From an optimization exercise on the open Yosys and OpenROAD flow, aimed at a short achievable clock period and few clock cycles; shortcuts taken in it are not production practice.
RTL that was checked went through simulation tests only; none was proved equivalent to the original.
Some runs may be left out. An edit can pass the tests and still lose a function that they never use.
The RTL of runs 6, 7 and 10 was laid out without a check of its function.
Power and IR drop assume default switching activity.

$ cat design/flow/config.mk
export PLATFORM = sky130hd
export DESIGN_NAME = mips
export DESIGN_NICKNAME = mips
export VERILOG_FILES = /design/flow/design.v
export SDC_FILE = /design/flow/constraint.sdc
export NUM_CORES = 8
export LEC_CHECK = 0
export CAP_MARGIN = 20
export CORE_MARGIN = 2
export CORE_UTILIZATION = 40
export PLACE_DENSITY = 0.6
export SLEW_MARGIN = 20
$ cat design/flow/constraint.sdc
create_clock -name core_clock -period 11.0 [get_ports {clk}]
set_input_delay 2.2000 -clock core_clock [delete_from_list [all_inputs] [get_ports {clk}]]
set_output_delay 2.2000 -clock core_clock [all_outputs]
set_load 0.01 [all_outputs]
$ cat design/flow/run.sh
#!/bin/bash
# synth_recipe.tcl (not shown) runs the flow's synth.tcl, then flattens the netlist and writes it again
# the make line also repeats each setting of config.mk as NAME=value (left out here)
make -C /OpenROAD-flow-scripts/flow DESIGN_CONFIG=/design/flow/config.mk WORK_HOME=/design/flow/orfs CLKGATE_MAP_FILE= SYNTH_SCRIPT=/design/flow/synth_recipe.tcl finish
$ cat design/flow/design.v
`timescale 1ps/1ps
module adder(input  wire [31:0] a,b,
             output wire [31:0] y);
    assign y = a+b;  
endmodule
module sl2(input  wire [31:0] a,
           output wire [31:0] y);
    assign y = {a[29:0], 2'b00};   
endmodule
module sl16(input  wire [15:0] a,
           output wire [31:0] y);
    assign y = {a, 16'b00};   
endmodule
module signext(input  wire [15:0] inst,
              output wire [31:0] imm);
    assign imm = {{16{inst[15]}}, inst[15:0]};  
endmodule
module equal(input wire [31:0] a, b,
             output wire equal);
    assign equal = (a == b);
endmodule
module flopr #(parameter WIDTH=8)
              (input  wire             clk, reset,
               input  wire [WIDTH-1:0] d,
               output reg [WIDTH-1:0] q);
    reg [WIDTH-1:0] mem;
    always @(posedge clk or posedge reset) begin  
        if(reset) mem <= 0;
        else      mem <= d;
    end
    assign q = mem;
endmodule
module cflopr #(parameter WIDTH=8)
              (input  wire             clk, reset, clr,
               input  wire [WIDTH-1:0] d,
               output reg [WIDTH-1:0] q);
    reg [WIDTH-1:0] mem;
    always @(posedge clk or posedge reset) begin  
        if(reset)    mem <= 0;
        else if(clr) mem <= 0;
        else         mem <= d;
    end
    assign q = mem;
endmodule
module eflopr #(parameter WIDTH=8)
              (input  wire             clk, reset, en,
               input  wire [WIDTH-1:0] d,
               output reg [WIDTH-1:0] q);
    reg [WIDTH-1:0] mem;
    always @(posedge clk or posedge reset) begin  
        if(reset)        mem <= 0;
        else if(en)      mem <= d;
    end
    assign q = mem;
endmodule
module ecflopr #(parameter WIDTH=8)
              (input  wire             clk, reset, en, clr,
               input  wire [WIDTH-1:0] d,
               output reg [WIDTH-1:0] q);
    reg [WIDTH-1:0] mem;
    always @(posedge clk or posedge reset) begin  
        if(reset)        mem <= 0;
        else if(clr)     mem <= 0;
        else if(en)      mem <= d;
    end
    assign q = mem;
endmodule
module mux2 #(parameter WIDTH=8)
             (input  wire [WIDTH-1:0] d0,d1,
              input  wire             s,
              output wire [WIDTH-1:0] y);
    assign y = s ? d1 : d0;   
endmodule
module mux3 #(parameter WIDTH=8)
             (input  wire [WIDTH-1:0] d0,d1, d2,
              input  wire [1:0]       s,
              output wire [WIDTH-1:0] y);
    assign y = s[1] ? d2 : s[0] ? d1 : d0;   
endmodule
`timescale 1ps/1ps
module ALU (input [31:0] InA, InB, input [3:0] ALUControl, output reg [31:0] out, output zero);
  wire less, greater, equal;
  wire [31:0] BB;
  wire [31:0] S;
  wire        cout;
  assign BB = (ALUControl[3]) ? ~InB : InB;
  assign {cout, S} = ALUControl[3] + InA + BB;   
  assign equal = (InA == InB) ? 1'b1 : 1'b0;
  assign less = (InA < InB && equal == 0) ? 1'b1 : 1'b0;
  assign greater = (InA > InB && equal == 0) ? 1'b1 : 1'b0;
  always @ * begin
    case (ALUControl[2:0]) 
      3'b000 : out <= InA & BB;          
      3'b001 : out <= InA | BB;          
      3'b010 : out <= S;                 
      3'b011 : out <= {31'b0, S[31]};    
      3'b100 : out <= InA ^ BB;          
      3'b101 : out <= ~(InA ^ BB);       
      default: out <= 32'h00000000;      
    endcase
  end 
  assign zero = (out == 0);
 endmodule
`timescale 1ps/1ps
module regfile(input  wire         CLK,
               input  wire         RST,
               input  wire         WE3,
               input  wire  [4:0]  A1, A2, A3,
               input  wire  [31:0] WD3,
               output wire  [31:0] RD1,RD2);
    reg [31:0] rf [31:0];
    integer i;
    assign RD1 = (A1 != 0) ? rf[A1] : 32'b0;
    assign RD2 = (A2 != 0) ? rf[A2] : 32'b0;
    always @(negedge CLK or posedge RST)begin
        if(RST) begin
            for(i = 1; i < 32; i = i + 1)begin
                rf[i] <= 32'b0;
            end
        end else begin
            if(WE3) rf[A3] <= WD3;
        end
    end
endmodule
`timescale 1ps/1ps
module multserial(input wire CLK,
                  input wire RST,
                  input wire MST,
                  input wire MSGN,
                  input wire [31:0] SRCA,
                  input wire [31:0] SRCB,
                  output wire [63:0] PROD,
                  output wire PRODV);
    reg [2:0] state;  
    reg msgn;  
  	reg [31:0] A, B;
  	reg [7:0] count;
    reg [63:0] P, T;  
  	reg [31:0] temp_b;  
    reg prodv;
  	assign PRODV = prodv;
  	assign PROD = P;
  	always @(posedge CLK or posedge RST) begin
      	if(RST) begin
          temp_b <= 0;
          msgn <= 0;
          P <= 0;
          T <= 0;
          prodv <= 1;
          A <= 0;
          B <= 0;
          state <= 3;
      	end else begin
          case (state)
              0: begin  
                  P <= 64'b0;
                  prodv <= 1'b0;
                  count <= 0;
                  if(B < A)begin
                      temp_b <= B;
                      T[31:0] <= A;
                      T[63:32] <= 32'b0;
                      if(msgn) begin
                        if(A[31] == 1'b1) begin
                          T[63:32] <= 32'b11111111111111111111111111111111;
                        end else begin
                          T[63:32] <= 32'b0;
                        end
                      end
                  end else begin
                      temp_b <= A;
                      T[31:0] <= B;
                      T[63:32] <= 32'b0;
                      if(msgn) begin
                        if(B[31] == 1'b1) begin
                          T[63:32] <= 32'b11111111111111111111111111111111;
                        end else begin
                          T[63:32] <= 32'b0;
                        end
                      end
                  end
                  state <= 1;
              end
              1: begin  
                    if(temp_b[0] == 1'b1) begin
                        if(count == 31 && msgn) begin  
                              P <= P - T;
                        end else begin
                          P <= P + T;
                        end
                    end else begin  
                          P <= P;
                    end
                    if(temp_b == 0) begin  
                          state <= 2;
                    end else begin  
                          temp_b <= temp_b>>1;  
                          T <= T<<1;  
                          count <= count + 1;
                          state <= 1;
                    end
              end
              2: begin  
                  prodv <= 1'b1;
                  if (MST) begin  
                      state <= 0; 
                      prodv <= 1'b0;
                      msgn <= MSGN;
                      A <= SRCA;
                      B <= SRCB;
                  end else begin  
                      state <= 3;
                  end
              end
              3: begin  
                  if(MST) begin  
                      state <= 0;
                      prodv <= 1'b0;
                      msgn <= MSGN;
                      A <= SRCA;
                      B <= SRCB;
                  end else begin 
                      state <= 3;
                  end
              end
              default: begin
                  if(MST) begin  
                      state <= 0;
                      prodv <= 1'b0;
                      msgn <= MSGN;
                      A <= SRCA;
                      B <= SRCB;
                  end else begin 
                      state <= 3;
                  end
              end
        endcase
      end
    end
endmodule
`timescale 1ps/1ps
module hazard(input regwriteW, regwriteM, memtoregM,
              input [4:0] writeregW, writeregM, writeregE,
              input regwriteE, memtoregE, branchD,
              input [4:0] rsE, rtE, rsD, rtD,
              input jalD, jalE, jalM, mdD, multstartE, prodv, 
              output [1:0] forwardAE, forwardBE,
              output forwardAD, forwardBD, stallD, stallF, flushE);
    wire lwstall, branchstall, jalstall, multstall;
    reg [1:0] forwardAE_temp, forwardBE_temp;
    assign forwardAE = forwardAE_temp;
    assign forwardBE = forwardBE_temp;
    always @ * begin
        if((rsE != 0) & (rsE == writeregM) & regwriteM)
            forwardAE_temp = 2'b10;
        else if ((rsE != 0) & (rsE == writeregW) & regwriteW)
            forwardAE_temp = 2'b01;
        else
            forwardAE_temp = 2'b00;
        if((rtE != 0) & (rtE == writeregM) & regwriteM)
            forwardBE_temp = 2'b10;
        else if ((rtE != 0) & (rtE == writeregW) & regwriteW)
            forwardBE_temp = 2'b01;
        else
            forwardBE_temp = 2'b00; 
    end
    assign forwardAD = (rsD != 0) & (rsD == writeregM) & regwriteM;
    assign forwardBD = (rtD != 0) & (rtD == writeregM) & regwriteM;
    assign lwstall = ((rsD == rtE) | (rtD == rtE)) & memtoregE;
    assign branchstall = (branchD & regwriteE & (writeregE == rsD | writeregE == rtD)) |
                         (branchD & memtoregM & (writeregM == rsD | writeregM == rtD));
    assign jalstall = jalE | jalM;
    assign multstall = mdD & (multstartE | ~prodv);  
    assign flushE = lwstall | branchstall | jalstall | multstall;
    assign stallD = flushE;
    assign stallF = stallD;
endmodule
`timescale 1ps/1ps
module controller(input         clk, rst,
                  input   [5:0] opD, fnD,
                  input         equalD, flushE,
                  output        regwriteW, memtoregW, jalW,
                  output        regwriteM, memtoregM, jalM, memwriteM, aluormultM, lohiM,
                  output        regwriteE, memtoregE, jalE, 
                  output        aluormultE, jalD, 
                  output        multstartE, multsignE,
                  output  [3:0] alucontrolE,
                  output  [1:0] alusrcE, regdstE,
                  output        branchD, jumpD, pcsrcD);
    wire       regwriteD, memwriteD, memtoregD, multstartD, multsignD, aluormultD, lohiD;
    wire [1:0] alusrcD, regdstD;
    wire       bneD;
    wire [2:0] aluopD;
    wire [3:0] alucontrolD;
    wire       lohiE, memwriteE;
    maindec md(opD, regwriteD, memwriteD, branchD, memtoregD, alusrcD, regdstD, jumpD, jalD, bneD, aluopD);
    aludec ad(fnD, aluopD, alucontrolD, multstartD, multsignD, aluormultD, lohiD);
    assign pcsrcD = branchD & (bneD ^ equalD);
    cflopr #(16) regE(clk, rst, flushE,
                    {multstartD, multsignD, regwriteD, 
                    memtoregD, memwriteD, alucontrolD, 
                    alusrcD, regdstD, jalD, aluormultD, lohiD},
                    {multstartE, multsignE, regwriteE, 
                    memtoregE, memwriteE, alucontrolE, 
                    alusrcE, regdstE, jalE, aluormultE, lohiE});
    flopr #(6) regM(clk, rst,
                   {regwriteE, memtoregE, memwriteE, jalE, aluormultE, lohiE},
                   {regwriteM, memtoregM, memwriteM, jalM, aluormultM, lohiM});
    flopr #(3) regW(clk, rst,
                   {regwriteM, memtoregM, jalM},
                   {regwriteW, memtoregW, jalW});
endmodule
module maindec(input  [5:0] op,
               output       regwrite, memwrite,
               output       branch, memtoreg,
               output [1:0] alusrc, regdst,
               output       jump, jal, bne,
               output [2:0] aluop);
    reg [13:0] controls;
    assign {regwrite, regdst, alusrc, branch, memwrite, memtoreg, jump, jal, bne, aluop} = controls;
    always @(op) begin
        case(op)
            6'b000000: controls <= 14'b10100000000010;  
            6'b100011: controls <= 14'b10001001000000;  
            6'b101011: controls <= 14'b00001010000000;  
            6'b000100: controls <= 14'b00000100000001;  
            6'b001000: controls <= 14'b10001000000000;  
            6'b000010: controls <= 14'b00000000100000;  
            6'b001101: controls <= 14'b10001000000011;  
            6'b000101: controls <= 14'b00000100001001;  
            6'b000011: controls <= 14'b11000000110000;  
            6'b001100: controls <= 14'b10001000000100;  
            6'b001110: controls <= 14'b10001000000101;  
            6'b001010: controls <= 14'b10001000000111;  
            6'b001111: controls <= 14'b10010000000000;  
            default:   controls <= 14'b00000000000000;  
        endcase
    end
endmodule
module aludec(input     [5:0]   funct,
              input     [2:0]   aluop,
              output    [3:0]   alucontrol,
              output            multstart,
              output            multsign,
              output            aluormult,
              output            lohi);
    reg [3:0] internal_ctrl;
    reg       int_multstart, int_multsign, int_aluormult, int_lohi;
    always @(funct or aluop) begin
        case(aluop)
            3'b000: begin internal_ctrl <= 3'b010; int_multstart <= 0; int_multsign <= 0; int_aluormult <= 0; int_lohi <= 0; end  
            3'b001: begin internal_ctrl <= 3'b110; int_multstart <= 0; int_multsign <= 0; int_aluormult <= 0; int_lohi <= 0; end  
            3'b010: case(funct)
                        6'b100000: begin internal_ctrl <= 4'b0010; int_multstart <= 0; int_multsign <= 0; int_aluormult <= 0; int_lohi <= 0; end  
                        6'b100010: begin internal_ctrl <= 4'b1010; int_multstart <= 0; int_multsign <= 0; int_aluormult <= 0; int_lohi <= 0; end  
                        6'b100100: begin internal_ctrl <= 4'b0000; int_multstart <= 0; int_multsign <= 0; int_aluormult <= 0; int_lohi <= 0; end  
                        6'b100101: begin internal_ctrl <= 4'b0001; int_multstart <= 0; int_multsign <= 0; int_aluormult <= 0; int_lohi <= 0; end  
                        6'b100110: begin internal_ctrl <= 4'b0100; int_multstart <= 0; int_multsign <= 0; int_aluormult <= 0; int_lohi <= 0; end  
                        6'b101000: begin internal_ctrl <= 4'b0101; int_multstart <= 0; int_multsign <= 0; int_aluormult <= 0; int_lohi <= 0; end  
                        6'b101010: begin internal_ctrl <= 4'b1011; int_multstart <= 0; int_multsign <= 0; int_aluormult <= 0; int_lohi <= 0; end  
                        6'b011000: begin internal_ctrl <= 4'b0000; int_multstart <= 1; int_multsign <= 1; int_aluormult <= 0; int_lohi <= 0; end  
                        6'b011001: begin internal_ctrl <= 4'b0000; int_multstart <= 1; int_multsign <= 0; int_aluormult <= 0; int_lohi <= 0; end  
                        6'b010010: begin internal_ctrl <= 4'b0000; int_multstart <= 0; int_multsign <= 0; int_aluormult <= 1; int_lohi <= 0; end 
                        6'b010000: begin internal_ctrl <= 4'b0000; int_multstart <= 0; int_multsign <= 0; int_aluormult <= 1; int_lohi <= 1; end 
                        default:   begin internal_ctrl <= 4'b0000; int_multstart <= 0; int_multsign <= 0; int_aluormult <= 0; int_lohi <= 0; end  
                    endcase
            3'b011: begin internal_ctrl <= 4'b0001; int_multstart <= 0; int_multsign <= 0; int_aluormult <= 0; int_lohi <= 0; end  
            3'b100: begin internal_ctrl <= 4'b0000; int_multstart <= 0; int_multsign <= 0; int_aluormult <= 0; int_lohi <= 0; end  
            3'b101: begin internal_ctrl <= 4'b0100; int_multstart <= 0; int_multsign <= 0; int_aluormult <= 0; int_lohi <= 0; end  
            3'b111: begin internal_ctrl <= 4'b1011; int_multstart <= 0; int_multsign <= 0; int_aluormult <= 0; int_lohi <= 0; end  
            default: begin internal_ctrl <= 4'b0000; int_multstart <= 0; int_multsign <= 0; int_aluormult <= 0; int_lohi <= 0; end  
        endcase
    end
    assign alucontrol = internal_ctrl;
    assign multstart = int_multstart;
    assign multsign = int_multsign; 
    assign aluormult = int_aluormult; 
    assign lohi = int_lohi;
endmodule
`timescale 1ps/1ps
module datapath(input        clk, rst,
                input  [31:0]instrF,
                input        regwriteW, memtoregW, jalW,
                input        regwriteM, memtoregM, jalM, memwriteM, aluormultM, lohiM,
                input        regwriteE, memtoregE, jalE, 
                input        multstartE, multsignE, aluormultE,
                input  [3:0] alucontrolE,
                input  [1:0] alusrcE, regdstE,
                input        branchD, jumpD, pcsrcD, jalD,
                input  [31:0]readdataM,
                output [31:0]alumultoutM, writedataM, pcF,
                output       flushE, equalD,
                output [5:0] opD, fnD);
    wire forwardAD, forwardBD;
    wire stallF, stallD, flushD, prodVE, mdD;
    wire [1:0] forwardAE, forwardBE;
    wire [4:0] rsD, rtD, rdD, rsE, rtE, rdE, writeregE, writeregM, writeregW;
    wire [31:0] wd3;
    wire [31:0] pcnextF, pcplus4F, pcplus4D, pcplus4E, pcplus4M, pcplus4W, 
                pctempD, pcbranchD, instrD,
                signimmD, signimmE, signimmshD, 
                luiD, luiE, srcAD, srcAE, srcBD, srcBE, writedataE,
                rfread1E, rfread2E, eq1, eq2,
                aluoutE, aluoutM, alumultoutW,
                readdataW, resultW, prodM1;
    wire [63:0] prodE, prodM;
    mux2 #(32) pcbrmux(pcplus4F, pcbranchD, pcsrcD, pctempD);
    mux2 #(32) pcjmux(pctempD, {pcplus4D[31:28], instrD[25:0], 2'b00}, jumpD, pcnextF);
    eflopr #(32) pcreg(clk, rst, ~stallF, pcnextF, pcF);
    adder pcplus4_1(pcF, 32'h4, pcplus4F);
    assign opD = instrD[31:26];
    assign fnD = instrD[5:0];
    assign rsD = instrD[25:21];
    assign rtD = instrD[20:16];
    assign rdD = instrD[15:11];
    assign flushD = (jumpD | pcsrcD) & ~stallD;  
    assign mdD = (opD == 6'b000000) & ((fnD == 6'b011000) | (fnD == 6'b011001) | (fnD == 6'b010010) | (fnD == 6'b010000));
    eflopr #(32) RD1(clk, rst, ~stallD, instrF, instrD);
    ecflopr #(32) RD2(clk, rst, ~stallD, flushD, pcplus4F, pcplus4D);
    mux2 #(32) jalmux(resultW, pcplus4W, jalW, wd3);
    signext se(instrD[15:0], signimmD);
    sl2 signimmsh(signimmD, signimmshD);
    sl16 lui(instrD[15:0], luiD);
    adder pcplus4_2(signimmshD, pcplus4D, pcbranchD);
    mux2 #(32) FADmux(srcAD, alumultoutM, forwardAD, eq1);
    mux2 #(32) FBDmux(srcBD, alumultoutM, forwardBD, eq2);
    equal eq(eq1, eq2, equalD);
    regfile rf(clk, rst, regwriteW, rsD, rtD, writeregW, wd3, srcAD, srcBD);
    cflopr #(32) RE1(clk, rst, flushE, srcAD, rfread1E);
    cflopr #(32) RE2(clk, rst, flushE, srcBD, rfread2E);
    cflopr #(5)  RE3(clk, rst, flushE, rsD, rsE);
    cflopr #(5)  RE4(clk, rst, flushE, rtD, rtE);
    cflopr #(5)  RE5(clk, rst, flushE, rdD, rdE);
    cflopr #(32) RE6(clk, rst, flushE, signimmD, signimmE);
    cflopr #(32) RE7(clk, rst, flushE, luiD, luiE);
    cflopr #(32) RE8(clk, rst, flushE, pcplus4D, pcplus4E);
    mux3 #(5)  regdstmux(rtE, rdE, 5'd31, regdstE, writeregE);
    mux3 #(32) forwardAEmux(rfread1E, resultW, alumultoutM, forwardAE, srcAE);
    mux3 #(32) forwardBEmux(rfread2E, resultW, alumultoutM, forwardBE, writedataE);
    mux3 #(32) alusrcmux(writedataE, signimmE, luiE, alusrcE, srcBE);
    ALU alu(srcAE, srcBE, alucontrolE, aluoutE, zeroE);
    multserial mult(clk, rst, multstartE, multsignE, srcAE, srcBE, prodE, prodVE );
    flopr #(64) RM1(clk, rst, prodE, prodM);
    flopr #(32) RM2(clk, rst, aluoutE, aluoutM);
    flopr #(32) RM3(clk, rst, writedataE, writedataM);
    flopr #(5) RM4(clk, rst, writeregE, writeregM);
    flopr #(32) RM5(clk, rst, pcplus4E, pcplus4M);
    mux2 #(32) multmux(prodM[31:0], prodM[63:32], lohiM, prodM1);  
    mux2 #(32) alumultmux(aluoutM, prodM1, aluormultM, alumultoutM);
    flopr #(32) RW1(clk, rst, readdataM, readdataW);
    flopr #(32) RW2(clk, rst, alumultoutM, alumultoutW);
    flopr #(5)  RW3(clk, rst, writeregM, writeregW);
    flopr #(32)  RW4(clk, rst, pcplus4M, pcplus4W);
    mux2 #(32) memtoregmux(alumultoutW, readdataW, memtoregW, resultW);
    hazard h(regwriteW, regwriteM, memtoregM,
             writeregW, writeregM, writeregE,
             regwriteE, memtoregE, branchD,
             rsE, rtE, rsD, rtD,
             jalD, jalE, jalM, mdD, multstartE, prodVE, 
             forwardAE, forwardBE,
             forwardAD, forwardBD, stallD, stallF, flushE);
endmodule
`timescale 1ps/1ps
module mips(input         clk, rst,
            input  [31:0] instrF, readdataM,
            output [31:0] pcF,
            output        memwriteM,
            output [31:0] alumultoutM, writedataM);
    wire [5:0] opD, fnD;
    wire equalD, flushE, regwriteW, memtoregW, jalW,
         regwriteM, memtoregM, jalM, lohiM,
         regwriteE, memtoregE, jalE, multstartE, multsignE,
         branchD, jumpD, pcsrcD;
    wire [1:0] alusrcE, regdstE;
    wire [3:0] alucontrolE;
    controller c(clk, rst, opD, fnD, equalD, flushE,
                  regwriteW, memtoregW, jalW,
                  regwriteM, memtoregM, jalM, memwriteM, aluormultM, lohiM,
                  regwriteE, memtoregE, jalE, 
                  aluormultE, jalD, 
                  multstartE, multsignE,
                  alucontrolE, alusrcE, regdstE,
                  branchD, jumpD, pcsrcD);
    datapath dp(clk, rst, instrF,
                regwriteW, memtoregW, jalW,
                regwriteM, memtoregM, jalM, memwriteM, aluormultM, lohiM,
                regwriteE, memtoregE, jalE, multstartE, multsignE, aluormultE,
                alucontrolE, alusrcE, regdstE,
                branchD, jumpD, pcsrcD, jalD,
                readdataM, alumultoutM, writedataM,
                pcF, flushE, equalD,
                opD, fnD);
endmodule
**Run 1: metal 1**

Supply wires on this layer in grey.
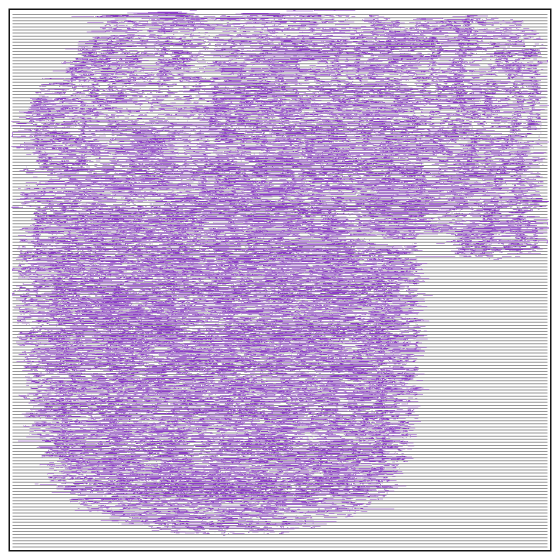
The layer holds 38% of the routed length. The longest straight run is 127 um. The wires run mostly horizontal.

**Run 1: signal wires on met2**

The bar under the picture is 100 um long.
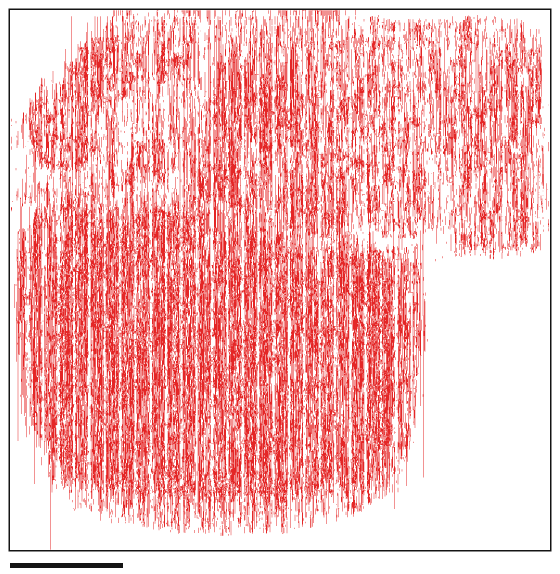
The longest straight run is 220 um. 7,860 nets have wire on it. The wires run mostly vertical. The layer carries 172 mm of wire. The layer holds 40% of the routed length.
drt total wl: 434,000 um
GRT met2 Usage: 50.7%

**Run 1: met3 routing**

The bar under the picture is 100 um long.
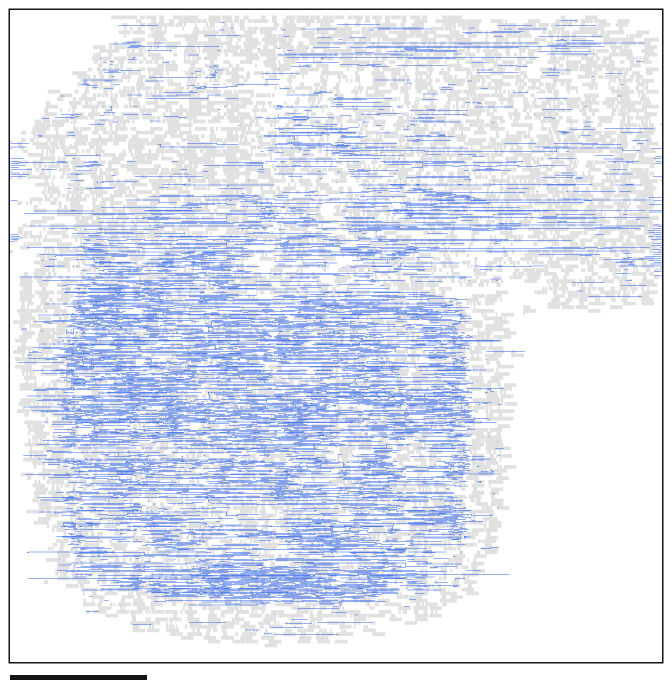
The longest straight run is 210 um. The layer carries 62.9 mm of wire. 1,300 nets have wire on it.
routing usage on met3: 14.9%
routed via count: 86,160

==> summary.md, run 1 <==
| Metric | Value |
|---|---|
| Seq cells post-synth | 1,736 |
| Final WS setup | 0.280 ns |
| Crit end category | flip-flop |
| Sequential cell area share | 42.5% |
| Area grow syn2layout | 14.1% |
| Pre-Repair DR Iteration Count | 9 |
| Antenna fix cells | 70 |
| Cell Area, Synth | 0.0896 sq mm |
| CTS Buffer Depth | 3 |
| I/O pins | 163 |
| Grt peak-use layer | met2 |
| Leading power group | sequential cells |
| Row count | 173 |
| GRT Residual Overflow | 0 |
| Total track usage | 37.1% |
| Async S/R FF share, synth | 99.5% |
| Fraction of area in multi-input gates | 42.0% |
| Antenna violations before repair | 70 |
| Logic pwr share | 18.9% |
| Die Height | 477 um |
| Status | no timing/DRC/antenna violations |
| Sequential share of the synthesized area | 48.5% |
| Slowest CP cell | or4_1 |
| TritonCTS clock tree | yes |
| Worst-path clk slew | 0.06 ns |
| Main combinational cell family by area after synthesis | compound AO/OA/AOI/OAI gates |
| Worst hold slack | 0.304 ns |
| Most common library cells after synthesis | nand2_1 (1,679), o21ai_0 (1,482), dfrtn_1 (992) |
| Final hold violation count | 0 |
| Post-CTS Setup Inserts | 0 |
| Routed len/inst | 33.4 um |
| Crit path top cell by count | buf_4 |
| Topmost layer with routed signal wires | met5 |
| Worst r2r path cells | 14 |
| Psw | 5.70 mW |
| Antenna-violating nets left | 0 |
| Die width | 477 um |
| Synth warn | 31 |
| Crit-path cells | and3_1 > a2111oi_0 > nand3_1 > or4_1 > o21ai_0 > xor2_1 > nor4_1 > buf_4 > nand4_1 > nor4_4 > buf_4 > mux2i_2 > nand2_2 > o311ai_0 |
| Mux cell area share after synthesis | 1.60% |
| Number of global-route vias before repair | 80,657 |
| Critical path launch point | dp.rf.rf[29][27] |
| Synth Area in Adders | 2.79% |
| CTS buffer count | 191 |
| CLK BUF | 278 |
| Inverter count | 200 |
| Synth Area in Compound Gates | 20.8% |
| Nets@finish | 10,065 |
| P per Cell Area | 173 mW/mm^2 |
| Stages on worst setup path | 14 |
| Sink Count | 1,736 |
| Hold Path Sink | dp.RW4.mem[18] |
| End of the critical path | dp.pcreg.mem[30] |
| Final setup viols | 0 |
| Most common cell after layout, fill and taps aside | nand2_1 |
| Top cell category | registers |
| Count of cell types in the netlist | 102 |
| CP bufs+invs | 2 |
| Reg2Reg Setup Slack | 0.28 ns |
| Syn_nets | 10,196 |
| GP Congestion | 0.994 |
| Total Power Consumption | 17.7 mW |
| Layout cells sized above 1 | 9.11% |
| Clock network share of area | 6.57% |
| Most flop-heavy register | dp.rf.rf |
| Vias per inst | 6.62 |
| Commonest cells after routing, fill and taps aside | nand2_1 (1,655), o21ai_0 (1,449), dfrtn_1 (992) |
| Initial Utilization | 40.3% |
| Worst Setup Path Type | flip-flop to flip-flop |
| Die ar. | 0.228 sq mm |
| Worst slack, placed | 0.375 ns |
| Internal power | 12.0 mW |
| Synth top area share | 27.7% |
| Post-CTS Resized | 0 |
| First-pass GRT wire length | 610,000 um |
| Non-CTS buffers | 494 |
| Max-slew headroom | 6.99% |
| Leak | 46.3 nW |
| Hold Crit Start | dp.RM5.mem[18] |
| N_taps | 2,975 |
| Clock power frac | 38.7% |
| Number of sequential cells | 1,736 |
| Storage cell area | 0.0435 sq mm |
| Root buffer cell | clkbuf_16 |
| Slew Viols, Final | 0 |
| Initial DRC Count | 14,971 |
| Syn Area/Cell | 9.02 sq um |
| Min-Delay Path Class | flip-flop to flip-flop |
| Max Cap Viol | 0 |
Testbench counts for the RTL of run 1, summed over its fixed seeds: cycles 148,713.
**Run 1: critical path on the layout**

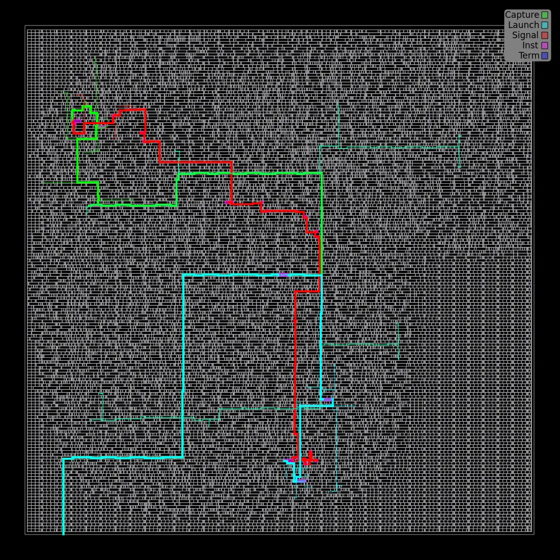

## Run 2: large edit since run 1, in outline
design/flow/design.v: 493 -> 3582 lines; modules unchanged: 0
  alu: new, 16 lines
  regfile: edited, 20 -> 32 lines
  multpipe: new, 3228 lines
  decoder: new, 71 lines
  mips: edited, 30 -> 227 lines
  removed: adder, sl2, sl16, signext, equal, flopr, cflopr, eflopr, ecflopr, mux2, mux3, ALU, multserial, hazard, controller, maindec, aludec, datapath
==> module mips as of run 2 <==
module mips(input         clk, rst,
            input  [31:0] instrF, readdataM,
            output [31:0] pcF,
            output        memwriteM,
            output [31:0] alumultoutM, writedataM);
    reg  [31:0] pc, pcp4;
    wire [31:0] pcp4F = pcp4;
    wire [31:0] pcp8F = pcp4 + 32'd4;
    assign pcF = pc;
    wire [4:0]  rsF = instrF[25:21];
    wire [4:0]  rtF = instrF[20:16];
    wire [31:1] rsohF, rtohF;
    genvar g;
    generate for (g = 1; g < 32; g = g + 1) begin : ohdec
        assign rsohF[g] = (rsF == g);
        assign rtohF[g] = (rtF == g);
    end endgenerate
    wire        regwrF, usesrsF, usesrtF, bregF, bimmF, bluiF, blinkF, isloadF, isstoreF;
    wire        s_addF, s_subF, s_andF, s_orF, s_xorF, s_xnorF, s_sltF, s_loF, s_hiF, s_linkF;
    wire        isbeqF, isbneF, isjumpF, ismultF, msignedF, ismfF;
    wire [4:0]  destF;
    decoder dec(instrF, regwrF, destF, usesrsF, usesrtF, bregF, bimmF, bluiF, blinkF,
                isloadF, isstoreF,
                s_addF, s_subF, s_andF, s_orF, s_xorF, s_xnorF, s_sltF, s_loF, s_hiF, s_linkF,
                isbeqF, isbneF, isjumpF, ismultF, msignedF, ismfF);
    reg  [31:0] instrD, pcp4D, pcp8D;
    reg  [31:1] rsohD, rtohD;
    reg         validD;        
    reg         regwrDq, usesrsDq, usesrtDq, bregD, bimmD, bluiD, blinkD, isloadDq, isstoreDq;
    reg         s_addD, s_subD, s_andD, s_orD, s_xorD, s_xnorD, s_sltD, s_loD, s_hiD, s_linkD;
    reg         isbeqDq, isbneDq, isjumpDq, ismultDq, msignedD, ismfDq;
    reg  [4:0]  destD;
    wire [4:0]  rsD = instrD[25:21];
    wire [4:0]  rtD = instrD[20:16];
    wire        regwrD   = validD & regwrDq;
    wire        isloadD  = validD & isloadDq;
    wire        isstoreD = validD & isstoreDq;
    wire        isbeqD   = validD & isbeqDq;
    wire        isbneD   = validD & isbneDq;
    wire        isjumpD  = validD & isjumpDq;
    wire        ismultD  = validD & ismultDq;
    wire        ismfD    = validD & ismfDq;
    wire [31:0] signimmD   = {{16{instrD[15]}}, instrD[15:0]};
    wire [31:0] btargetD   = pcp4D + {signimmD[29:0], 2'b00};
    wire [31:0] btargetp4D = pcp8D + {signimmD[29:0], 2'b00};
    wire [31:0] jtargetD   = {pcp4D[31:28], instrD[25:0], 2'b00};
    wire [31:0] jtargetp4D = jtargetD + 32'd4;
    wire        isbrD      = isbeqD | isbneD;
    reg  [1:0]  bht [0:63];
    reg  [63:0] bhv;
    wire [5:0]  bidxF  = pcp4F[7:2];
    reg  [5:0]  bidxD;
    reg         bvD, btD;
    wire        statD  = instrD[15] | isbneDq;
    wire        predtD = isbrD & (bvD ? btD : statD);
    reg         regwrE, isloadE, ismultE;
    reg  [4:0]  destE;
    reg         regwrM, isloadM;
    reg  [4:0]  destM;
    reg  [31:0] resMi;         
    wire        mbusy1, mbusy2;
    reg         stallq;
    wire        stallD = stallq & validD;
    wire        rsmF    = (rsF == destD);
    wire        rtmF    = (rtF == destD);
    wire        lduseN  = isloadD & regwrD & ((usesrsF & rsmF) | (usesrtF & rtmF));
    wire        mfwaitN = ismfF & (ismultD | ismultE | mbusy1);
    wire        mdepN   = ismultF & regwrD & (rsmF | rtmF);
    wire        mfwaitS = ismfD & (ismultE | mbusy1);
    wire        stallnext = stallD ? mfwaitS : (lduseN | mfwaitN | mdepN);
    wire [31:0] mvalM = isloadM ? readdataM : resMi;
    wire [31:0] rfa, rfb;
    regfile rf(clk, rst, regwrM, destM, mvalM, rsohD, rtohD, rfa, rfb);
    wire [4:0]  rsN   = stallD ? rsD : rsF;
    wire [4:0]  rtN   = stallD ? rtD : rtF;
    wire        bregN = stallD ? bregD : bregF;
    wire        fAEn  = ~stallD & regwrD & rsmF;
    wire        fBEn  = ~stallD & regwrD & rtmF;
    wire        fAMn  = regwrE & (rsN == destE);
    wire        fBMn  = regwrE & (rtN == destE);
    reg         fAM, fBM;
    reg         a_add, a_sub, a_slt, a_oth, a_rv;
    reg         b_add, b_sub, b_slt, b_oth, b_nf;
    reg         s_add, s_sub, s_slt, s_oth, s_rv;
    always @(posedge clk) begin
        fAM <= fAMn; fBM <= fBMn;
        a_add <= fAEn & s_addD; a_sub <= fAEn & s_subD; a_slt <= fAEn & s_sltD;
        a_oth <= fAEn;          a_rv  <= ~fAEn;
        b_add <= fBEn & bregN & s_addD; b_sub <= fBEn & bregN & s_subD;
        b_slt <= fBEn & bregN & s_sltD; b_oth <= fBEn & bregN; b_nf <= ~(fBEn & bregN);
        s_add <= fBEn & s_addD; s_sub <= fBEn & s_subD; s_slt <= fBEn & s_sltD;
        s_oth <= fBEn;          s_rv  <= ~fBEn;
    end
    wire [31:0] rvA  = fAM ? mvalM : rfa;
    wire [31:0] rvB  = fBM ? mvalM : rfb;
    wire [31:0] immB = bimmD ? signimmD :
                       bluiD ? {instrD[15:0], 16'b0} : pcp4D;
    wire [31:0] sumE, difE, othE;
    wire [31:0] opAD = ({32{a_add}} & sumE) | ({32{a_sub}} & difE)
                     | ({32{a_slt}} & {31'b0, difE[31]}) | ({32{a_oth}} & othE)
                     | ({32{a_rv}} & rvA);
    wire [31:0] bnfD = bregD ? rvB : immB;
    wire [31:0] opBD = ({32{b_add}} & sumE) | ({32{b_sub}} & difE)
                     | ({32{b_slt}} & {31'b0, difE[31]}) | ({32{b_oth}} & othE)
                     | ({32{b_nf}} & bnfD);
    wire [31:0] sdD  = ({32{s_add}} & sumE) | ({32{s_sub}} & difE)
                     | ({32{s_slt}} & {31'b0, difE[31]}) | ({32{s_oth}} & othE)
                     | ({32{s_rv}} & rvB);
    reg  [31:0] opAE, opBE, sdE, altE, altp4E;
    reg         s_addE, s_subE, s_andE, s_orE, s_xorE, s_xnorE, s_sltE, s_loE, s_hiE, s_linkE;
    reg         isstoreE, isbeqE, isbneE, predtE, msignedE;
    wire [31:0] hi, lo;
    alu alu(opAE, opBE, s_andE, s_orE, s_xorE, s_xnorE, s_loE, s_hiE, s_linkE, lo, hi,
            sumE, difE, othE);
    wire [31:0] aluoutE = ({32{s_addE}} & sumE) | ({32{s_subE}} & difE)
                        | ({32{s_sltE}} & {31'b0, difE[31]}) | othE;
    reg  [31:0] cmpAE, cmpBE, mulAE, mulBE;
    reg  [5:0]  bidxE;
    wire eqE    = (cmpAE == cmpBE);
    wire takenE = (isbeqE & eqE) | (isbneE & ~eqE);
    wire mispE  = (isbeqE | isbneE) & (takenE ^ predtE);
    multpipe mul(clk, rst, ismultE, msignedE, mulAE, mulBE, hi, lo, mbusy1, mbusy2);
    reg         memwrM;
    reg  [31:0] resM, wdM;     
    assign alumultoutM = resM;
    assign writedataM  = wdM;
    assign memwriteM   = memwrM;
    wire redirD = (isjumpD | predtD) & ~stallD;
    wire [31:0] pcnext   = mispE  ? altE :
                           stallD ? pc :
                           redirD ? (isjumpDq ? jtargetD : btargetD) :
                           pcp4F;
    wire [31:0] pcp4next = mispE  ? altp4E :
                           stallD ? pcp4 :
                           redirD ? (isjumpDq ? jtargetp4D : btargetp4D) :
                           pcp8F;
    always @(posedge clk or posedge rst) begin
        if (rst) begin
            pc <= 32'b0;
            pcp4 <= 32'd4;
            validD <= 1'b0;
            stallq <= 1'b0;
        end else begin
            pc <= pcnext;
            pcp4 <= pcp4next;
            stallq <= stallnext;
            if (!stallD) validD <= ~mispE;
        end
    end
    always @(posedge clk) begin
        if (!stallD) begin
            instrD <= instrF;
            pcp4D  <= pcp4F;
            pcp8D  <= pcp8F;
            rsohD  <= rsohF;
            rtohD  <= rtohF;
            bidxD  <= bidxF;
            bvD    <= bhv[bidxF];
            btD    <= bht[bidxF][1];
            regwrDq <= regwrF; destD <= destF; usesrsDq <= usesrsF; usesrtDq <= usesrtF;
            bregD <= bregF; bimmD <= bimmF; bluiD <= bluiF; blinkD <= blinkF;
            isloadDq <= isloadF; isstoreDq <= isstoreF;
            s_addD <= s_addF; s_subD <= s_subF; s_andD <= s_andF; s_orD <= s_orF;
            s_xorD <= s_xorF; s_xnorD <= s_xnorF; s_sltD <= s_sltF; s_loD <= s_loF;
            s_hiD <= s_hiF; s_linkD <= s_linkF;
            isbeqDq <= isbeqF; isbneDq <= isbneF; isjumpDq <= isjumpF;
            ismultDq <= ismultF; msignedD <= msignedF; ismfDq <= ismfF;
        end
    end
    always @(posedge clk) begin
        opAE <= opAD; opBE <= opBD; sdE <= sdD;
        cmpAE <= opAD & {32{isbeqDq | isbneDq}};
        cmpBE <= opBD & {32{isbeqDq | isbneDq}};
        mulAE <= rvA & {32{ismultDq}};
        mulBE <= rvB & {32{ismultDq}};
        altE <= predtD ? pcp4F : btargetD;
        altp4E <= predtD ? pcp8F : btargetp4D;
        bidxE <= bidxD;
        destE <= destD;
        msignedE <= msignedD;
        predtE <= predtD;
        s_addE <= s_addD; s_subE <= s_subD; s_andE <= s_andD; s_orE <= s_orD;
        s_xorE <= s_xorD; s_xnorE <= s_xnorD; s_sltE <= s_sltD; s_loE <= s_loD; s_hiE <= s_hiD;
        s_linkE <= s_linkD;
        resM <= aluoutE & {32{isloadE | isstoreE}};
        resMi <= aluoutE;
        wdM <= sdE;
        destM <= destE;
    end
    reg         bupd, btaken;
    reg  [5:0]  bidxU;
    always @(posedge clk) begin
        btaken <= takenE;
        bidxU  <= bidxE;
    end
    integer k;
    always @(posedge clk) begin
        for (k = 0; k < 64; k = k + 1)
            if (bupd && bidxU == k) begin
                if (!bhv[k])                         bht[k] <= btaken ? 2'b10 : 2'b01;
                else if (btaken && bht[k] != 2'b11)  bht[k] <= bht[k] + 2'b01;
                else if (!btaken && bht[k] != 2'b00) bht[k] <= bht[k] - 2'b01;
            end
    end
    always @(posedge clk or posedge rst) begin
        if (rst) bhv <= 64'b0;
        else for (k = 0; k < 64; k = k + 1)
            if (bupd && bidxU == k) bhv[k] <= 1'b1;
    end
    always @(posedge clk or posedge rst) begin
        if (rst) begin
            regwrE <= 0; isloadE <= 0; ismultE <= 0; isstoreE <= 0; isbeqE <= 0; isbneE <= 0;
            memwrM <= 0; isloadM <= 0; regwrM <= 0; bupd <= 0;
        end else begin
            regwrE   <= regwrD & ~stallD;
            isloadE  <= isloadD & ~stallD;
            ismultE  <= ismultD & ~stallD;
            isstoreE <= isstoreD & ~stallD;
            isbeqE   <= isbeqD & ~stallD;
            isbneE   <= isbneD & ~stallD;
            memwrM   <= isstoreE;
            isloadM  <= isloadE;
            regwrM   <= regwrE;
            bupd     <= isbeqE | isbneE;
        end
    end
endmodule
==> module alu as of run 2 <==
module alu(input  [31:0] a, b,
           input         s_and, s_or, s_xor, s_xnor, s_lo, s_hi, s_link,
           input  [31:0] lo, hi,
           output [31:0] sum, dif,
           output [31:0] oth);
    assign sum = a + b;
    assign dif = a - b;
    wire [31:0] x = a ^ b;
    assign oth = ({32{s_and}}  & (a & b))
               | ({32{s_or}}   & (a | b))
               | ({32{s_xor}}  & x)
               | ({32{s_xnor}} & ~x)
               | ({32{s_lo}}   & lo)
               | ({32{s_hi}}   & hi)
               | ({32{s_link}} & b);
endmodule
==> module decoder as of run 2 <==
module decoder(input  [31:0] instr,
               output        regwr,       
               output  [4:0] dest,
               output        usesrs, usesrt,
               output        breg,        
               output        bimm,        
               output        blui,        
               output        blink,       
               output        isload, isstore,
               output        s_add, s_sub, s_and, s_or, s_xor, s_xnor, s_slt, s_lo, s_hi, s_link,
               output        isbeq, isbne, isjump,
               output        ismult, msigned, ismf);
    wire [5:0] op = instr[31:26];
    wire [5:0] fn = instr[5:0];
    wire [4:0] rt = instr[20:16];
    wire [4:0] rd = instr[15:11];
    wire rtype = (op == 6'b000000);
    wire r_add  = rtype & (fn == 6'b100000);
    wire r_sub  = rtype & (fn == 6'b100010);
    wire r_and  = rtype & (fn == 6'b100100);
    wire r_or   = rtype & (fn == 6'b100101);
    wire r_xor  = rtype & (fn == 6'b100110);
    wire r_xnor = rtype & (fn == 6'b101000);
    wire r_slt  = rtype & (fn == 6'b101010);
    wire r_mult = rtype & (fn == 6'b011000);
    wire r_multu= rtype & (fn == 6'b011001);
    wire r_mflo = rtype & (fn == 6'b010010);
    wire r_mfhi = rtype & (fn == 6'b010000);
    wire i_addi = (op == 6'b001000);
    wire i_andi = (op == 6'b001100);
    wire i_ori  = (op == 6'b001101);
    wire i_xori = (op == 6'b001110);
    wire i_slti = (op == 6'b001010);
    wire i_lui  = (op == 6'b001111);
    wire i_lw   = (op == 6'b100011);
    wire i_sw   = (op == 6'b101011);
    wire i_beq  = (op == 6'b000100);
    wire i_bne  = (op == 6'b000101);
    wire i_j    = (op == 6'b000010);
    wire i_jal  = (op == 6'b000011);
    wire r_alu = r_add | r_sub | r_and | r_or | r_xor | r_xnor | r_slt;
    wire i_alu = i_addi | i_andi | i_ori | i_xori | i_slti | i_lui;
    wire wr_rd = r_alu | r_mflo | r_mfhi;
    wire wr_rt = i_alu | i_lw;
    assign dest  = i_jal ? 5'd31 : (wr_rd ? rd : rt);
    assign regwr = i_jal | ((wr_rd | wr_rt) & (dest != 5'd0));
    assign usesrs = r_alu | r_mult | r_multu | i_alu | i_lw | i_sw | i_beq | i_bne;
    assign usesrt = r_alu | r_mult | r_multu | i_sw | i_beq | i_bne;
    assign breg  = r_alu | r_mult | r_multu | i_beq | i_bne;
    assign bimm  = i_addi | i_andi | i_ori | i_xori | i_slti | i_lw | i_sw;
    assign blui  = i_lui;
    assign blink = i_jal;
    assign isload  = i_lw;
    assign isstore = i_sw;
    assign s_sub  = r_sub;
    assign s_add  = r_add | i_addi | i_lui | i_lw | i_sw;
    assign s_link = i_jal;
    assign s_and  = r_and | i_andi;
    assign s_or   = r_or  | i_ori;
    assign s_xor  = r_xor | i_xori;
    assign s_xnor = r_xnor;
    assign s_slt  = r_slt | i_slti;
    assign s_lo   = r_mflo;
    assign s_hi   = r_mfhi;
    assign isbeq  = i_beq;
    assign isbne  = i_bne;
    assign isjump = i_j | i_jal;
    assign ismult = r_mult | r_multu;
    assign msigned = r_mult;
    assign ismf   = r_mflo | r_mfhi;
endmodule
==> module regfile as of run 2 <==
module regfile(input         clk, rst,
               input         we,
               input  [4:0]  wa,
               input  [31:0] wd,
               input  [31:1] sel1, sel2,    
               output [31:0] rd1, rd2);
    reg [31:0] rf [1:31];
    reg [31:1] valid;
    integer i;
    wire [31:1] g1 = sel1 & valid;
    wire [31:1] g2 = sel2 & valid;
    reg  [31:0] r1, r2;
    always @* begin
        r1 = 32'b0;
        r2 = 32'b0;
        for (i = 1; i < 32; i = i + 1) begin
            r1 = r1 | ({32{g1[i]}} & rf[i]);
            r2 = r2 | ({32{g2[i]}} & rf[i]);
        end
    end
    assign rd1 = r1;
    assign rd2 = r2;
    always @(posedge clk) begin
        for (i = 1; i < 32; i = i + 1)
            if (we && wa == i) rf[i] <= wd;
    end
    always @(posedge clk or posedge rst) begin
        if (rst) valid <= 31'b0;
        else for (i = 1; i < 32; i = i + 1)
            if (we && wa == i) valid[i] <= 1'b1;
    end
endmodule
==> design/flow/flow/run.sh (new file) <==
#!/bin/bash
# Layout flow: the standard ORFS flow (standard.sh), with the standard synthesis
# unchanged and two changes to the steps after it:
#  - every input and output port gets a sky130_fd_sc_hd__buf_4 (buffer_ports would
#    otherwise pick a slow delay buffer);
#  - the clkdlybuf4s* delay buffers are left out of the cells the repair steps may add.
# Each step's full output goes to a log file of its own in this folder.
set -euo pipefail
bash standard.sh synth > synth.log 2>&1
export DONT_USE_CELLS="sky130_fd_sc_hd__clkdlybuf4s15_1 sky130_fd_sc_hd__clkdlybuf4s15_2 sky130_fd_sc_hd__clkdlybuf4s18_1 sky130_fd_sc_hd__clkdlybuf4s18_2 sky130_fd_sc_hd__clkdlybuf4s25_1 sky130_fd_sc_hd__clkdlybuf4s25_2 sky130_fd_sc_hd__clkdlybuf4s50_1 sky130_fd_sc_hd__clkdlybuf4s50_2"
export BUFFER_PORTS_ARGS="-buffer_cell sky130_fd_sc_hd__buf_4"
bash standard.sh floorplan > floorplan.log 2>&1
bash standard.sh place > place.log 2>&1
bash standard.sh cts > cts.log 2>&1
bash standard.sh route > route.log 2>&1
bash standard.sh finish > finish.log 2>&1
==> design/flow/standard.sh (new file) <==
#!/bin/bash
# synth_recipe.tcl (not shown) runs the flow's synth.tcl, then flattens the netlist and writes it again
# the make line also repeats each setting of config.mk as NAME=value (left out here)
make -C /OpenROAD-flow-scripts/flow DESIGN_CONFIG=/design/flow/config.mk WORK_HOME=/design/flow/orfs CLKGATE_MAP_FILE= SYNTH_SCRIPT=/design/flow/synth_recipe.tcl "${@:-finish}"
--- a/design/flow/config.mk
+++ b/design/flow/config.mk
@@ -6,7 +6,8 @@
 export NUM_CORES = 8
 export LEC_CHECK = 0
-export CAP_MARGIN = 20
+export CAP_MARGIN = 70
 export CORE_MARGIN = 2
 export CORE_UTILIZATION = 40
 export PLACE_DENSITY = 0.6
-export SLEW_MARGIN = 20
+export SETUP_SLACK_MARGIN = 5
+export SLEW_MARGIN = 70
removed: design/flow/run.sh
**Run 2: critical path on the layout**

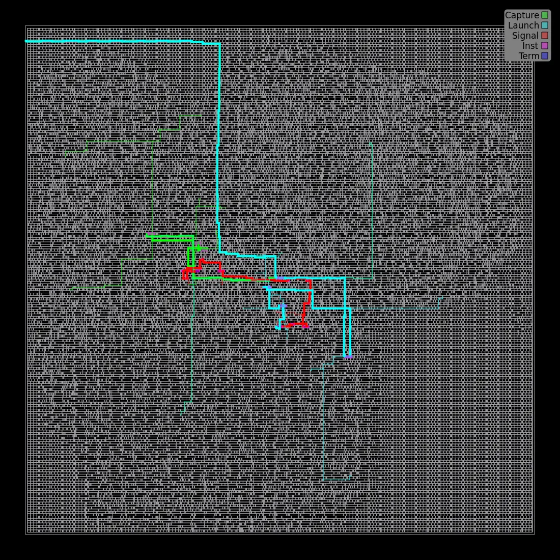
Final WS setup: 6.77 ns
Final Util: 46.7%
Final Non-Filler Cells: 18,642
setup TNS: 0 ns
Final min period: 4.23 ns

**Run 2: metal 1**

Supply wires on this layer in grey.
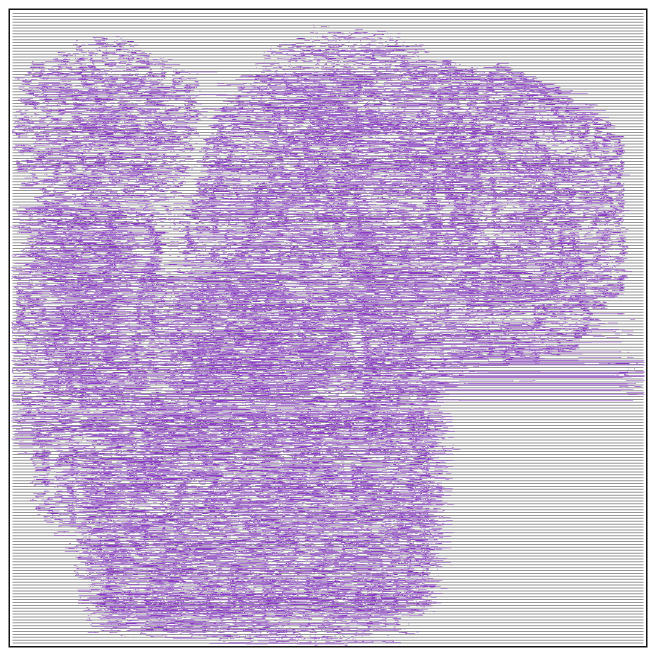
The longest straight run is 187 um. 13,662 nets have wire on it. The layer carries 221 mm of wire. The layer holds 38% of the routed length.

==> summary.md, run 2 <==
| Metric | Value |
|---|---|
| Top cell category | registers |
| Vias per inst | 6.44 |
| Seq cells post-synth | 2,650 |
| Max Cap Viol | 0 |
| Worst r2r path cells | 14 |
| Slowest CP cell | fa_1 |
| Mux cell area share after synthesis | 1.89% |
| Synth top area share | 29.1% |
| Post-CTS Setup Inserts | 0 |
| Antenna violations before repair | 42 |
| Leading power group | sequential cells |
| CLK BUF | 416 |
| Worst hold slack | 0.286 ns |
| End of the critical path | cmpBE[22] |
| Cell Area, Synth | 0.140 sq mm |
| Commonest cells after routing, fill and taps aside | edfxtp_1 (1,362), nand2_1 (1,269), a21oi_1 (1,085) |
| Clock power frac | 38.9% |
| First-pass GRT wire length | 814,000 um |
| Internal power | 18.8 mW |
| Row count | 217 |
| CTS Buffer Depth | 4 |
| Number of global-route vias before repair | 109,769 |
| Final setup viols | 0 |
| Die width | 596 um |
| Met3 wire len | 86,000 um |
| Antenna fix cells | 45 |
| Syn_nets | 14,792 |
| Worst-path clk slew | 0.06 ns |
| Root buffer cell | clkbuf_16 |
| # DRC | 0 |
| Drt total wl | 581,000 um |
| Hold Crit Start | mul.rb2[55] |
| Sequential cell area share | 41.5% |
| Routed via count | 120,121 |
| Sink Count | 2,650 |
| P per Cell Area | 164 mW/mm^2 |
| Leak | 61.1 nW |
| Storage cell area | 0.0678 sq mm |
| Critical path launch point | opAE[0] |
| Stages on worst setup path | 14 |
| Status | no timing/DRC/antenna violations |
| Topmost layer with routed signal wires | met5 |
| Number of flip-flops in the largest register | 992 |
| GRT met2 Usage | 43.5% |
| Grt peak-use layer | met2 |
| Non-CTS buffers | 734 |
| GRT Residual Overflow | 0 |
| Inverter count | 750 |
| Total Power Consumption | 26.8 mW |
| Most flop-heavy register | rf.rf |
| Clock network share of area | 6.17% |
| Synth Area in Adders | 10.5% |
| Final hold violation count | 0 |
| Fraction of area in multi-input gates | 41.4% |
| GP Congestion | 0.972 |
| Syn Area/Cell | 10.0 sq um |
| Initial Utilization | 40.2% |
| Hold Path Sink | mul.rbh3[23] |
| Unrepaired setup endpoints after global routing | false |
| Crit-path cells | inv_1 > ha_1 > fa_1 > o21bai_1 > a31oi_1 > a32oi_1 > a21oi_1 > o31a_1 > o31ai_4 > a21oi_1 > o21ai_1 > xnor2_1 > a221o_1 > nor2b_1 |
| Sequential share of the synthesized area | 48.2% |
| Psw | 8.04 mW |
| Die Height | 596 um |
| Worst Setup Path Type | flip-flop to flip-flop |
| Antenna-violating nets left | 0 |
| Most common cell after layout, fill and taps aside | edfxtp_1 |
| Routed len/inst | 31.2 um |
| Crit path top cell by count | a21oi_1 |
| Number of sequential cells | 2,650 |
| Post-CTS Resized | 0 |
| CP bufs+invs | 1 |
| Layout cells sized above 1 | 13.2% |
| Routing usage on met3 | 10.3% |
| Reg2Reg Setup Slack | 6.77 ns |
| Total track usage | 31.5% |
| Main combinational cell family by area after synthesis | compound AO/OA/AOI/OAI gates |
| Async S/R FF share, synth | 6.60% |
| Crit end category | flip-flop |
| Pre-Repair DR Iteration Count | 8 |
| Synth warn | 5 |
| Die ar. | 0.356 sq mm |
| Most common library cells after synthesis | edfxtp_1 (1,362), nand2_1 (1,282), a21oi_1 (1,140) |
| Area grow syn2layout | 16.3% |
| CTS buffer count | 303 |
| Initial DRC Count | 20,775 |
| Synth area leader | edfxtp_1 |
| Min-Delay Path Class | flip-flop to flip-flop |
| Count of cell types in the netlist | 96 |
| TritonCTS clock tree | yes |
| I/O pins | 163 |
| Max-slew headroom | 63.9% |
| Worst slack, placed | 6.50 ns |
| Top Family by Delay on Critical Path | compound AO/OA/AOI/OAI gates |
| Synth Area in Compound Gates | 20.7% |
| Logic pwr share | 17.7% |
Testbench counts for the RTL of run 2, summed over its fixed seeds: cycles 104,768.
**Run 2: signal wires on met2**

The bar under the picture is 200 um long.
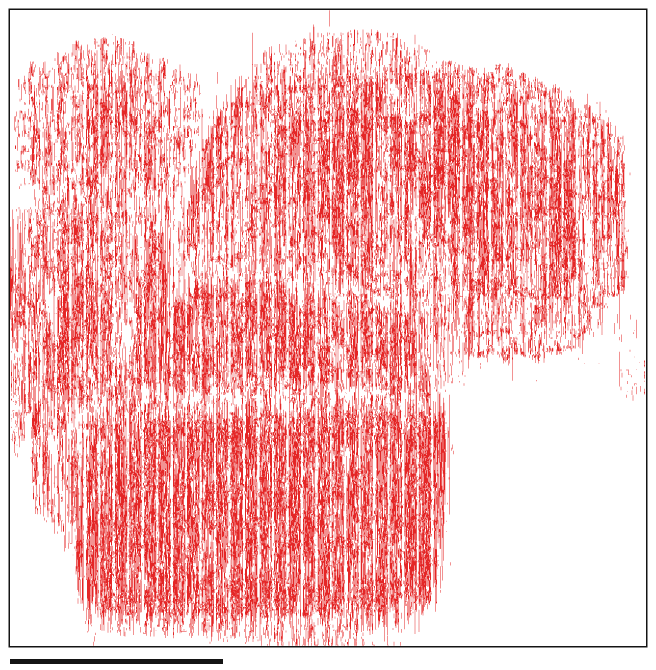

==> run 3: changes to the inputs <==
--- a/design/flow/config.mk
+++ b/design/flow/config.mk
@@ -6,8 +6,8 @@
 export NUM_CORES = 8
 export LEC_CHECK = 0
-export CAP_MARGIN = 70
+export CAP_MARGIN = 60
 export CORE_MARGIN = 2
 export CORE_UTILIZATION = 40
 export PLACE_DENSITY = 0.6
 export SETUP_SLACK_MARGIN = 5
-export SLEW_MARGIN = 70
+export SLEW_MARGIN = 60
**Run 3: signal wires on met2**

The bar under the picture is 200 um long.
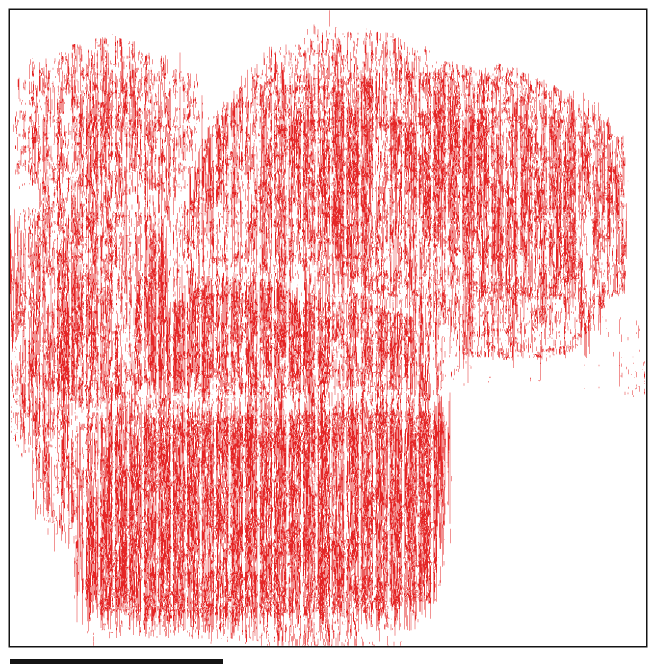
The longest straight run is 161 um. The layer carries 230 mm of wire. The wires run mostly vertical.

==> summary.md, run 3 <==
| Metric | Value |
|---|---|
| Status | no timing/DRC/antenna violations |
| Cell Area, Synth | 0.140 sq mm |
| Synth Area in Compound Gates | 20.7% |
| Inverter count | 750 |
| CP bufs+invs | 1 |
| Mux cell area share after synthesis | 1.89% |
| Antenna fix cells | 44 |
| Crit-path cells | inv_1 > ha_1 > fa_1 > o21bai_1 > a31oi_1 > a32oi_1 > a21oi_1 > o31a_1 > o31ai_1 > a211o_1 > a21oi_1 > xnor2_1 > a221o_1 > nor2b_1 |
| Hold Path Sink | mul.rah3[20] |
| Internal power | 18.5 mW |
| Seq cells post-synth | 2,650 |
| Unrepaired setup endpoints after global routing | false |
| Grt peak-use layer | met2 |
| Fraction of area in multi-input gates | 41.9% |
| Nets@finish | 14,385 |
| Clock power frac | 39.0% |
| Worst hold slack | 0.317 ns |
| Worst Setup Path Type | flip-flop to flip-flop |
| Slew Viols, Final | 0 |
| Leak | 59.3 nW |
| Final setup viols | 0 |
| CTS Buffer Depth | 4 |
| Met3 wire len | 85,300 um |
| Non-CTS buffers | 561 |
| P per Cell Area | 167 mW/mm^2 |
| # DRC | 0 |
| Initial Utilization | 40.2% |
| Routed via count | 119,429 |
| Setup TNS | 0 ns |
| Final hold violation count | 0 |
| GRT met2 Usage | 43.2% |
| I/O pins | 163 |
| Storage cell area | 0.0677 sq mm |
| Post-CTS Resized | 0 |
| GP Congestion | 0.972 |
| Root buffer cell | clkbuf_16 |
| Leading power group | sequential cells |
| Top Family by Delay on Critical Path | compound AO/OA/AOI/OAI gates |
| Syn_nets | 14,792 |
| Die Height | 596 um |
| Crit end category | flip-flop |
| Clock network share of area | 6.29% |
| CLK BUF | 419 |
| Sink Count | 2,650 |
| Area grow syn2layout | 12.9% |
| Crit path top cell by count | a21oi_1 |
| Synth area leader | edfxtp_1 |
| Routing usage on met3 | 10.7% |
| Most flop-heavy register | rf.rf |
| Hold Crit Start | mul.ra2[52] |
| Syn Area/Cell | 10.0 sq um |
| Slowest CP cell | o31ai_1 |
| Max Cap Viol | 0 |
| Synth warn | 5 |
| Drt total wl | 578,000 um |
| Number of flip-flops in the largest register | 992 |
| Antenna-violating nets left | 0 |
| Sequential cell area share | 42.8% |
**Run 3: critical path on the layout**

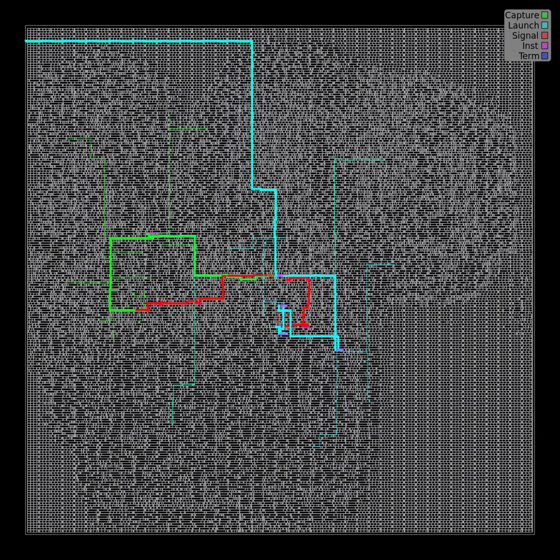
Final Util: 45.4%
Final min period: 4.16 ns
Final WS setup: 6.84 ns
Final Non-Filler Cells: 18,463

**Run 3: metal 1**

Supply wires on this layer in grey.
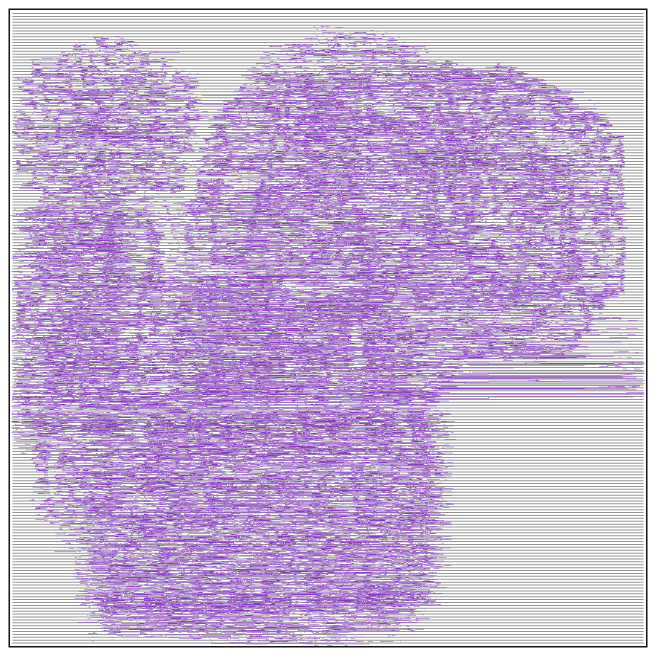

==> run 4: changes to the inputs <==
--- a/design/flow/config.mk
+++ b/design/flow/config.mk
@@ -8,6 +8,6 @@
 export CAP_MARGIN = 60
 export CORE_MARGIN = 2
-export CORE_UTILIZATION = 40
-export PLACE_DENSITY = 0.6
+export CORE_UTILIZATION = 55
+export PLACE_DENSITY = 0.75
 export SETUP_SLACK_MARGIN = 5
 export SLEW_MARGIN = 60
**Run 4: metal 1**

Supply wires on this layer in grey.
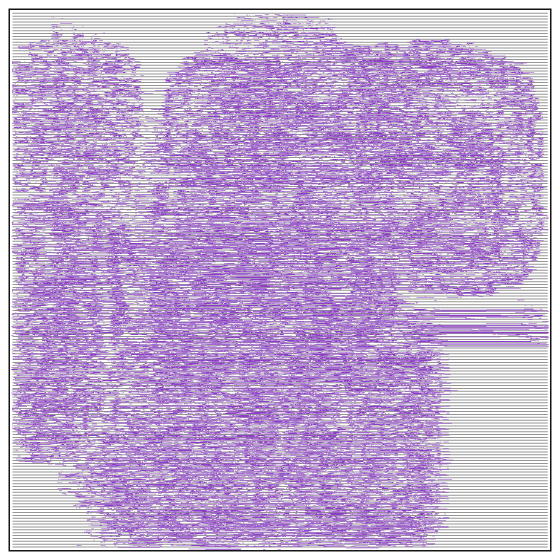
The longest straight run is 112 um. The layer carries 188 mm of wire. The wires run mostly horizontal.
drt total wl: 547,000 um
met1 Resource Use GR: 52.3%
routed via count: 122,452

==> summary.md, run 4 <==
| Metric | Value |
|---|---|
| Initial DRC Count | 23,705 |
| Syn Area/Cell | 10.0 sq um |
| Synth warn | 5 |
| Area grow syn2layout | 11.6% |
| Synth Area in Compound Gates | 20.7% |
| CTS Buffer Depth | 4 |
| Max Cap Viol | 0 |
| Worst hold slack | 0.301 ns |
| Clock power frac | 38.6% |
| CTS buffer count | 298 |
| Leak | 59.0 nW |
| Nets@finish | 14,338 |
| Layout cells sized above 1 | 10.4% |
| Vias per inst | 7.15 |
| Final Util | 61.6% |
| Logic pwr share | 17.2% |
| # DRC | 0 |
| Die width | 509 um |
| Post-CTS Resized | 0 |
| Most common library cells after synthesis | edfxtp_1 (1,362), nand2_1 (1,282), a21oi_1 (1,140) |
| Crit end category | flip-flop |
| Commonest cells after routing, fill and taps aside | edfxtp_1 (1,362), nand2_1 (1,272), a21oi_1 (1,112) |
| Cell Area, Synth | 0.140 sq mm |
| Final setup viols | 0 |
| Row count | 185 |
| Psw | 7.68 mW |
| Min-Delay Path Class | flip-flop to flip-flop |
| Synth Area in Adders | 10.5% |
| Sequential cell area share | 43.3% |
| Syn_nets | 14,792 |
| Post-CTS Setup Inserts | 0 |
| GP Congestion | 1.00 |
| Setup TNS | 0 ns |
| Main combinational cell family by area after synthesis | compound AO/OA/AOI/OAI gates |
| Reg2Reg Setup Slack | 6.71 ns |
| I/O pins | 163 |
| P per Cell Area | 168 mW/mm^2 |
| Final min period | 4.29 ns |
| Sink Count | 2,650 |
| Async S/R FF share, synth | 6.60% |
| Total track usage | 41.0% |
| Most common cell after layout, fill and taps aside | edfxtp_1 |
| Worst-path clk slew | 0.06 ns |
| Slowest CP cell | edfxtp_1 |
| Slew Viols, Final | 0 |
| Top Family by Delay on Critical Path | compound AO/OA/AOI/OAI gates |
| Met3 wire len | 96,700 um |
| Routed len/inst | 31.9 um |
| Die ar. | 0.259 sq mm |
| Max-slew headroom | 49.6% |
| Final Non-Filler Cells | 17,134 |
| Sequential share of the synthesized area | 48.2% |
| GRT met2 Usage | 55.4% |
| Root buffer cell | clkbuf_16 |
| Antenna violations before repair | 36 |
| Worst slack, placed | 6.44 ns |
| Crit path top cell by count | o22ai_1 |
| Antenna-violating nets left | 0 |
| Clock network share of area | 6.22% |
| GRT Residual Overflow | 0 |
| Critical path launch point | instrD[2] |
| CP bufs+invs | 0 |
| Number of global-route vias before repair | 112,423 |
| Stages on worst setup path | 12 |
| Top cell category | registers |
| Unrepaired setup endpoints after global routing | false |
| Most flop-heavy register | rf.rf |
| Final WS setup | 6.71 ns |
| TritonCTS clock tree | yes |
| Storage cell area | 0.0677 sq mm |
| Worst Setup Path Type | flip-flop to flip-flop |
| Total Power Consumption | 26.2 mW |
| Fraction of area in multi-input gates | 42.4% |
| Final hold violation count | 0 |
| Inverter count | 750 |
| CLK BUF | 389 |
| Die Height | 509 um |
| Synth top area share | 29.1% |
| Non-CTS buffers | 517 |
| Synth area leader | edfxtp_1 |
| Initial Utilization | 55.3% |
| Leading power group | sequential cells |
| Count of cell types in the netlist | 96 |
| Number of flip-flops in the largest register | 992 |
| Mux cell area share after synthesis | 1.89% |
| Seq cells post-synth | 2,650 |
| IO buf count | 162 |
| Pre-Repair DR Iteration Count | 13 |
| End of the critical path | pc[28] |
| Routing usage on met3 | 19.2% |
| First-pass GRT wire length | 774,000 um |
| Worst r2r path cells | 12 |
| Internal power | 18.6 mW |
| Antenna fix cells | 25 |
| Hold Path Sink | wdM[0] |
| Status | no timing/DRC/antenna violations |
| Crit-path cells | ha_1 > nor2b_1 > o2111a_1 > nor4b_1 > o22ai_1 > o211ai_1 > o22ai_1 > o41ai_4 > o21bai_1 > a211oi_1 > a31oi_1 > o31a_1 |
| Number of sequential cells | 2,650 |
| Grt peak-use layer | met2 |
**Run 4: met4 routing**

The bar under the picture is 200 um long. Supply wires on this layer in grey.
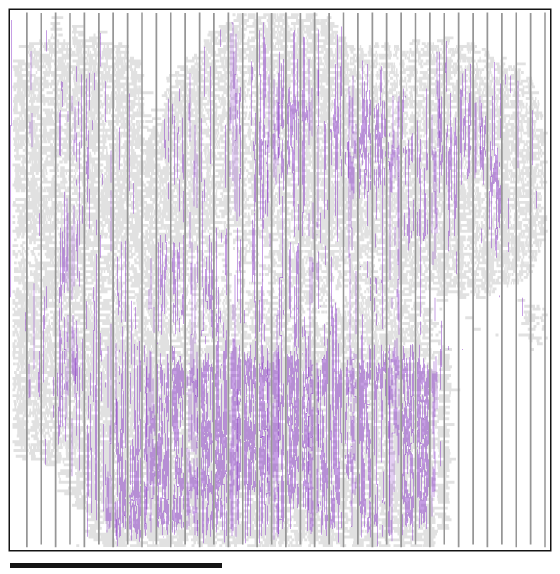
The layer carries 48.0 mm of wire. The layer holds 8.8% of the routed length. The longest straight run is 251 um.

**Run 4: critical path on the layout**

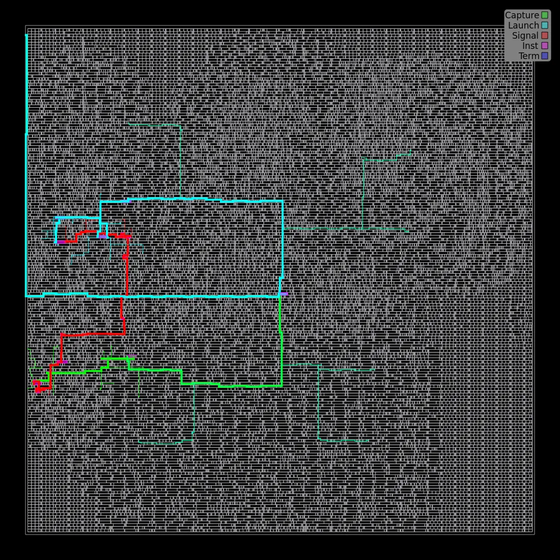

==> run 5: changes to the inputs <==
--- a/design/flow/config.mk
+++ b/design/flow/config.mk
@@ -8,6 +8,6 @@
 export CAP_MARGIN = 60
 export CORE_MARGIN = 2
-export CORE_UTILIZATION = 55
-export PLACE_DENSITY = 0.75
+export CORE_UTILIZATION = 45
+export PLACE_DENSITY = 0.7
 export SETUP_SLACK_MARGIN = 5
 export SLEW_MARGIN = 60
**Run 5: critical path on the layout**

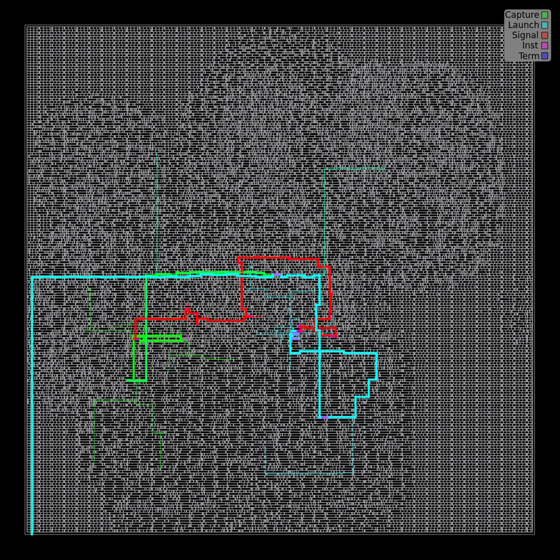
Final Util: 50.6%
Final WS setup: 6.60 ns

==> summary.md, run 5 <==
| Metric | Value |
|---|---|
| Commonest cells after routing, fill and taps aside | edfxtp_1 (1,362), nand2_1 (1,271), a21oi_1 (1,112) |
| Mux cell area share after synthesis | 1.89% |
| I/O pins | 163 |
| Main combinational cell family by area after synthesis | compound AO/OA/AOI/OAI gates |
| Syn_nets | 14,792 |
| Slew Viols, Final | 0 |
| Final setup viols | 0 |
| Worst-path clk slew | 0.06 ns |
| Reg2Reg Setup Slack | 6.60 ns |
| Cell Area, Synth | 0.140 sq mm |
| Inverter count | 750 |
| Met3 wire len | 92,800 um |
| Psw | 7.81 mW |
| Stages on worst setup path | 13 |
| Min-Delay Path Class | flip-flop to flip-flop |
| Total Power Consumption | 26.2 mW |
| Synth top area share | 29.1% |
| Max Cap Viol | 0 |
| Row count | 205 |
| Root buffer cell | clkbuf_16 |
| GRT Residual Overflow | 0 |
| Die width | 562 um |
| Slowest CP cell | fa_1 |
| Fraction of area in multi-input gates | 42.2% |
| Worst Setup Path Type | flip-flop to flip-flop |
| Antenna fix cells | 25 |
| Nets@finish | 14,358 |
| CTS buffer count | 289 |
| Crit end category | flip-flop |
| Synth warn | 5 |
| Most common cell after layout, fill and taps aside | edfxtp_1 |
| IO buf count | 162 |
| Internal power | 18.4 mW |
| Hold Crit Start | mul.ra2[52] |
| Crit-path cells | ha_1 > fa_1 > a21o_1 > nand4_1 > nand3_1 > a31o_2 > nor3_1 > o21ai_1 > a31oi_2 > o21ai_0 > xnor2_1 > a221o_1 > o21a_1 |
| TritonCTS clock tree | yes |
| Initial Utilization | 45.1% |
| Max-slew headroom | 49.2% |
| Fmax | 227 MHz |
| Clock power frac | 38.3% |
| Unrepaired setup endpoints after global routing | false |
| Async S/R FF share, synth | 6.60% |
| Pre-Repair DR Iteration Count | 17 |
| Critical path launch point | opBE[0] |
| Grt peak-use layer | met2 |
| Number of global-route vias before repair | 110,953 |
| Number of sequential cells | 2,650 |
| End of the critical path | resM[28] |
| Leading power group | sequential cells |
| Post-CTS Setup Inserts | 0 |
| Final min period | 4.40 ns |
| Logic pwr share | 17.3% |
| Sequential share of the synthesized area | 48.2% |
| Storage cell area | 0.0677 sq mm |
| Worst r2r path cells | 13 |
| Synth Area in Adders | 10.5% |
| Routing usage on met3 | 13.7% |
| Worst slack, placed | 6.53 ns |
| Synth area leader | edfxtp_1 |
| Antenna violations before repair | 44 |
| GP Congestion | 0.988 |
| Layout cells sized above 1 | 10.7% |
| CP bufs+invs | 0 |
| Final hold violation count | 0 |
| GRT met2 Usage | 46.4% |
| Top cell category | registers |
| Clock network share of area | 6.09% |
| Synth Area in Compound Gates | 20.7% |
| Initial DRC Count | 22,796 |
| CTS Buffer Depth | 4 |
| Status | no timing/DRC/antenna violations |
| Worst hold slack | 0.306 ns |
| Number of flip-flops in the largest register | 992 |
| Non-CTS buffers | 546 |
| N_taps | 4,140 |
| Vias per inst | 6.73 |
| Area grow syn2layout | 12.3% |
| P per Cell Area | 166 mW/mm^2 |
| Seq cells post-synth | 2,650 |
| Count of cell types in the netlist | 96 |
| Sequential cell area share | 43.0% |
| Leak | 59.1 nW |
| # DRC | 0 |
| Most flop-heavy register | rf.rf |
| Die ar. | 0.316 sq mm |
| CLK BUF | 381 |
**Run 5: metal 1**

Supply wires on this layer in grey.
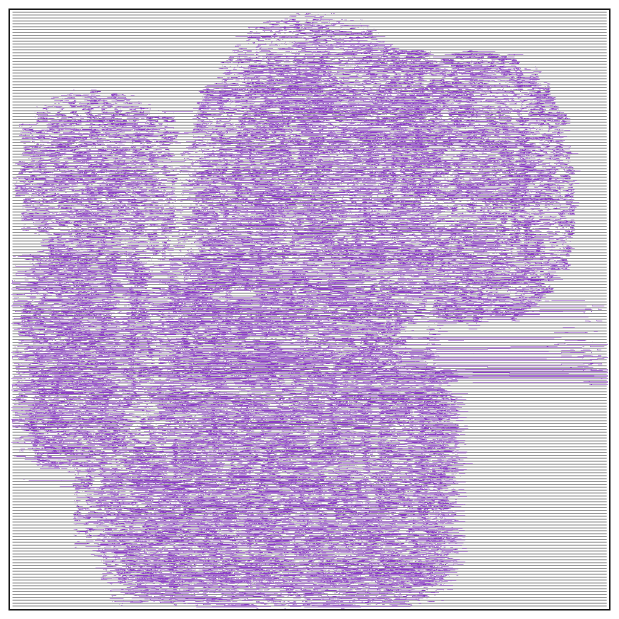
13,479 nets have wire on it. The layer carries 199 mm of wire. The wires run mostly horizontal. The longest straight run is 152 um.
drt total wl: 557,000 um
met1 Resource Use GR: 44.2%
routed via count: 120,748

**Run 5: met3 routing**

The bar under the picture is 200 um long.
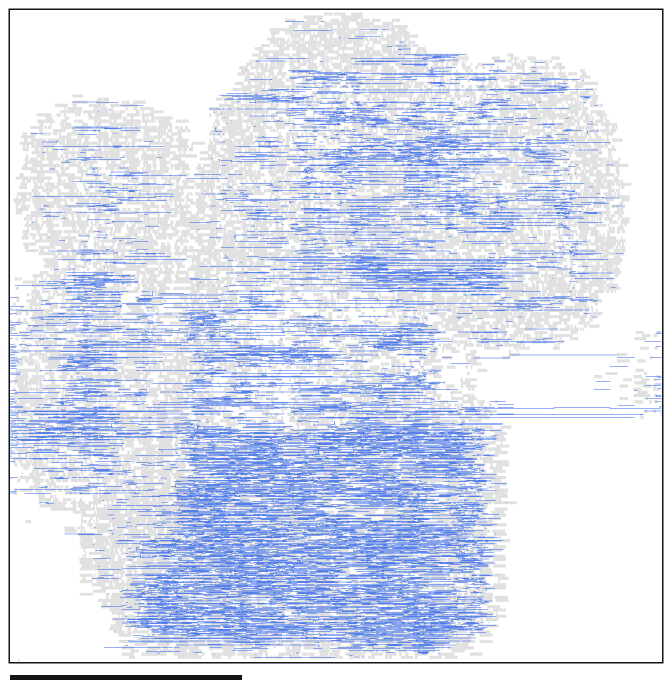

==> run 6: changes to the inputs <==
--- a/design/flow/design.v
+++ b/design/flow/design.v
@@ -3538,5 +3538,5 @@
         s_xorE <= s_xorD; s_xnorE <= s_xnorD; s_sltE <= s_sltD; s_loE <= s_loD; s_hiE <= s_hiD;
         s_linkE <= s_linkD;
-        resM <= aluoutE & {32{isloadE | isstoreE}};
+        resM <= sumE;            
         resMi <= aluoutE;
         wdM <= sdE;
--- a/design/flow/config.mk
+++ b/design/flow/config.mk
@@ -8,6 +8,6 @@
 export CAP_MARGIN = 60
 export CORE_MARGIN = 2
-export CORE_UTILIZATION = 45
-export PLACE_DENSITY = 0.7
+export CORE_UTILIZATION = 40
+export PLACE_DENSITY = 0.6
 export SETUP_SLACK_MARGIN = 5
 export SLEW_MARGIN = 60
**Run 6: met3 routing**

The bar under the picture is 200 um long.
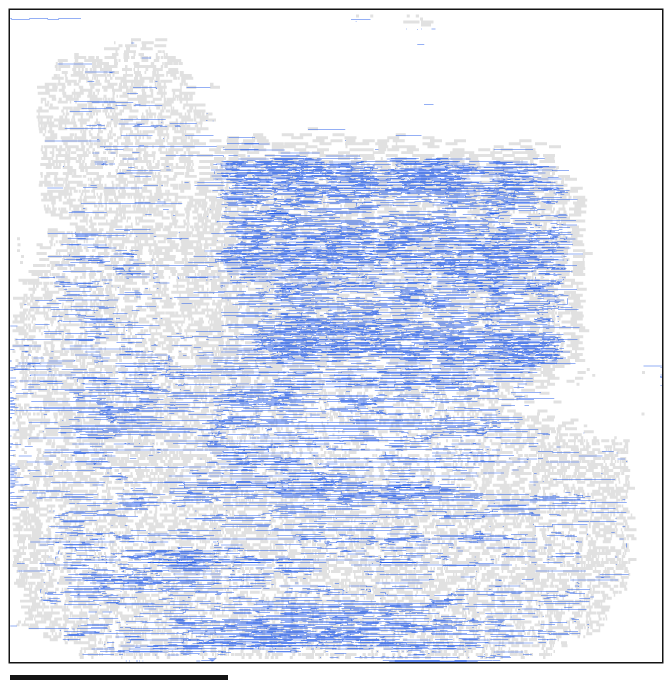
1,775 nets have wire on it. The longest straight run is 248 um. The layer carries 90.5 mm of wire. The wires run mostly horizontal. The layer holds 15% of the routed length.
routed via count: 120,538
drt total wl: 598,000 um
routing usage on met3: 11.5%

==> summary.md, run 6 <==
| Metric | Value |
|---|---|
| CP bufs+invs | 1 |
| CTS Buffer Depth | 4 |
| Synth Area in Adders | 10.4% |
| Number of sequential cells | 2,650 |
| # DRC | 0 |
| Nets@finish | 14,376 |
| CLK BUF | 403 |
| Critical path launch point | opAE[0] |
| Fraction of area in multi-input gates | 42.1% |
| Crit path top cell by count | o21ai_1 |
| Sink Count | 2,650 |
| N_taps | 4,599 |
| Area grow syn2layout | 12.9% |
| Syn_nets | 14,760 |
| GP Congestion | 0.978 |
| Layout cells sized above 1 | 11.1% |
| IO buf count | 162 |
| Slew Viols, Final | 0 |
| Die width | 597 um |
| Leak | 59.8 nW |
| Synth Area in XOR/XNOR | 2.10% |
| Synth area leader | edfxtp_1 |
| Row count | 217 |
| Unrepaired setup endpoints after global routing | false |
| Async S/R FF share, synth | 6.60% |
| Post-CTS Setup Inserts | 0 |
| Antenna violations before repair | 51 |
| Hold depth | 0 |
| Synth warn | 5 |
| Cell Area, Synth | 0.141 sq mm |
| Worst r2r path cells | 13 |
| Routed len/inst | 32.4 um |
| Non-CTS buffers | 574 |
| Grt peak-use layer | met2 |
| GRT met2 Usage | 44.1% |
| Total track usage | 32.3% |
| Logic pwr share | 19.2% |
| Sequential cell area share | 42.6% |
| Worst slack, placed | 6.26 ns |
| Initial DRC Count | 21,216 |
| Final Util | 45.4% |
| Crit-path cells | inv_1 > ha_1 > fa_1 > o21ba_2 > o2111ai_1 > a311oi_4 > o41a_1 > a21oi_2 > o21ai_1 > o21ai_1 > o311ai_2 > a221o_1 > nor2b_1 |
| Synth top area share | 29.1% |
| I/O pins | 163 |
| Root buffer cell | clkbuf_16 |
| Met1 WL | 228,000 um |
| Number of global-route vias before repair | 110,675 |
| Met1 Resource Use GR | 43.7% |
| Storage cell area | 0.0677 sq mm |
| Post-CTS Resized | 0 |
| Slowest CP cell | fa_1 |
| Stages on worst setup path | 13 |
| Crit end category | flip-flop |
| P per Cell Area | 173 mW/mm^2 |
| Inverter count | 758 |
| Setup TNS | 0 ns |
| Clock network share of area | 6.14% |
| Total Power Consumption | 27.5 mW |
| CP Launch Type | flip-flop |
| Mux cell area share after synthesis | 2.11% |
| First-pass GRT wire length | 830,000 um |
| Commonest cells after routing, fill and taps aside | edfxtp_1 (1,362), nand2_1 (1,253), a21oi_1 (1,114) |
| Final min period | 4.30 ns |
| Count of cell types in the netlist | 97 |
| Leading power group | sequential cells |
| Max-slew headroom | 50.1% |
| Period utilization | 39.1% |
| Simple-gate portion of the synthesized area | 11.0% |
| Worst hold slack | 0.311 ns |
| Pre-Repair DR Iteration Count | 9 |
| Main combinational cell family by area after synthesis | compound AO/OA/AOI/OAI gates |
| Status | no timing/DRC/antenna violations |
| Sequential share of the synthesized area | 48.0% |
| Most flop-heavy register | rf.rf |
| Top cell category | registers |
| Syn Area/Cell | 10.1 sq um |
| Fmax | 233 MHz |
| Final WS setup | 6.70 ns |
| Antenna-violating nets left | 0 |
| Hold Crit Start | bidxE[1] |
| Number of flip-flops in the largest register | 992 |
| Die ar. | 0.357 sq mm |
| Most common cell after layout, fill and taps aside | edfxtp_1 |
| Seq cells post-synth | 2,650 |
| CTS buffer count | 300 |
| GRT Residual Overflow | 0 |
| Met3 wire len | 90,500 um |
| Worst-path clk slew | 0.06 ns |
| Hold Path Sink | bidxU[1] |
| Final Non-Filler Cells | 18,428 |
| Internal power | 18.9 mW |
| Reg2Reg Setup Slack | 6.70 ns |
| Die Height | 597 um |
| Clock power frac | 37.1% |
| Max Cap Viol | 0 |
| End of the critical path | cmpAE[30] |
| TritonCTS clock tree | yes |
| Most common library cells after synthesis | edfxtp_1 (1,362), nand2_1 (1,259), a21oi_1 (1,121) |
| Vias per inst | 6.54 |
| Topmost layer with routed signal wires | met5 |
| Synth Area in Compound Gates | 21.0% |
| Top Family by Delay on Critical Path | compound AO/OA/AOI/OAI gates |
| Antenna fix cells | 22 |
| Final hold violation count | 0 |
| Core ar. | 0.350 sq mm |
| Final setup viols | 0 |
| Min-Delay Path Class | flip-flop to flip-flop |
| Psw | 8.58 mW |
| Initial Utilization | 40.2% |
**Run 6: met4 routing**

The bar under the picture is 200 um long. Supply wires on this layer in grey.
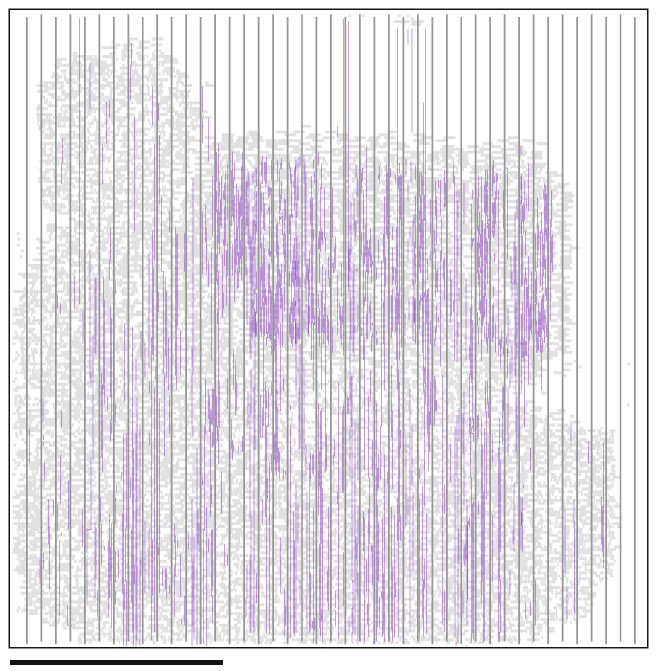
The wires run mostly vertical. 490 nets have wire on it.

**Run 6: critical path on the layout**

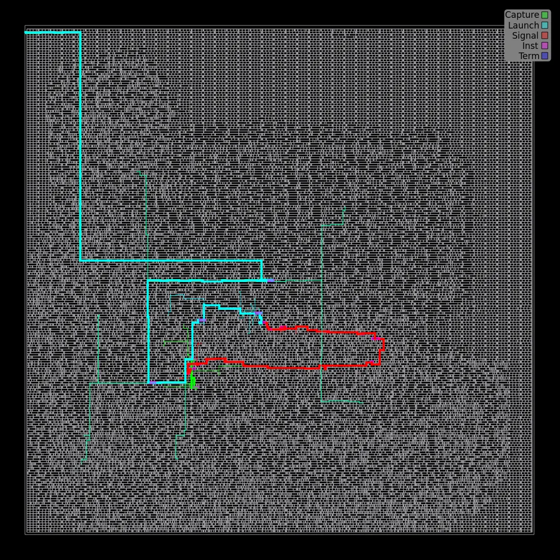

==> run 7: changes to the inputs <==
--- a/design/flow/design.v
+++ b/design/flow/design.v
@@ -3470,7 +3470,7 @@
     wire [31:0] aluoutE = ({32{s_addE}} & sumE) | ({32{s_subE}} & difE)
                         | ({32{s_sltE}} & {31'b0, difE[31]}) | othE;
-    reg  [31:0] cmpAE, cmpBE, mulAE, mulBE;
+    reg  [31:0] mulAE, mulBE;
     reg  [5:0]  bidxE;
-    wire eqE    = (cmpAE == cmpBE);
+    wire eqE    = (opAE == opBE);
     wire takenE = (isbeqE & eqE) | (isbneE & ~eqE);
     wire mispE  = (isbeqE | isbneE) & (takenE ^ predtE);
@@ -3525,6 +3525,4 @@
     always @(posedge clk) begin
         opAE <= opAD; opBE <= opBD; sdE <= sdD;
-        cmpAE <= opAD & {32{isbeqDq | isbneDq}};
-        cmpBE <= opBD & {32{isbeqDq | isbneDq}};
         mulAE <= rvA & {32{ismultDq}};
         mulBE <= rvB & {32{ismultDq}};
**Run 7: critical path on the layout**

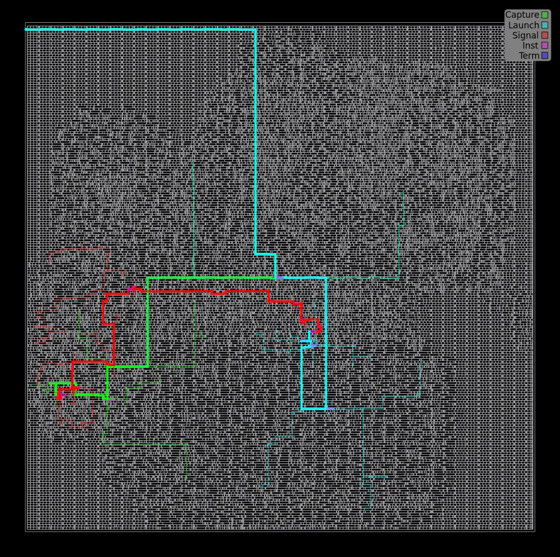
Final min period: 4.91 ns
Final Non-Filler Cells: 18,119
Final Util: 45.4%
Final WS setup: 6.09 ns

**Run 7: signal wires on met2**

The bar under the picture is 200 um long.
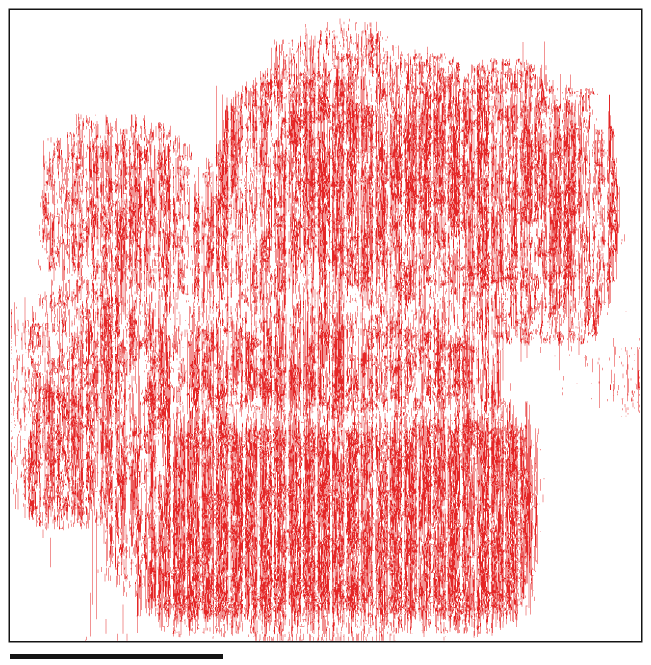
The wires run mostly vertical. The longest straight run is 215 um. The layer carries 231 mm of wire.

==> summary.md, run 7 <==
| Metric | Value |
|---|---|
| CLK BUF | 425 |
| Storage cell area | 0.0664 sq mm |
| Synth area leader | edfxtp_1 |
| Routed via count | 118,311 |
| Reg2Reg Setup Slack | 6.09 ns |
| Commonest cells after routing, fill and taps aside | edfxtp_1 (1,362), nand2_1 (1,233), dfxtp_1 (981) |
| Initial DRC Count | 21,122 |
| Logic pwr share | 17.9% |
| Slew Viols, Final | 0 |
| Most flop-heavy register | rf.rf |
| Seq cells post-synth | 2,586 |
| # DRC | 0 |
| Met1 Resource Use GR | 43.3% |
| Cell Area, Synth | 0.138 sq mm |
| Routing usage on met3 | 10.9% |
| Synth Area in XOR/XNOR | 1.91% |
| Core ar. | 0.343 sq mm |
| Critical path launch point | opBE[14] |
| Worst slack, placed | 6.19 ns |
| Grt peak-use layer | met2 |
| Top Family by Delay on Critical Path | simple AND/OR/NAND/NOR gates |
| Hold Path Sink | wdM[4] |
| Nets@finish | 14,114 |
| Final hold violation count | 0 |
| Synth Area in Adders | 10.6% |
| Syn_nets | 14,514 |
| Die ar. | 0.350 sq mm |
| GRT met2 Usage | 44.3% |
| IO buf count | 162 |
| Fraction of area in multi-input gates | 42.0% |
| Worst-path clk slew | 0.06 ns |
| Vias per inst | 6.53 |
| GP Congestion | 0.969 |
| Period utilization | 44.7% |
| Crit end category | flip-flop |
| Psw | 8.01 mW |
| Simple-gate portion of the synthesized area | 10.8% |
| Root buffer cell | clkbuf_16 |
| Internal power | 18.3 mW |
| GRT Residual Overflow | 0 |
| Pre-Repair DR Iteration Count | 10 |
| N_taps | 4,557 |
| Status | no timing/DRC/antenna violations |
| Number of sequential cells | 2,586 |
| Synth Area in Compound Gates | 21.2% |
| Post-CTS Setup Inserts | 0 |
| Stages on worst setup path | 13 |
| Min-Delay Path Class | flip-flop to flip-flop |
| CP Launch Type | flip-flop |
| Count of cell types in the netlist | 91 |
| CTS Buffer Depth | 4 |
| Number of flip-flops in the largest register | 992 |
| Layout cells sized above 1 | 11.0% |
| End of the critical path | pcp4[24] |
| Worst r2r path cells | 13 |
| Met1 WL | 223,000 um |
| Initial Utilization | 40.2% |
| Topmost layer with routed signal wires | met5 |
| Antenna violations before repair | 44 |
| Hold Crit Start | sdE[4] |
| Die width | 592 um |
| Sequential share of the synthesized area | 48.0% |
| Clock network share of area | 6.20% |
| Final setup viols | 0 |
| Most common cell after layout, fill and taps aside | edfxtp_1 |
| Top cell category | registers |
| Antenna-violating nets left | 0 |
| First-pass GRT wire length | 809,000 um |
| Leading power group | sequential cells |
| Slowest CP cell | nor3b_4 |
| Antenna fix cells | 27 |
| Inverter count | 761 |
| Worst hold slack | 0.256 ns |
| Max-slew headroom | 50.3% |
**Run 7: metal 1**

Supply wires on this layer in grey.
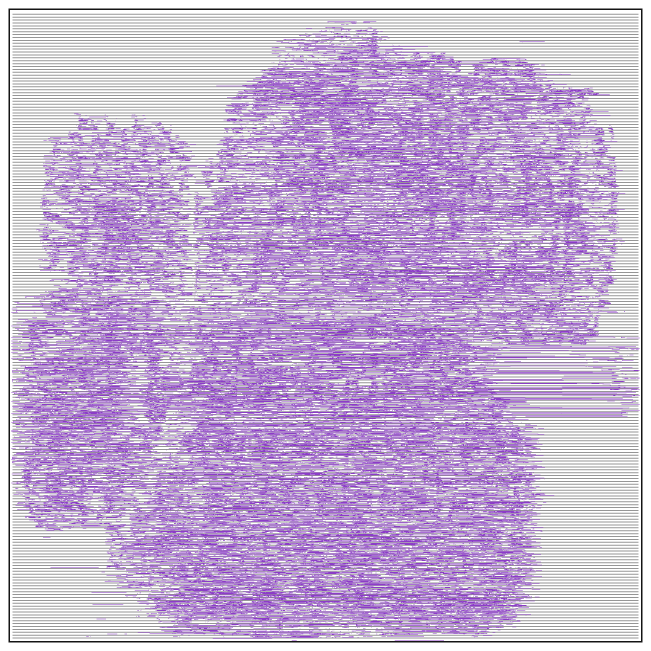

==> run 8: changes to the inputs <==
--- a/design/flow/design.v
+++ b/design/flow/design.v
@@ -3475,4 +3475,6 @@
     wire takenE = (isbeqE & eqE) | (isbneE & ~eqE);
     wire mispE  = (isbeqE | isbneE) & (takenE ^ predtE);
+    reg         mispq;
+    reg  [31:0] altq, altp4q;
     multpipe mul(clk, rst, ismultE, msignedE, mulAE, mulBE, hi, lo, mbusy1, mbusy2);
     reg         memwrM;
@@ -3482,9 +3484,9 @@
     assign memwriteM   = memwrM;
     wire redirD = (isjumpD | predtD) & ~stallD;
-    wire [31:0] pcnext   = mispE  ? altE :
+    wire [31:0] pcnext   = mispq  ? altq :
                            stallD ? pc :
                            redirD ? (isjumpDq ? jtargetD : btargetD) :
                            pcp4F;
-    wire [31:0] pcp4next = mispE  ? altp4E :
+    wire [31:0] pcp4next = mispq  ? altp4q :
                            stallD ? pcp4 :
                            redirD ? (isjumpDq ? jtargetp4D : btargetp4D) :
@@ -3496,9 +3498,11 @@
             validD <= 1'b0;
             stallq <= 1'b0;
+            mispq <= 1'b0;
         end else begin
             pc <= pcnext;
             pcp4 <= pcp4next;
             stallq <= stallnext;
-            if (!stallD) validD <= ~mispE;
+            mispq <= mispE;
+            if (!stallD) validD <= ~(mispE | mispq);
         end
     end
@@ -3528,4 +3532,6 @@
         mulBE <= rvB & {32{ismultDq}};
         altE <= predtD ? pcp4F : btargetD;
+        altq <= altE;
+        altp4q <= altp4E;
         altp4E <= predtD ? pcp8F : btargetp4D;
         bidxE <= bidxD;
**Run 8: metal 1**

Supply wires on this layer in grey.
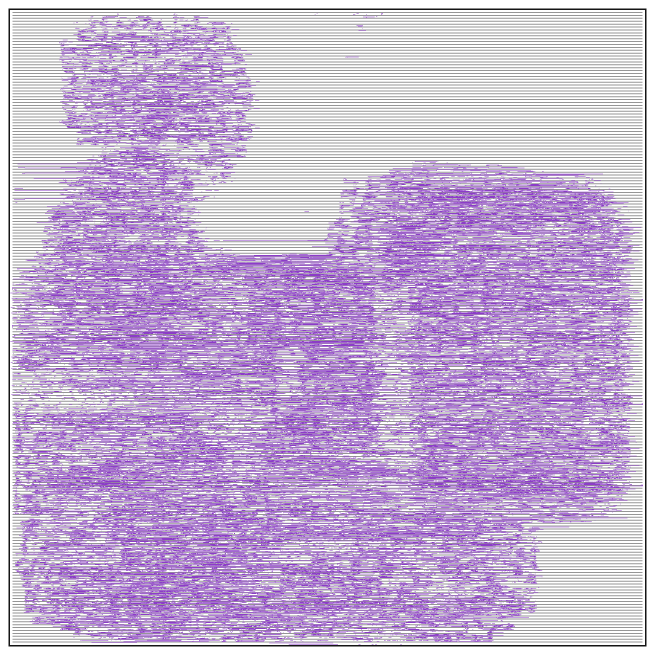
The layer holds 37% of the routed length. The layer carries 227 mm of wire. 13,460 nets have wire on it. The wires run mostly horizontal. The longest straight run is 124 um.

==> summary.md, run 8 <==
| Metric | Value |
|---|---|
| N_taps | 4,599 |
| Row count | 217 |
| CTS buffer count | 302 |
| Initial DRC Count | 22,372 |
| Top cell category | registers |
| Antenna-violating nets left | 0 |
| Nets@finish | 14,297 |
| Top Family by Delay on Critical Path | flip-flops |
| Setup TNS | 0 ns |
| Initial Utilization | 40.1% |
| Number of sequential cells | 2,649 |
| Leading power group | sequential cells |
| Synth area leader | edfxtp_1 |
| Sequential cell area share | 42.8% |
| Cell Area, Synth | 0.140 sq mm |
| Non-CTS buffers | 580 |
| Number of global-route vias before repair | 109,316 |
| Seq cells post-synth | 2,649 |
| Crit-path cells | buf_4 |
| Root buffer cell | clkbuf_16 |
| Unrepaired setup endpoints after global routing | false |
| Synth Area in XOR/XNOR | 1.90% |
| Clock power frac | 38.6% |
| Final min period | 4.08 ns |
| Core ar. | 0.349 sq mm |
| Hold Path Sink | altq[27] |
| Synth top area share | 29.2% |
| Final WS setup | 6.92 ns |
| Worst-path clk slew | 0.07 ns |
| Post-CTS Setup Inserts | 0 |
| CP bufs+invs | 1 |
| Final Non-Filler Cells | 18,407 |
| CTS Buffer Depth | 4 |
| Stages on worst setup path | 1 |
| Max-slew headroom | 50.4% |
| Post-CTS Resized | 0 |
| Fmax | 245 MHz |
| Psw | 8.43 mW |
| Final setup viols | 0 |
| Count of cell types in the netlist | 110 |
| Worst r2r path cells | 11 |
| Period utilization | 37.0% |
| Crit end category | output pin |
| Worst slack, placed | 6.59 ns |
| Layout cells sized above 1 | 11.3% |
| CP Launch Type | flip-flop |
| Drt total wl | 614,000 um |
| Synth Area in Compound Gates | 20.9% |
| Area grow syn2layout | 13.0% |
| P per Cell Area | 173 mW/mm^2 |
| End of the critical path | pcF[28] |
| Leak | 59.2 nW |
| Slowest CP cell | dfrtp_1 |
| Status | no timing/DRC/antenna violations |
| Die width | 595 um |
| Hold depth | 0 |
| Hold Crit Start | altE[27] |
| Routed len/inst | 33.4 um |
| Fraction of area in multi-input gates | 41.6% |
| Storage cell area | 0.0677 sq mm |
| Most flop-heavy register | rf.rf |
| Sequential share of the synthesized area | 48.3% |
| First-pass GRT wire length | 847,000 um |
| Syn Area/Cell | 10.1 sq um |
| Worst Setup Path Type | flip-flop to output pin |
| Most common cell after layout, fill and taps aside | edfxtp_1 |
| Mux cell area share after synthesis | 1.94% |
| Grt peak-use layer | met2 |
| Die ar. | 0.354 sq mm |
Testbench counts for the RTL of run 8, summed over its fixed seeds: cycles 105,550.
**Run 8: signal wires on met2**

The bar under the picture is 200 um long.
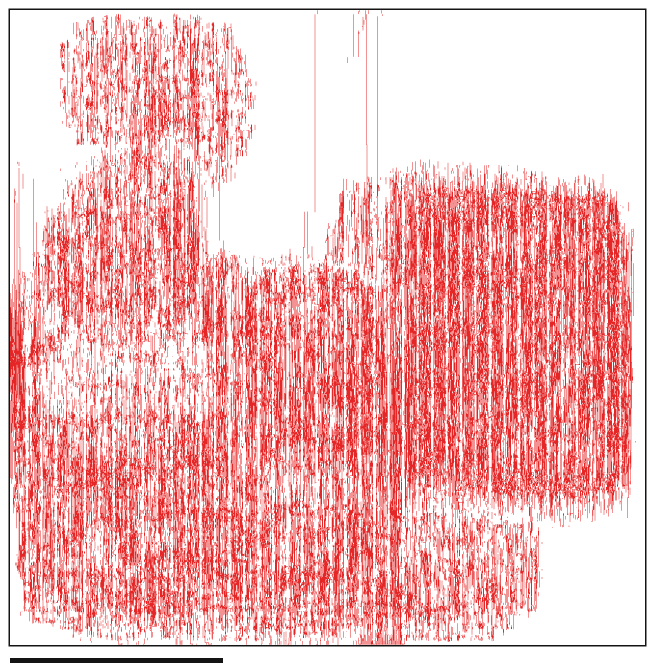
The wires run mostly vertical. The layer carries 241 mm of wire. The longest straight run is 217 um. 11,202 nets have wire on it. The layer holds 39% of the routed length.

**Run 8: met4 routing**

The bar under the picture is 200 um long. Supply wires on this layer in grey.
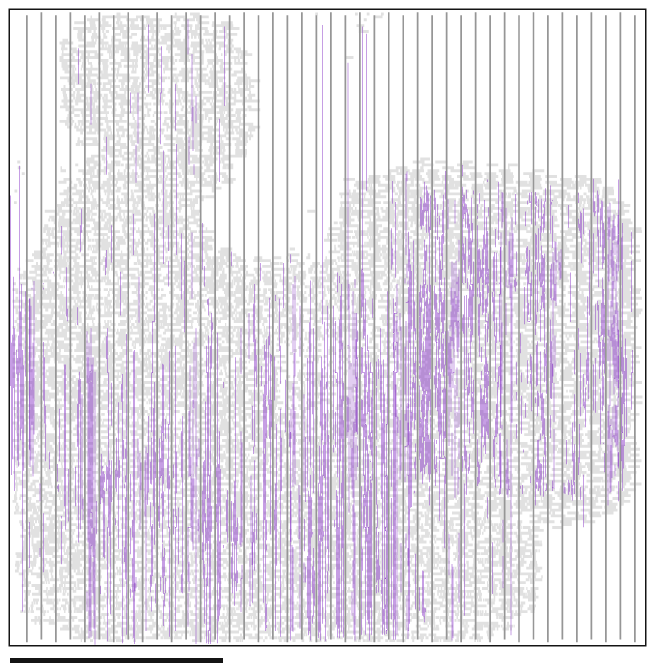

==> run 9: changes to the inputs <==
==> design/flow/run.sh (new file) <==
#!/bin/bash
# synth_recipe.tcl (not shown) runs the flow's synth.tcl, then flattens the netlist and writes it again
# the make line also repeats each setting of config.mk as NAME=value (left out here)
make -C /OpenROAD-flow-scripts/flow DESIGN_CONFIG=/design/flow/config.mk WORK_HOME=/design/flow/orfs CLKGATE_MAP_FILE= SYNTH_SCRIPT=/design/flow/synth_recipe.tcl finish
removed: design/flow/flow/run.sh
removed: design/flow/standard.sh
**Run 9: met4 routing**

The bar under the picture is 200 um long. Supply wires on this layer in grey.
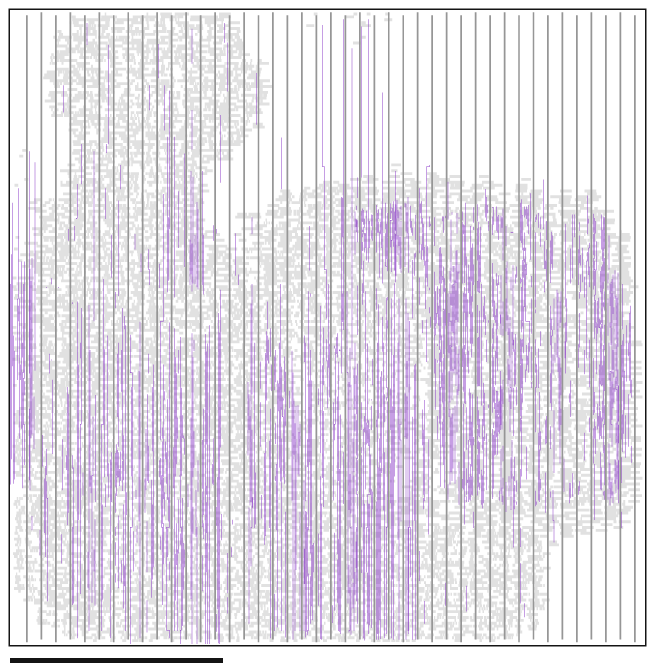
The layer carries 52.2 mm of wire. 528 nets have wire on it. The longest straight run is 320 um.

==> summary.md, run 9 <==
| Metric | Value |
|---|---|
| Mux cell area share after synthesis | 1.94% |
| Synth area leader | edfxtp_1 |
| CP Launch Type | flip-flop |
| Simple-gate portion of the synthesized area | 11.0% |
| Most common library cells after synthesis | edfxtp_1 (1,362), nand2_1 (1,276), a21oi_1 (1,146) |
| GP Congestion | 1.03 |
| Clock network share of area | 6.37% |
| Status | no timing/DRC/antenna violations |
| Slowest CP cell | dfrtp_1 |
| Final hold violation count | 0 |
| First-pass GRT wire length | 850,000 um |
| Synth Area in Adders | 10.5% |
| Internal power | 19.0 mW |
| Commonest cells after routing, fill and taps aside | edfxtp_1 (1,362), nand2_1 (1,265), a21oi_1 (1,135) |
| End of the critical path | pcF[31] |
| Clock power frac | 38.2% |
| Main combinational cell family by area after synthesis | compound AO/OA/AOI/OAI gates |
| Leak | 59.3 nW |
| Unrepaired setup endpoints after global routing | false |
| Number of sequential cells | 2,649 |
| TritonCTS clock tree | yes |
| Layout cells sized above 1 | 10.4% |
| Max Cap Viol | 0 |
| Reg2Reg Setup Slack | 6.95 ns |
| Synth Area in Compound Gates | 20.9% |
| Final Non-Filler Cells | 18,423 |
| Row count | 217 |
| Slew Viols, Final | 0 |
| Synth Area in XOR/XNOR | 1.90% |
| Most flop-heavy register | rf.rf |
| Total Power Consumption | 27.4 mW |
| Die width | 595 um |
| Sequential share of the synthesized area | 48.3% |
| Most common cell after layout, fill and taps aside | edfxtp_1 |
| CLK BUF | 418 |
| Crit end category | output pin |
| Leading power group | sequential cells |
| Critical path launch point | pc[31] |
| Final min period | 4.53 ns |
| I/O pins | 163 |
| Worst slack, placed | 6.09 ns |
| Sink Count | 2,649 |
| Grt peak-use layer | met2 |
| Post-CTS Setup Inserts | 0 |
| Core ar. | 0.349 sq mm |
| Post-CTS Resized | 0 |
| Antenna violations before repair | 70 |
| Hold depth | 0 |
| P per Cell Area | 173 mW/mm^2 |
| GRT met2 Usage | 45.2% |
| N_taps | 4,599 |
| Sequential cell area share | 42.6% |
| Area grow syn2layout | 13.6% |
| Seq cells post-synth | 2,649 |
| Die Height | 595 um |
| CTS buffer count | 302 |
| Hold Path Sink | mul.rbh3[5] |
**Run 9: metal 1**

Supply wires on this layer in grey.
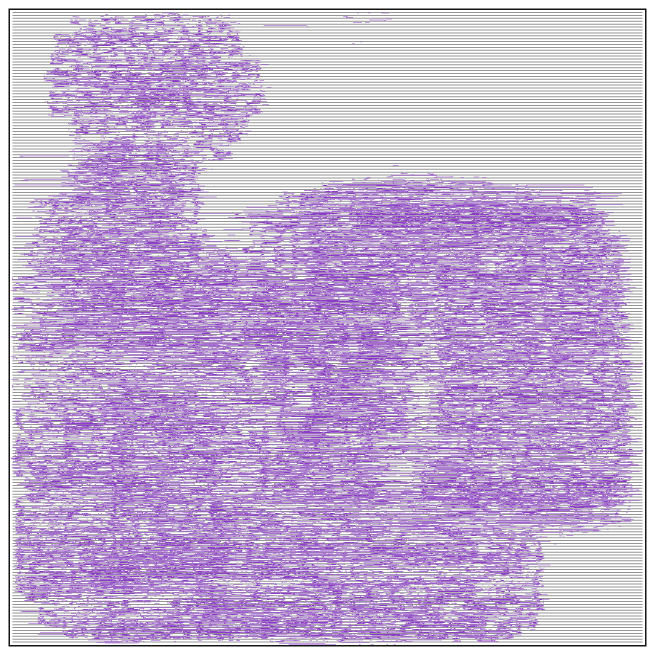
The layer carries 232 mm of wire. The wires run mostly horizontal.
routed via count: 120,266
met1 Resource Use GR: 44.0%
drt total wl: 618,000 um

**Run 9: signal wires on met2**

The bar under the picture is 200 um long.
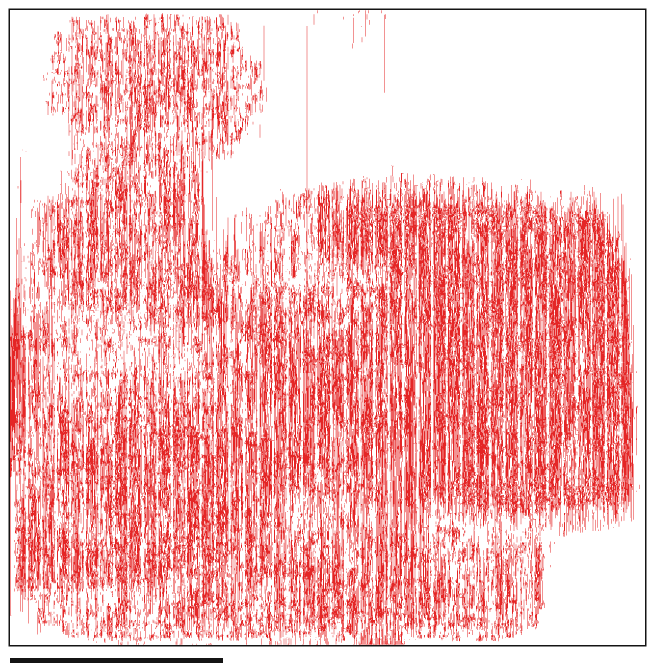

==> run 10: changes to the inputs <==
--- a/design/flow/design.v
+++ b/design/flow/design.v
@@ -55,6 +55,6 @@
                 input  [31:0] a, b,
                 output [31:0] hi, lo,
-                output        busy1, busy2);
-    reg        v1, v2, v3;
+                output        busy1);
+    reg        v1, v2;
     reg        hlv;             
     reg [31:0] hir, lor;
@@ -65,7 +65,4 @@
     reg [63:0] ra2, rb2;
     assign busy1 = v1;
-    assign busy2 = v2;
-    reg [31:0] lo3, rah3, rbh3;
-    reg        c3;
     wire bn0, bo0, bt0;
     wire [33:0] pp0;
@@ -2800,6 +2797,7 @@
     wire [63:0] rowa = {s1069, s1067, s1065, s1063, s1061, s1059, s1057, s1055, s1053, s1051, s1049, s1047, s1045, s1043, s1041, s1039, s1037, s1035, s1033, s1031, s1029, s1027, s1025, s1023, s1021, s1019, s1017, s1015, s1013, s1011, s1009, s1007, s1005, s1003, s1001, s999, s997, s995, s993, s991, s989, s987, s985, s983, s981, s979, s977, s975, s973, s971, s969, s967, s965, s963, s961, s959, s957, s955, s953, s951, s949, s947, r1_1_0, r1_0_0};
     wire [63:0] rowb = {c1068, c1066, c1064, c1062, c1060, c1058, c1056, c1054, c1052, c1050, c1048, c1046, c1044, c1042, c1040, c1038, c1036, c1034, c1032, c1030, c1028, c1026, c1024, c1022, c1020, c1018, c1016, c1014, c1012, c1010, c1008, c1006, c1004, c1002, c1000, c998, c996, c994, c992, c990, c988, c986, c984, c982, c980, c978, c976, c974, c972, c970, c968, c966, c964, c962, c960, c958, c956, c954, c952, c950, c948, r1_2_2, 1'b0, r1_0_1};
-    wire [32:0] lsum = {1'b0, ra2[31:0]} + {1'b0, rb2[31:0]};
-    wire [31:0] hsum = rah3 + rbh3 + {31'b0, c3};
+    wire [32:0] lsum  = {1'b0, ra2[31:0]} + {1'b0, rb2[31:0]};
+    wire [31:0] hsum0 = ra2[63:32] + rb2[63:32];
+    wire [31:0] hsum1 = ra2[63:32] + rb2[63:32] + 32'd1;
     always @(posedge clk) begin
             r1_0_0 <= pp0[0];
@@ -3259,21 +3257,16 @@
             ra2 <= rowa;
             rb2 <= rowb;
-            lo3  <= lsum[31:0];
-            c3   <= lsum[32];
-            rah3 <= ra2[63:32];
-            rbh3 <= rb2[63:32];
-            if (v3) begin
-                hir <= hsum;
-                lor <= lo3;
+            if (v2) begin
+                hir <= lsum[32] ? hsum1 : hsum0;
+                lor <= lsum[31:0];
             end
     end
     always @(posedge clk or posedge rst) begin
         if (rst) begin
-            v1 <= 1'b0; v2 <= 1'b0; v3 <= 1'b0; hlv <= 1'b0;
+            v1 <= 1'b0; v2 <= 1'b0; hlv <= 1'b0;
         end else begin
             v1 <= start;
             v2 <= v1;
-            v3 <= v2;
-            if (v3) hlv <= 1'b1;
+            if (v2) hlv <= 1'b1;
         end
     end
@@ -3359,5 +3352,6 @@
             output        memwriteM,
             output [31:0] alumultoutM, writedataM);
-    reg  [31:0] pc, pcp4;
+    reg  [31:0] pc, pcp4x;
+    wire [31:0] pcp4  = pcp4x ^ 32'd4;
     wire [31:0] pcp4F = pcp4;
     wire [31:0] pcp8F = pcp4 + 32'd4;
@@ -3414,5 +3408,5 @@
     reg  [4:0]  destM;
     reg  [31:0] resMi;         
-    wire        mbusy1, mbusy2;
+    wire        mbusy1;
     reg         stallq;
     wire        stallD = stallq & validD;
@@ -3420,7 +3414,7 @@
     wire        rtmF    = (rtF == destD);
     wire        lduseN  = isloadD & regwrD & ((usesrsF & rsmF) | (usesrtF & rtmF));
-    wire        mfwaitN = ismfF & (ismultD | ismultE | mbusy1);
+    wire        mfwaitN = ismfF & (ismultD | ismultE);
     wire        mdepN   = ismultF & regwrD & (rsmF | rtmF);
-    wire        mfwaitS = ismfD & (ismultE | mbusy1);
+    wire        mfwaitS = ismfD & ismultE;
     wire        stallnext = stallD ? mfwaitS : (lduseN | mfwaitN | mdepN);
     wire [31:0] mvalM = isloadM ? readdataM : resMi;
@@ -3477,5 +3471,5 @@
     reg         mispq;
     reg  [31:0] altq, altp4q;
-    multpipe mul(clk, rst, ismultE, msignedE, mulAE, mulBE, hi, lo, mbusy1, mbusy2);
+    multpipe mul(clk, rst, ismultE, msignedE, mulAE, mulBE, hi, lo, mbusy1);
     reg         memwrM;
     reg  [31:0] resM, wdM;     
@@ -3495,5 +3489,5 @@
         if (rst) begin
             pc <= 32'b0;
-            pcp4 <= 32'd4;
+            pcp4x <= 32'b0;
             validD <= 1'b0;
             stallq <= 1'b0;
@@ -3501,5 +3495,5 @@
         end else begin
             pc <= pcnext;
-            pcp4 <= pcp4next;
+            pcp4x <= pcp4next ^ 32'd4;
             stallq <= stallnext;
             mispq <= mispE;
==> design/flow/flow/run.sh (new file) <==
#!/bin/bash
# Layout flow: the standard ORFS flow (standard.sh), with the standard synthesis
# unchanged and two changes to the steps after it:
#  - every input and output port gets a sky130_fd_sc_hd__buf_4 (buffer_ports would
#    otherwise pick a slow delay buffer);
#  - the clkdlybuf4s* delay buffers are left out of the cells the repair steps may add.
# Each step's full output goes to a log file of its own in this folder.
set -euo pipefail
bash standard.sh synth > synth.log 2>&1
export DONT_USE_CELLS="sky130_fd_sc_hd__clkdlybuf4s15_1 sky130_fd_sc_hd__clkdlybuf4s15_2 sky130_fd_sc_hd__clkdlybuf4s18_1 sky130_fd_sc_hd__clkdlybuf4s18_2 sky130_fd_sc_hd__clkdlybuf4s25_1 sky130_fd_sc_hd__clkdlybuf4s25_2 sky130_fd_sc_hd__clkdlybuf4s50_1 sky130_fd_sc_hd__clkdlybuf4s50_2"
export BUFFER_PORTS_ARGS="-buffer_cell sky130_fd_sc_hd__buf_4"
bash standard.sh floorplan > floorplan.log 2>&1
bash standard.sh place > place.log 2>&1
bash standard.sh cts > cts.log 2>&1
bash standard.sh route > route.log 2>&1
bash standard.sh finish > finish.log 2>&1
==> design/flow/standard.sh (new file) <==
#!/bin/bash
# synth_recipe.tcl (not shown) runs the flow's synth.tcl, then flattens the netlist and writes it again
# the make line also repeats each setting of config.mk as NAME=value (left out here)
make -C /OpenROAD-flow-scripts/flow DESIGN_CONFIG=/design/flow/config.mk WORK_HOME=/design/flow/orfs CLKGATE_MAP_FILE= SYNTH_SCRIPT=/design/flow/synth_recipe.tcl "${@:-finish}"
removed: design/flow/run.sh
**Run 10: signal wires on met2**

The bar under the picture is 200 um long.
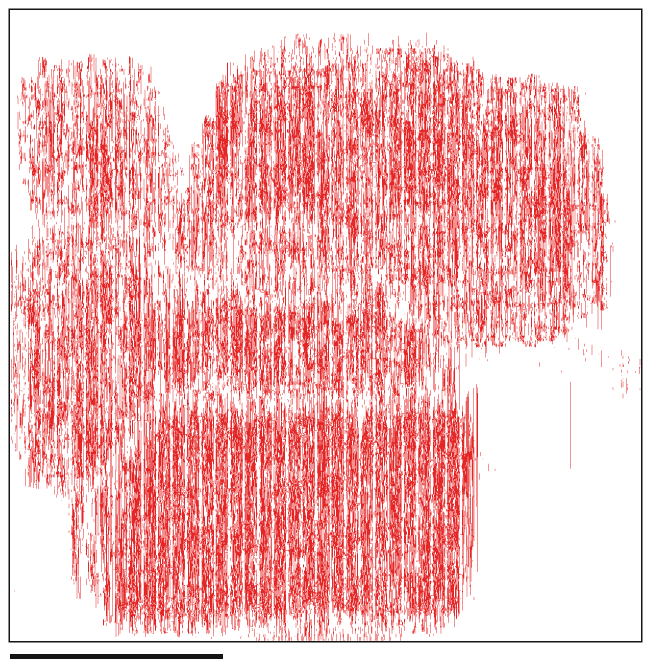
The wires run mostly vertical. The layer carries 229 mm of wire. 11,218 nets have wire on it. The longest straight run is 289 um. The layer holds 40% of the routed length.
routed via count: 118,201
GRT met2 Usage: 44.0%
drt total wl: 568,000 um

**Run 10: critical path on the layout**

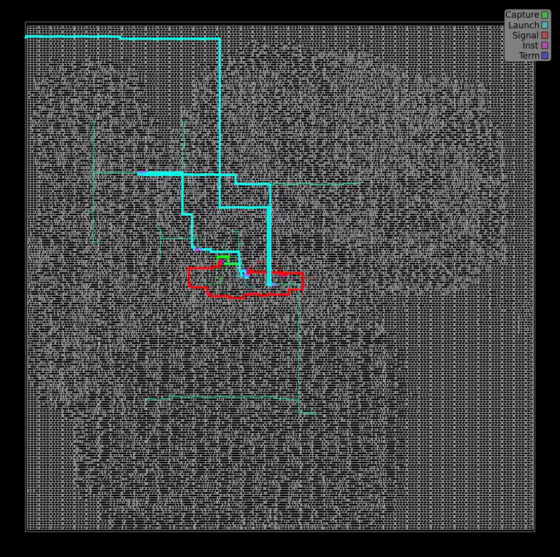
Final Util: 45.5%
Final Non-Filler Cells: 18,232
Final min period: 4.36 ns

==> summary.md, run 10 <==
| Metric | Value |
|---|---|
| Synth Area in XOR/XNOR | 2.11% |
| Topmost layer with routed signal wires | met5 |
| Synth area leader | edfxtp_1 |
| # DRC | 0 |
| Area grow syn2layout | 13.1% |
| Logic pwr share | 17.7% |
| Async S/R FF share, synth | 6.86% |
| Worst slack, placed | 6.14 ns |
| Nets@finish | 14,210 |
| Commonest cells after routing, fill and taps aside | edfxtp_1 (1,362), nand2_1 (1,262), a21oi_1 (1,094) |
| Inverter count | 754 |
| Fraction of area in multi-input gates | 42.5% |
| Main combinational cell family by area after synthesis | compound AO/OA/AOI/OAI gates |
| Fmax | 229 MHz |
| Most flop-heavy register | rf.rf |
| IO buf count | 162 |
| P per Cell Area | 169 mW/mm^2 |
| Clock network share of area | 6.29% |
| Hold Crit Start | altp4E[1] |
| Status | no timing/DRC/antenna violations |
| Hold Path Sink | altp4q[1] |
| Worst hold slack | 0.303 ns |
| Final setup viols | 0 |
| Sequential share of the synthesized area | 47.4% |
| Slowest CP cell | o311ai_1 |
| Top cell category | multi-input gates |
| CTS buffer count | 291 |
| N_taps | 4,557 |
| Worst Setup Path Type | flip-flop to flip-flop |
| Syn_nets | 14,650 |
| Initial DRC Count | 19,954 |
| GP Congestion | 0.964 |
| Reg2Reg Setup Slack | 6.64 ns |
| Final WS setup | 6.64 ns |
| Crit-path cells | ha_1 > fa_1 > a21oi_1 > o21bai_1 > a21oi_1 > o311ai_1 > nand2_1 > o31a_1 > nand2_1 > a21oi_1 > o21ai_0 > mux2i_1 > o221ai_1 |
| Worst r2r path cells | 13 |
| Total Power Consumption | 26.4 mW |
| Leak | 58.5 nW |
| Seq cells post-synth | 2,551 |
| GRT Residual Overflow | 0 |
| Non-CTS buffers | 550 |
| Post-CTS Setup Inserts | 0 |
| Sink Count | 2,551 |

==> gallery <==
Signal wires on met2.
The bar under the picture is 200 um long.
panel A
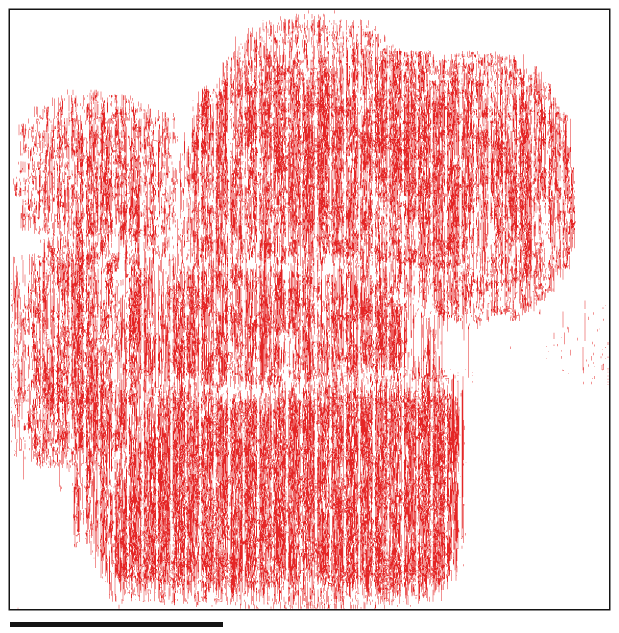
panel B
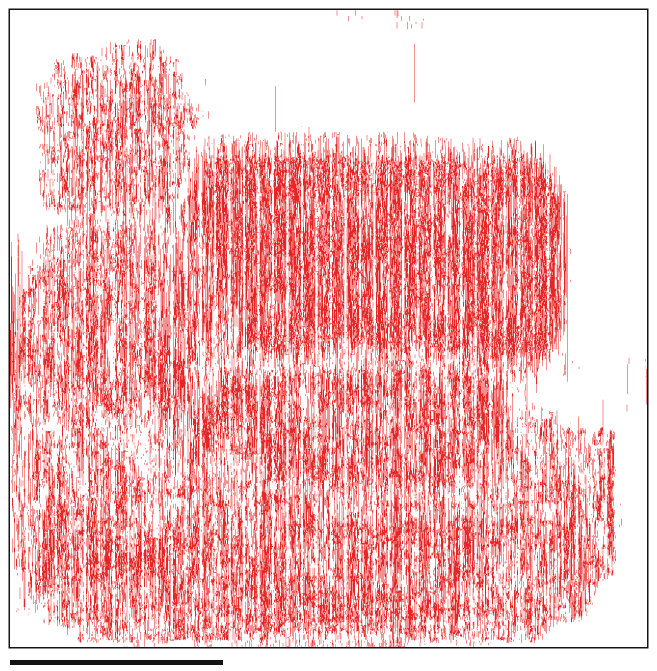
Panel A is run 5.
Panel B is run 6.

Key to panel A:
The layer carries 218 mm of wire. The layer holds 39% of the routed length. The longest straight run is 139 um. The wires run mostly vertical. 11,513 nets have wire on it.


==> notes/layouts.md <==
Pictures saved along the way, in no particular order.

Met3 routing.
The bar under the picture is 200 um long.
image #1
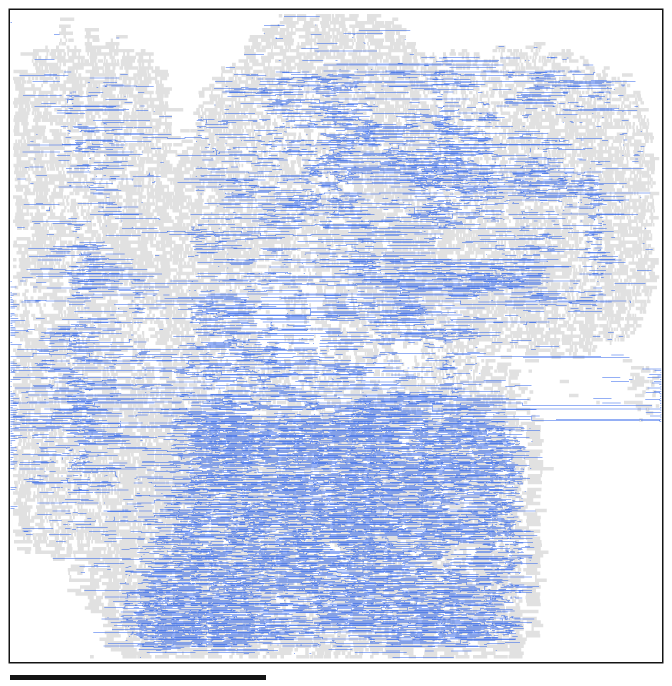
image #2
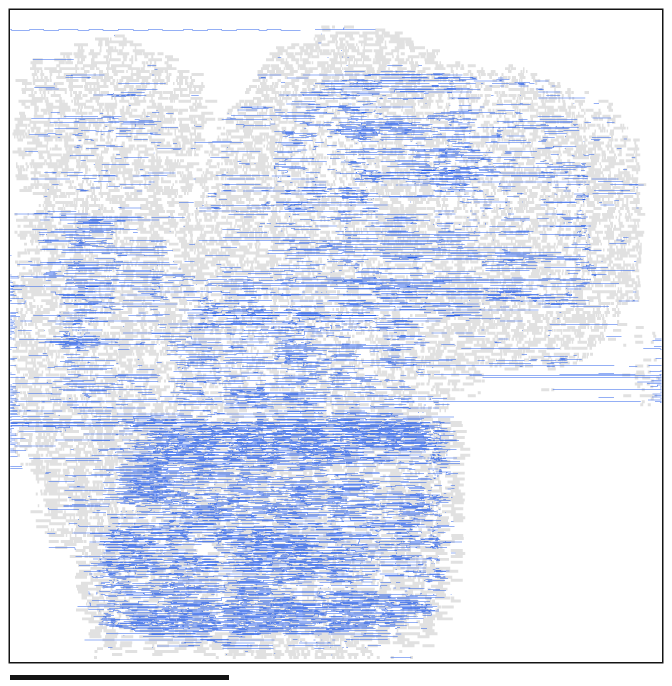
image #3
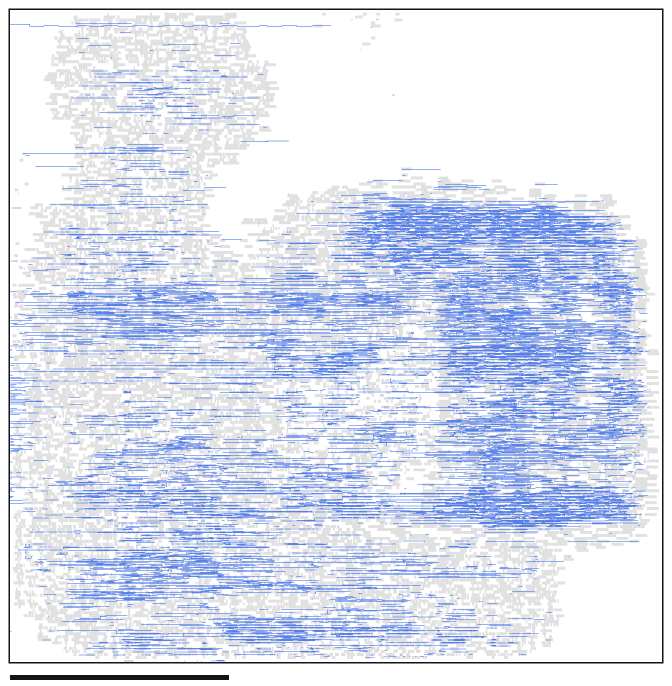
Run 3 is image #2.
Run 4 is image #1.
Run 9 is image #3.

Key to image #3:
The longest straight run is 251 um. The layer holds 15% of the routed length. The layer carries 92.6 mm of wire. The wires run mostly horizontal. 1,822 nets have wire on it.

[separate check: timing with driven ports]
The flow's constraints put no driver on any port. The routed layouts listed below were extracted and timed again, unchanged, in two steps.
Step 1, drivers: a clkbuf_16 drives clk and a buf_2 each remaining input, both assumed.
Step 2 moves the port delays by t, midway between the first and last clock arrival at a register: inputs arrive t later, outputs are due t later. That takes back most of the time a late clock gives input paths.
Slacks: ideal / step 1 / step 2; pairs: ideal / step 1.
run	t, ns	setup WS [ns]	worst hold slack (ns)	worst setup path after step 2	clock arrival spread, ns
run 2	1.058	6.770 / 6.770 / 6.050	0.286 / 0.286 / 0.286	input to register	0.116 / 0.117
run 3	1.050	6.837 / 6.837 / 6.521	0.317 / 0.317 / 0.317	input to register	0.124 / 0.125
run 4	1.065	6.709 / 6.709 / 6.357	0.301 / 0.301 / 0.301	input to register	0.109 / 0.109
run 5	1.030	6.597 / 6.597 / 6.450	0.306 / 0.306 / 0.306	input to register	0.123 / 0.122
run 6	1.025	6.699 / 6.699 / 6.151	0.311 / 0.311 / 0.311	input to register	0.109 / 0.110
run 7	1.046	6.087 / 6.087 / 6.076	0.256 / 0.256 / 0.256	input to register	0.140 / 0.141
run 8	1.048	6.925 / 6.821 / 6.434	0.313 / 0.313 / 0.313	input to register	0.101 / 0.100
run 9	1.034	6.472 / 6.365 / 6.008	0.305 / 0.305 / 0.305	input to register	0.070 / 0.070
run 10	1.034	6.635 / 6.635 / 6.109	0.303 / 0.303 / 0.303	input to register	0.086 / 0.085
After both steps every run listed still meets setup and hold. For run 2, which loses most, drivers alone change the setup slack by 0.000 ns; drivers and shift together by -0.720 ns.
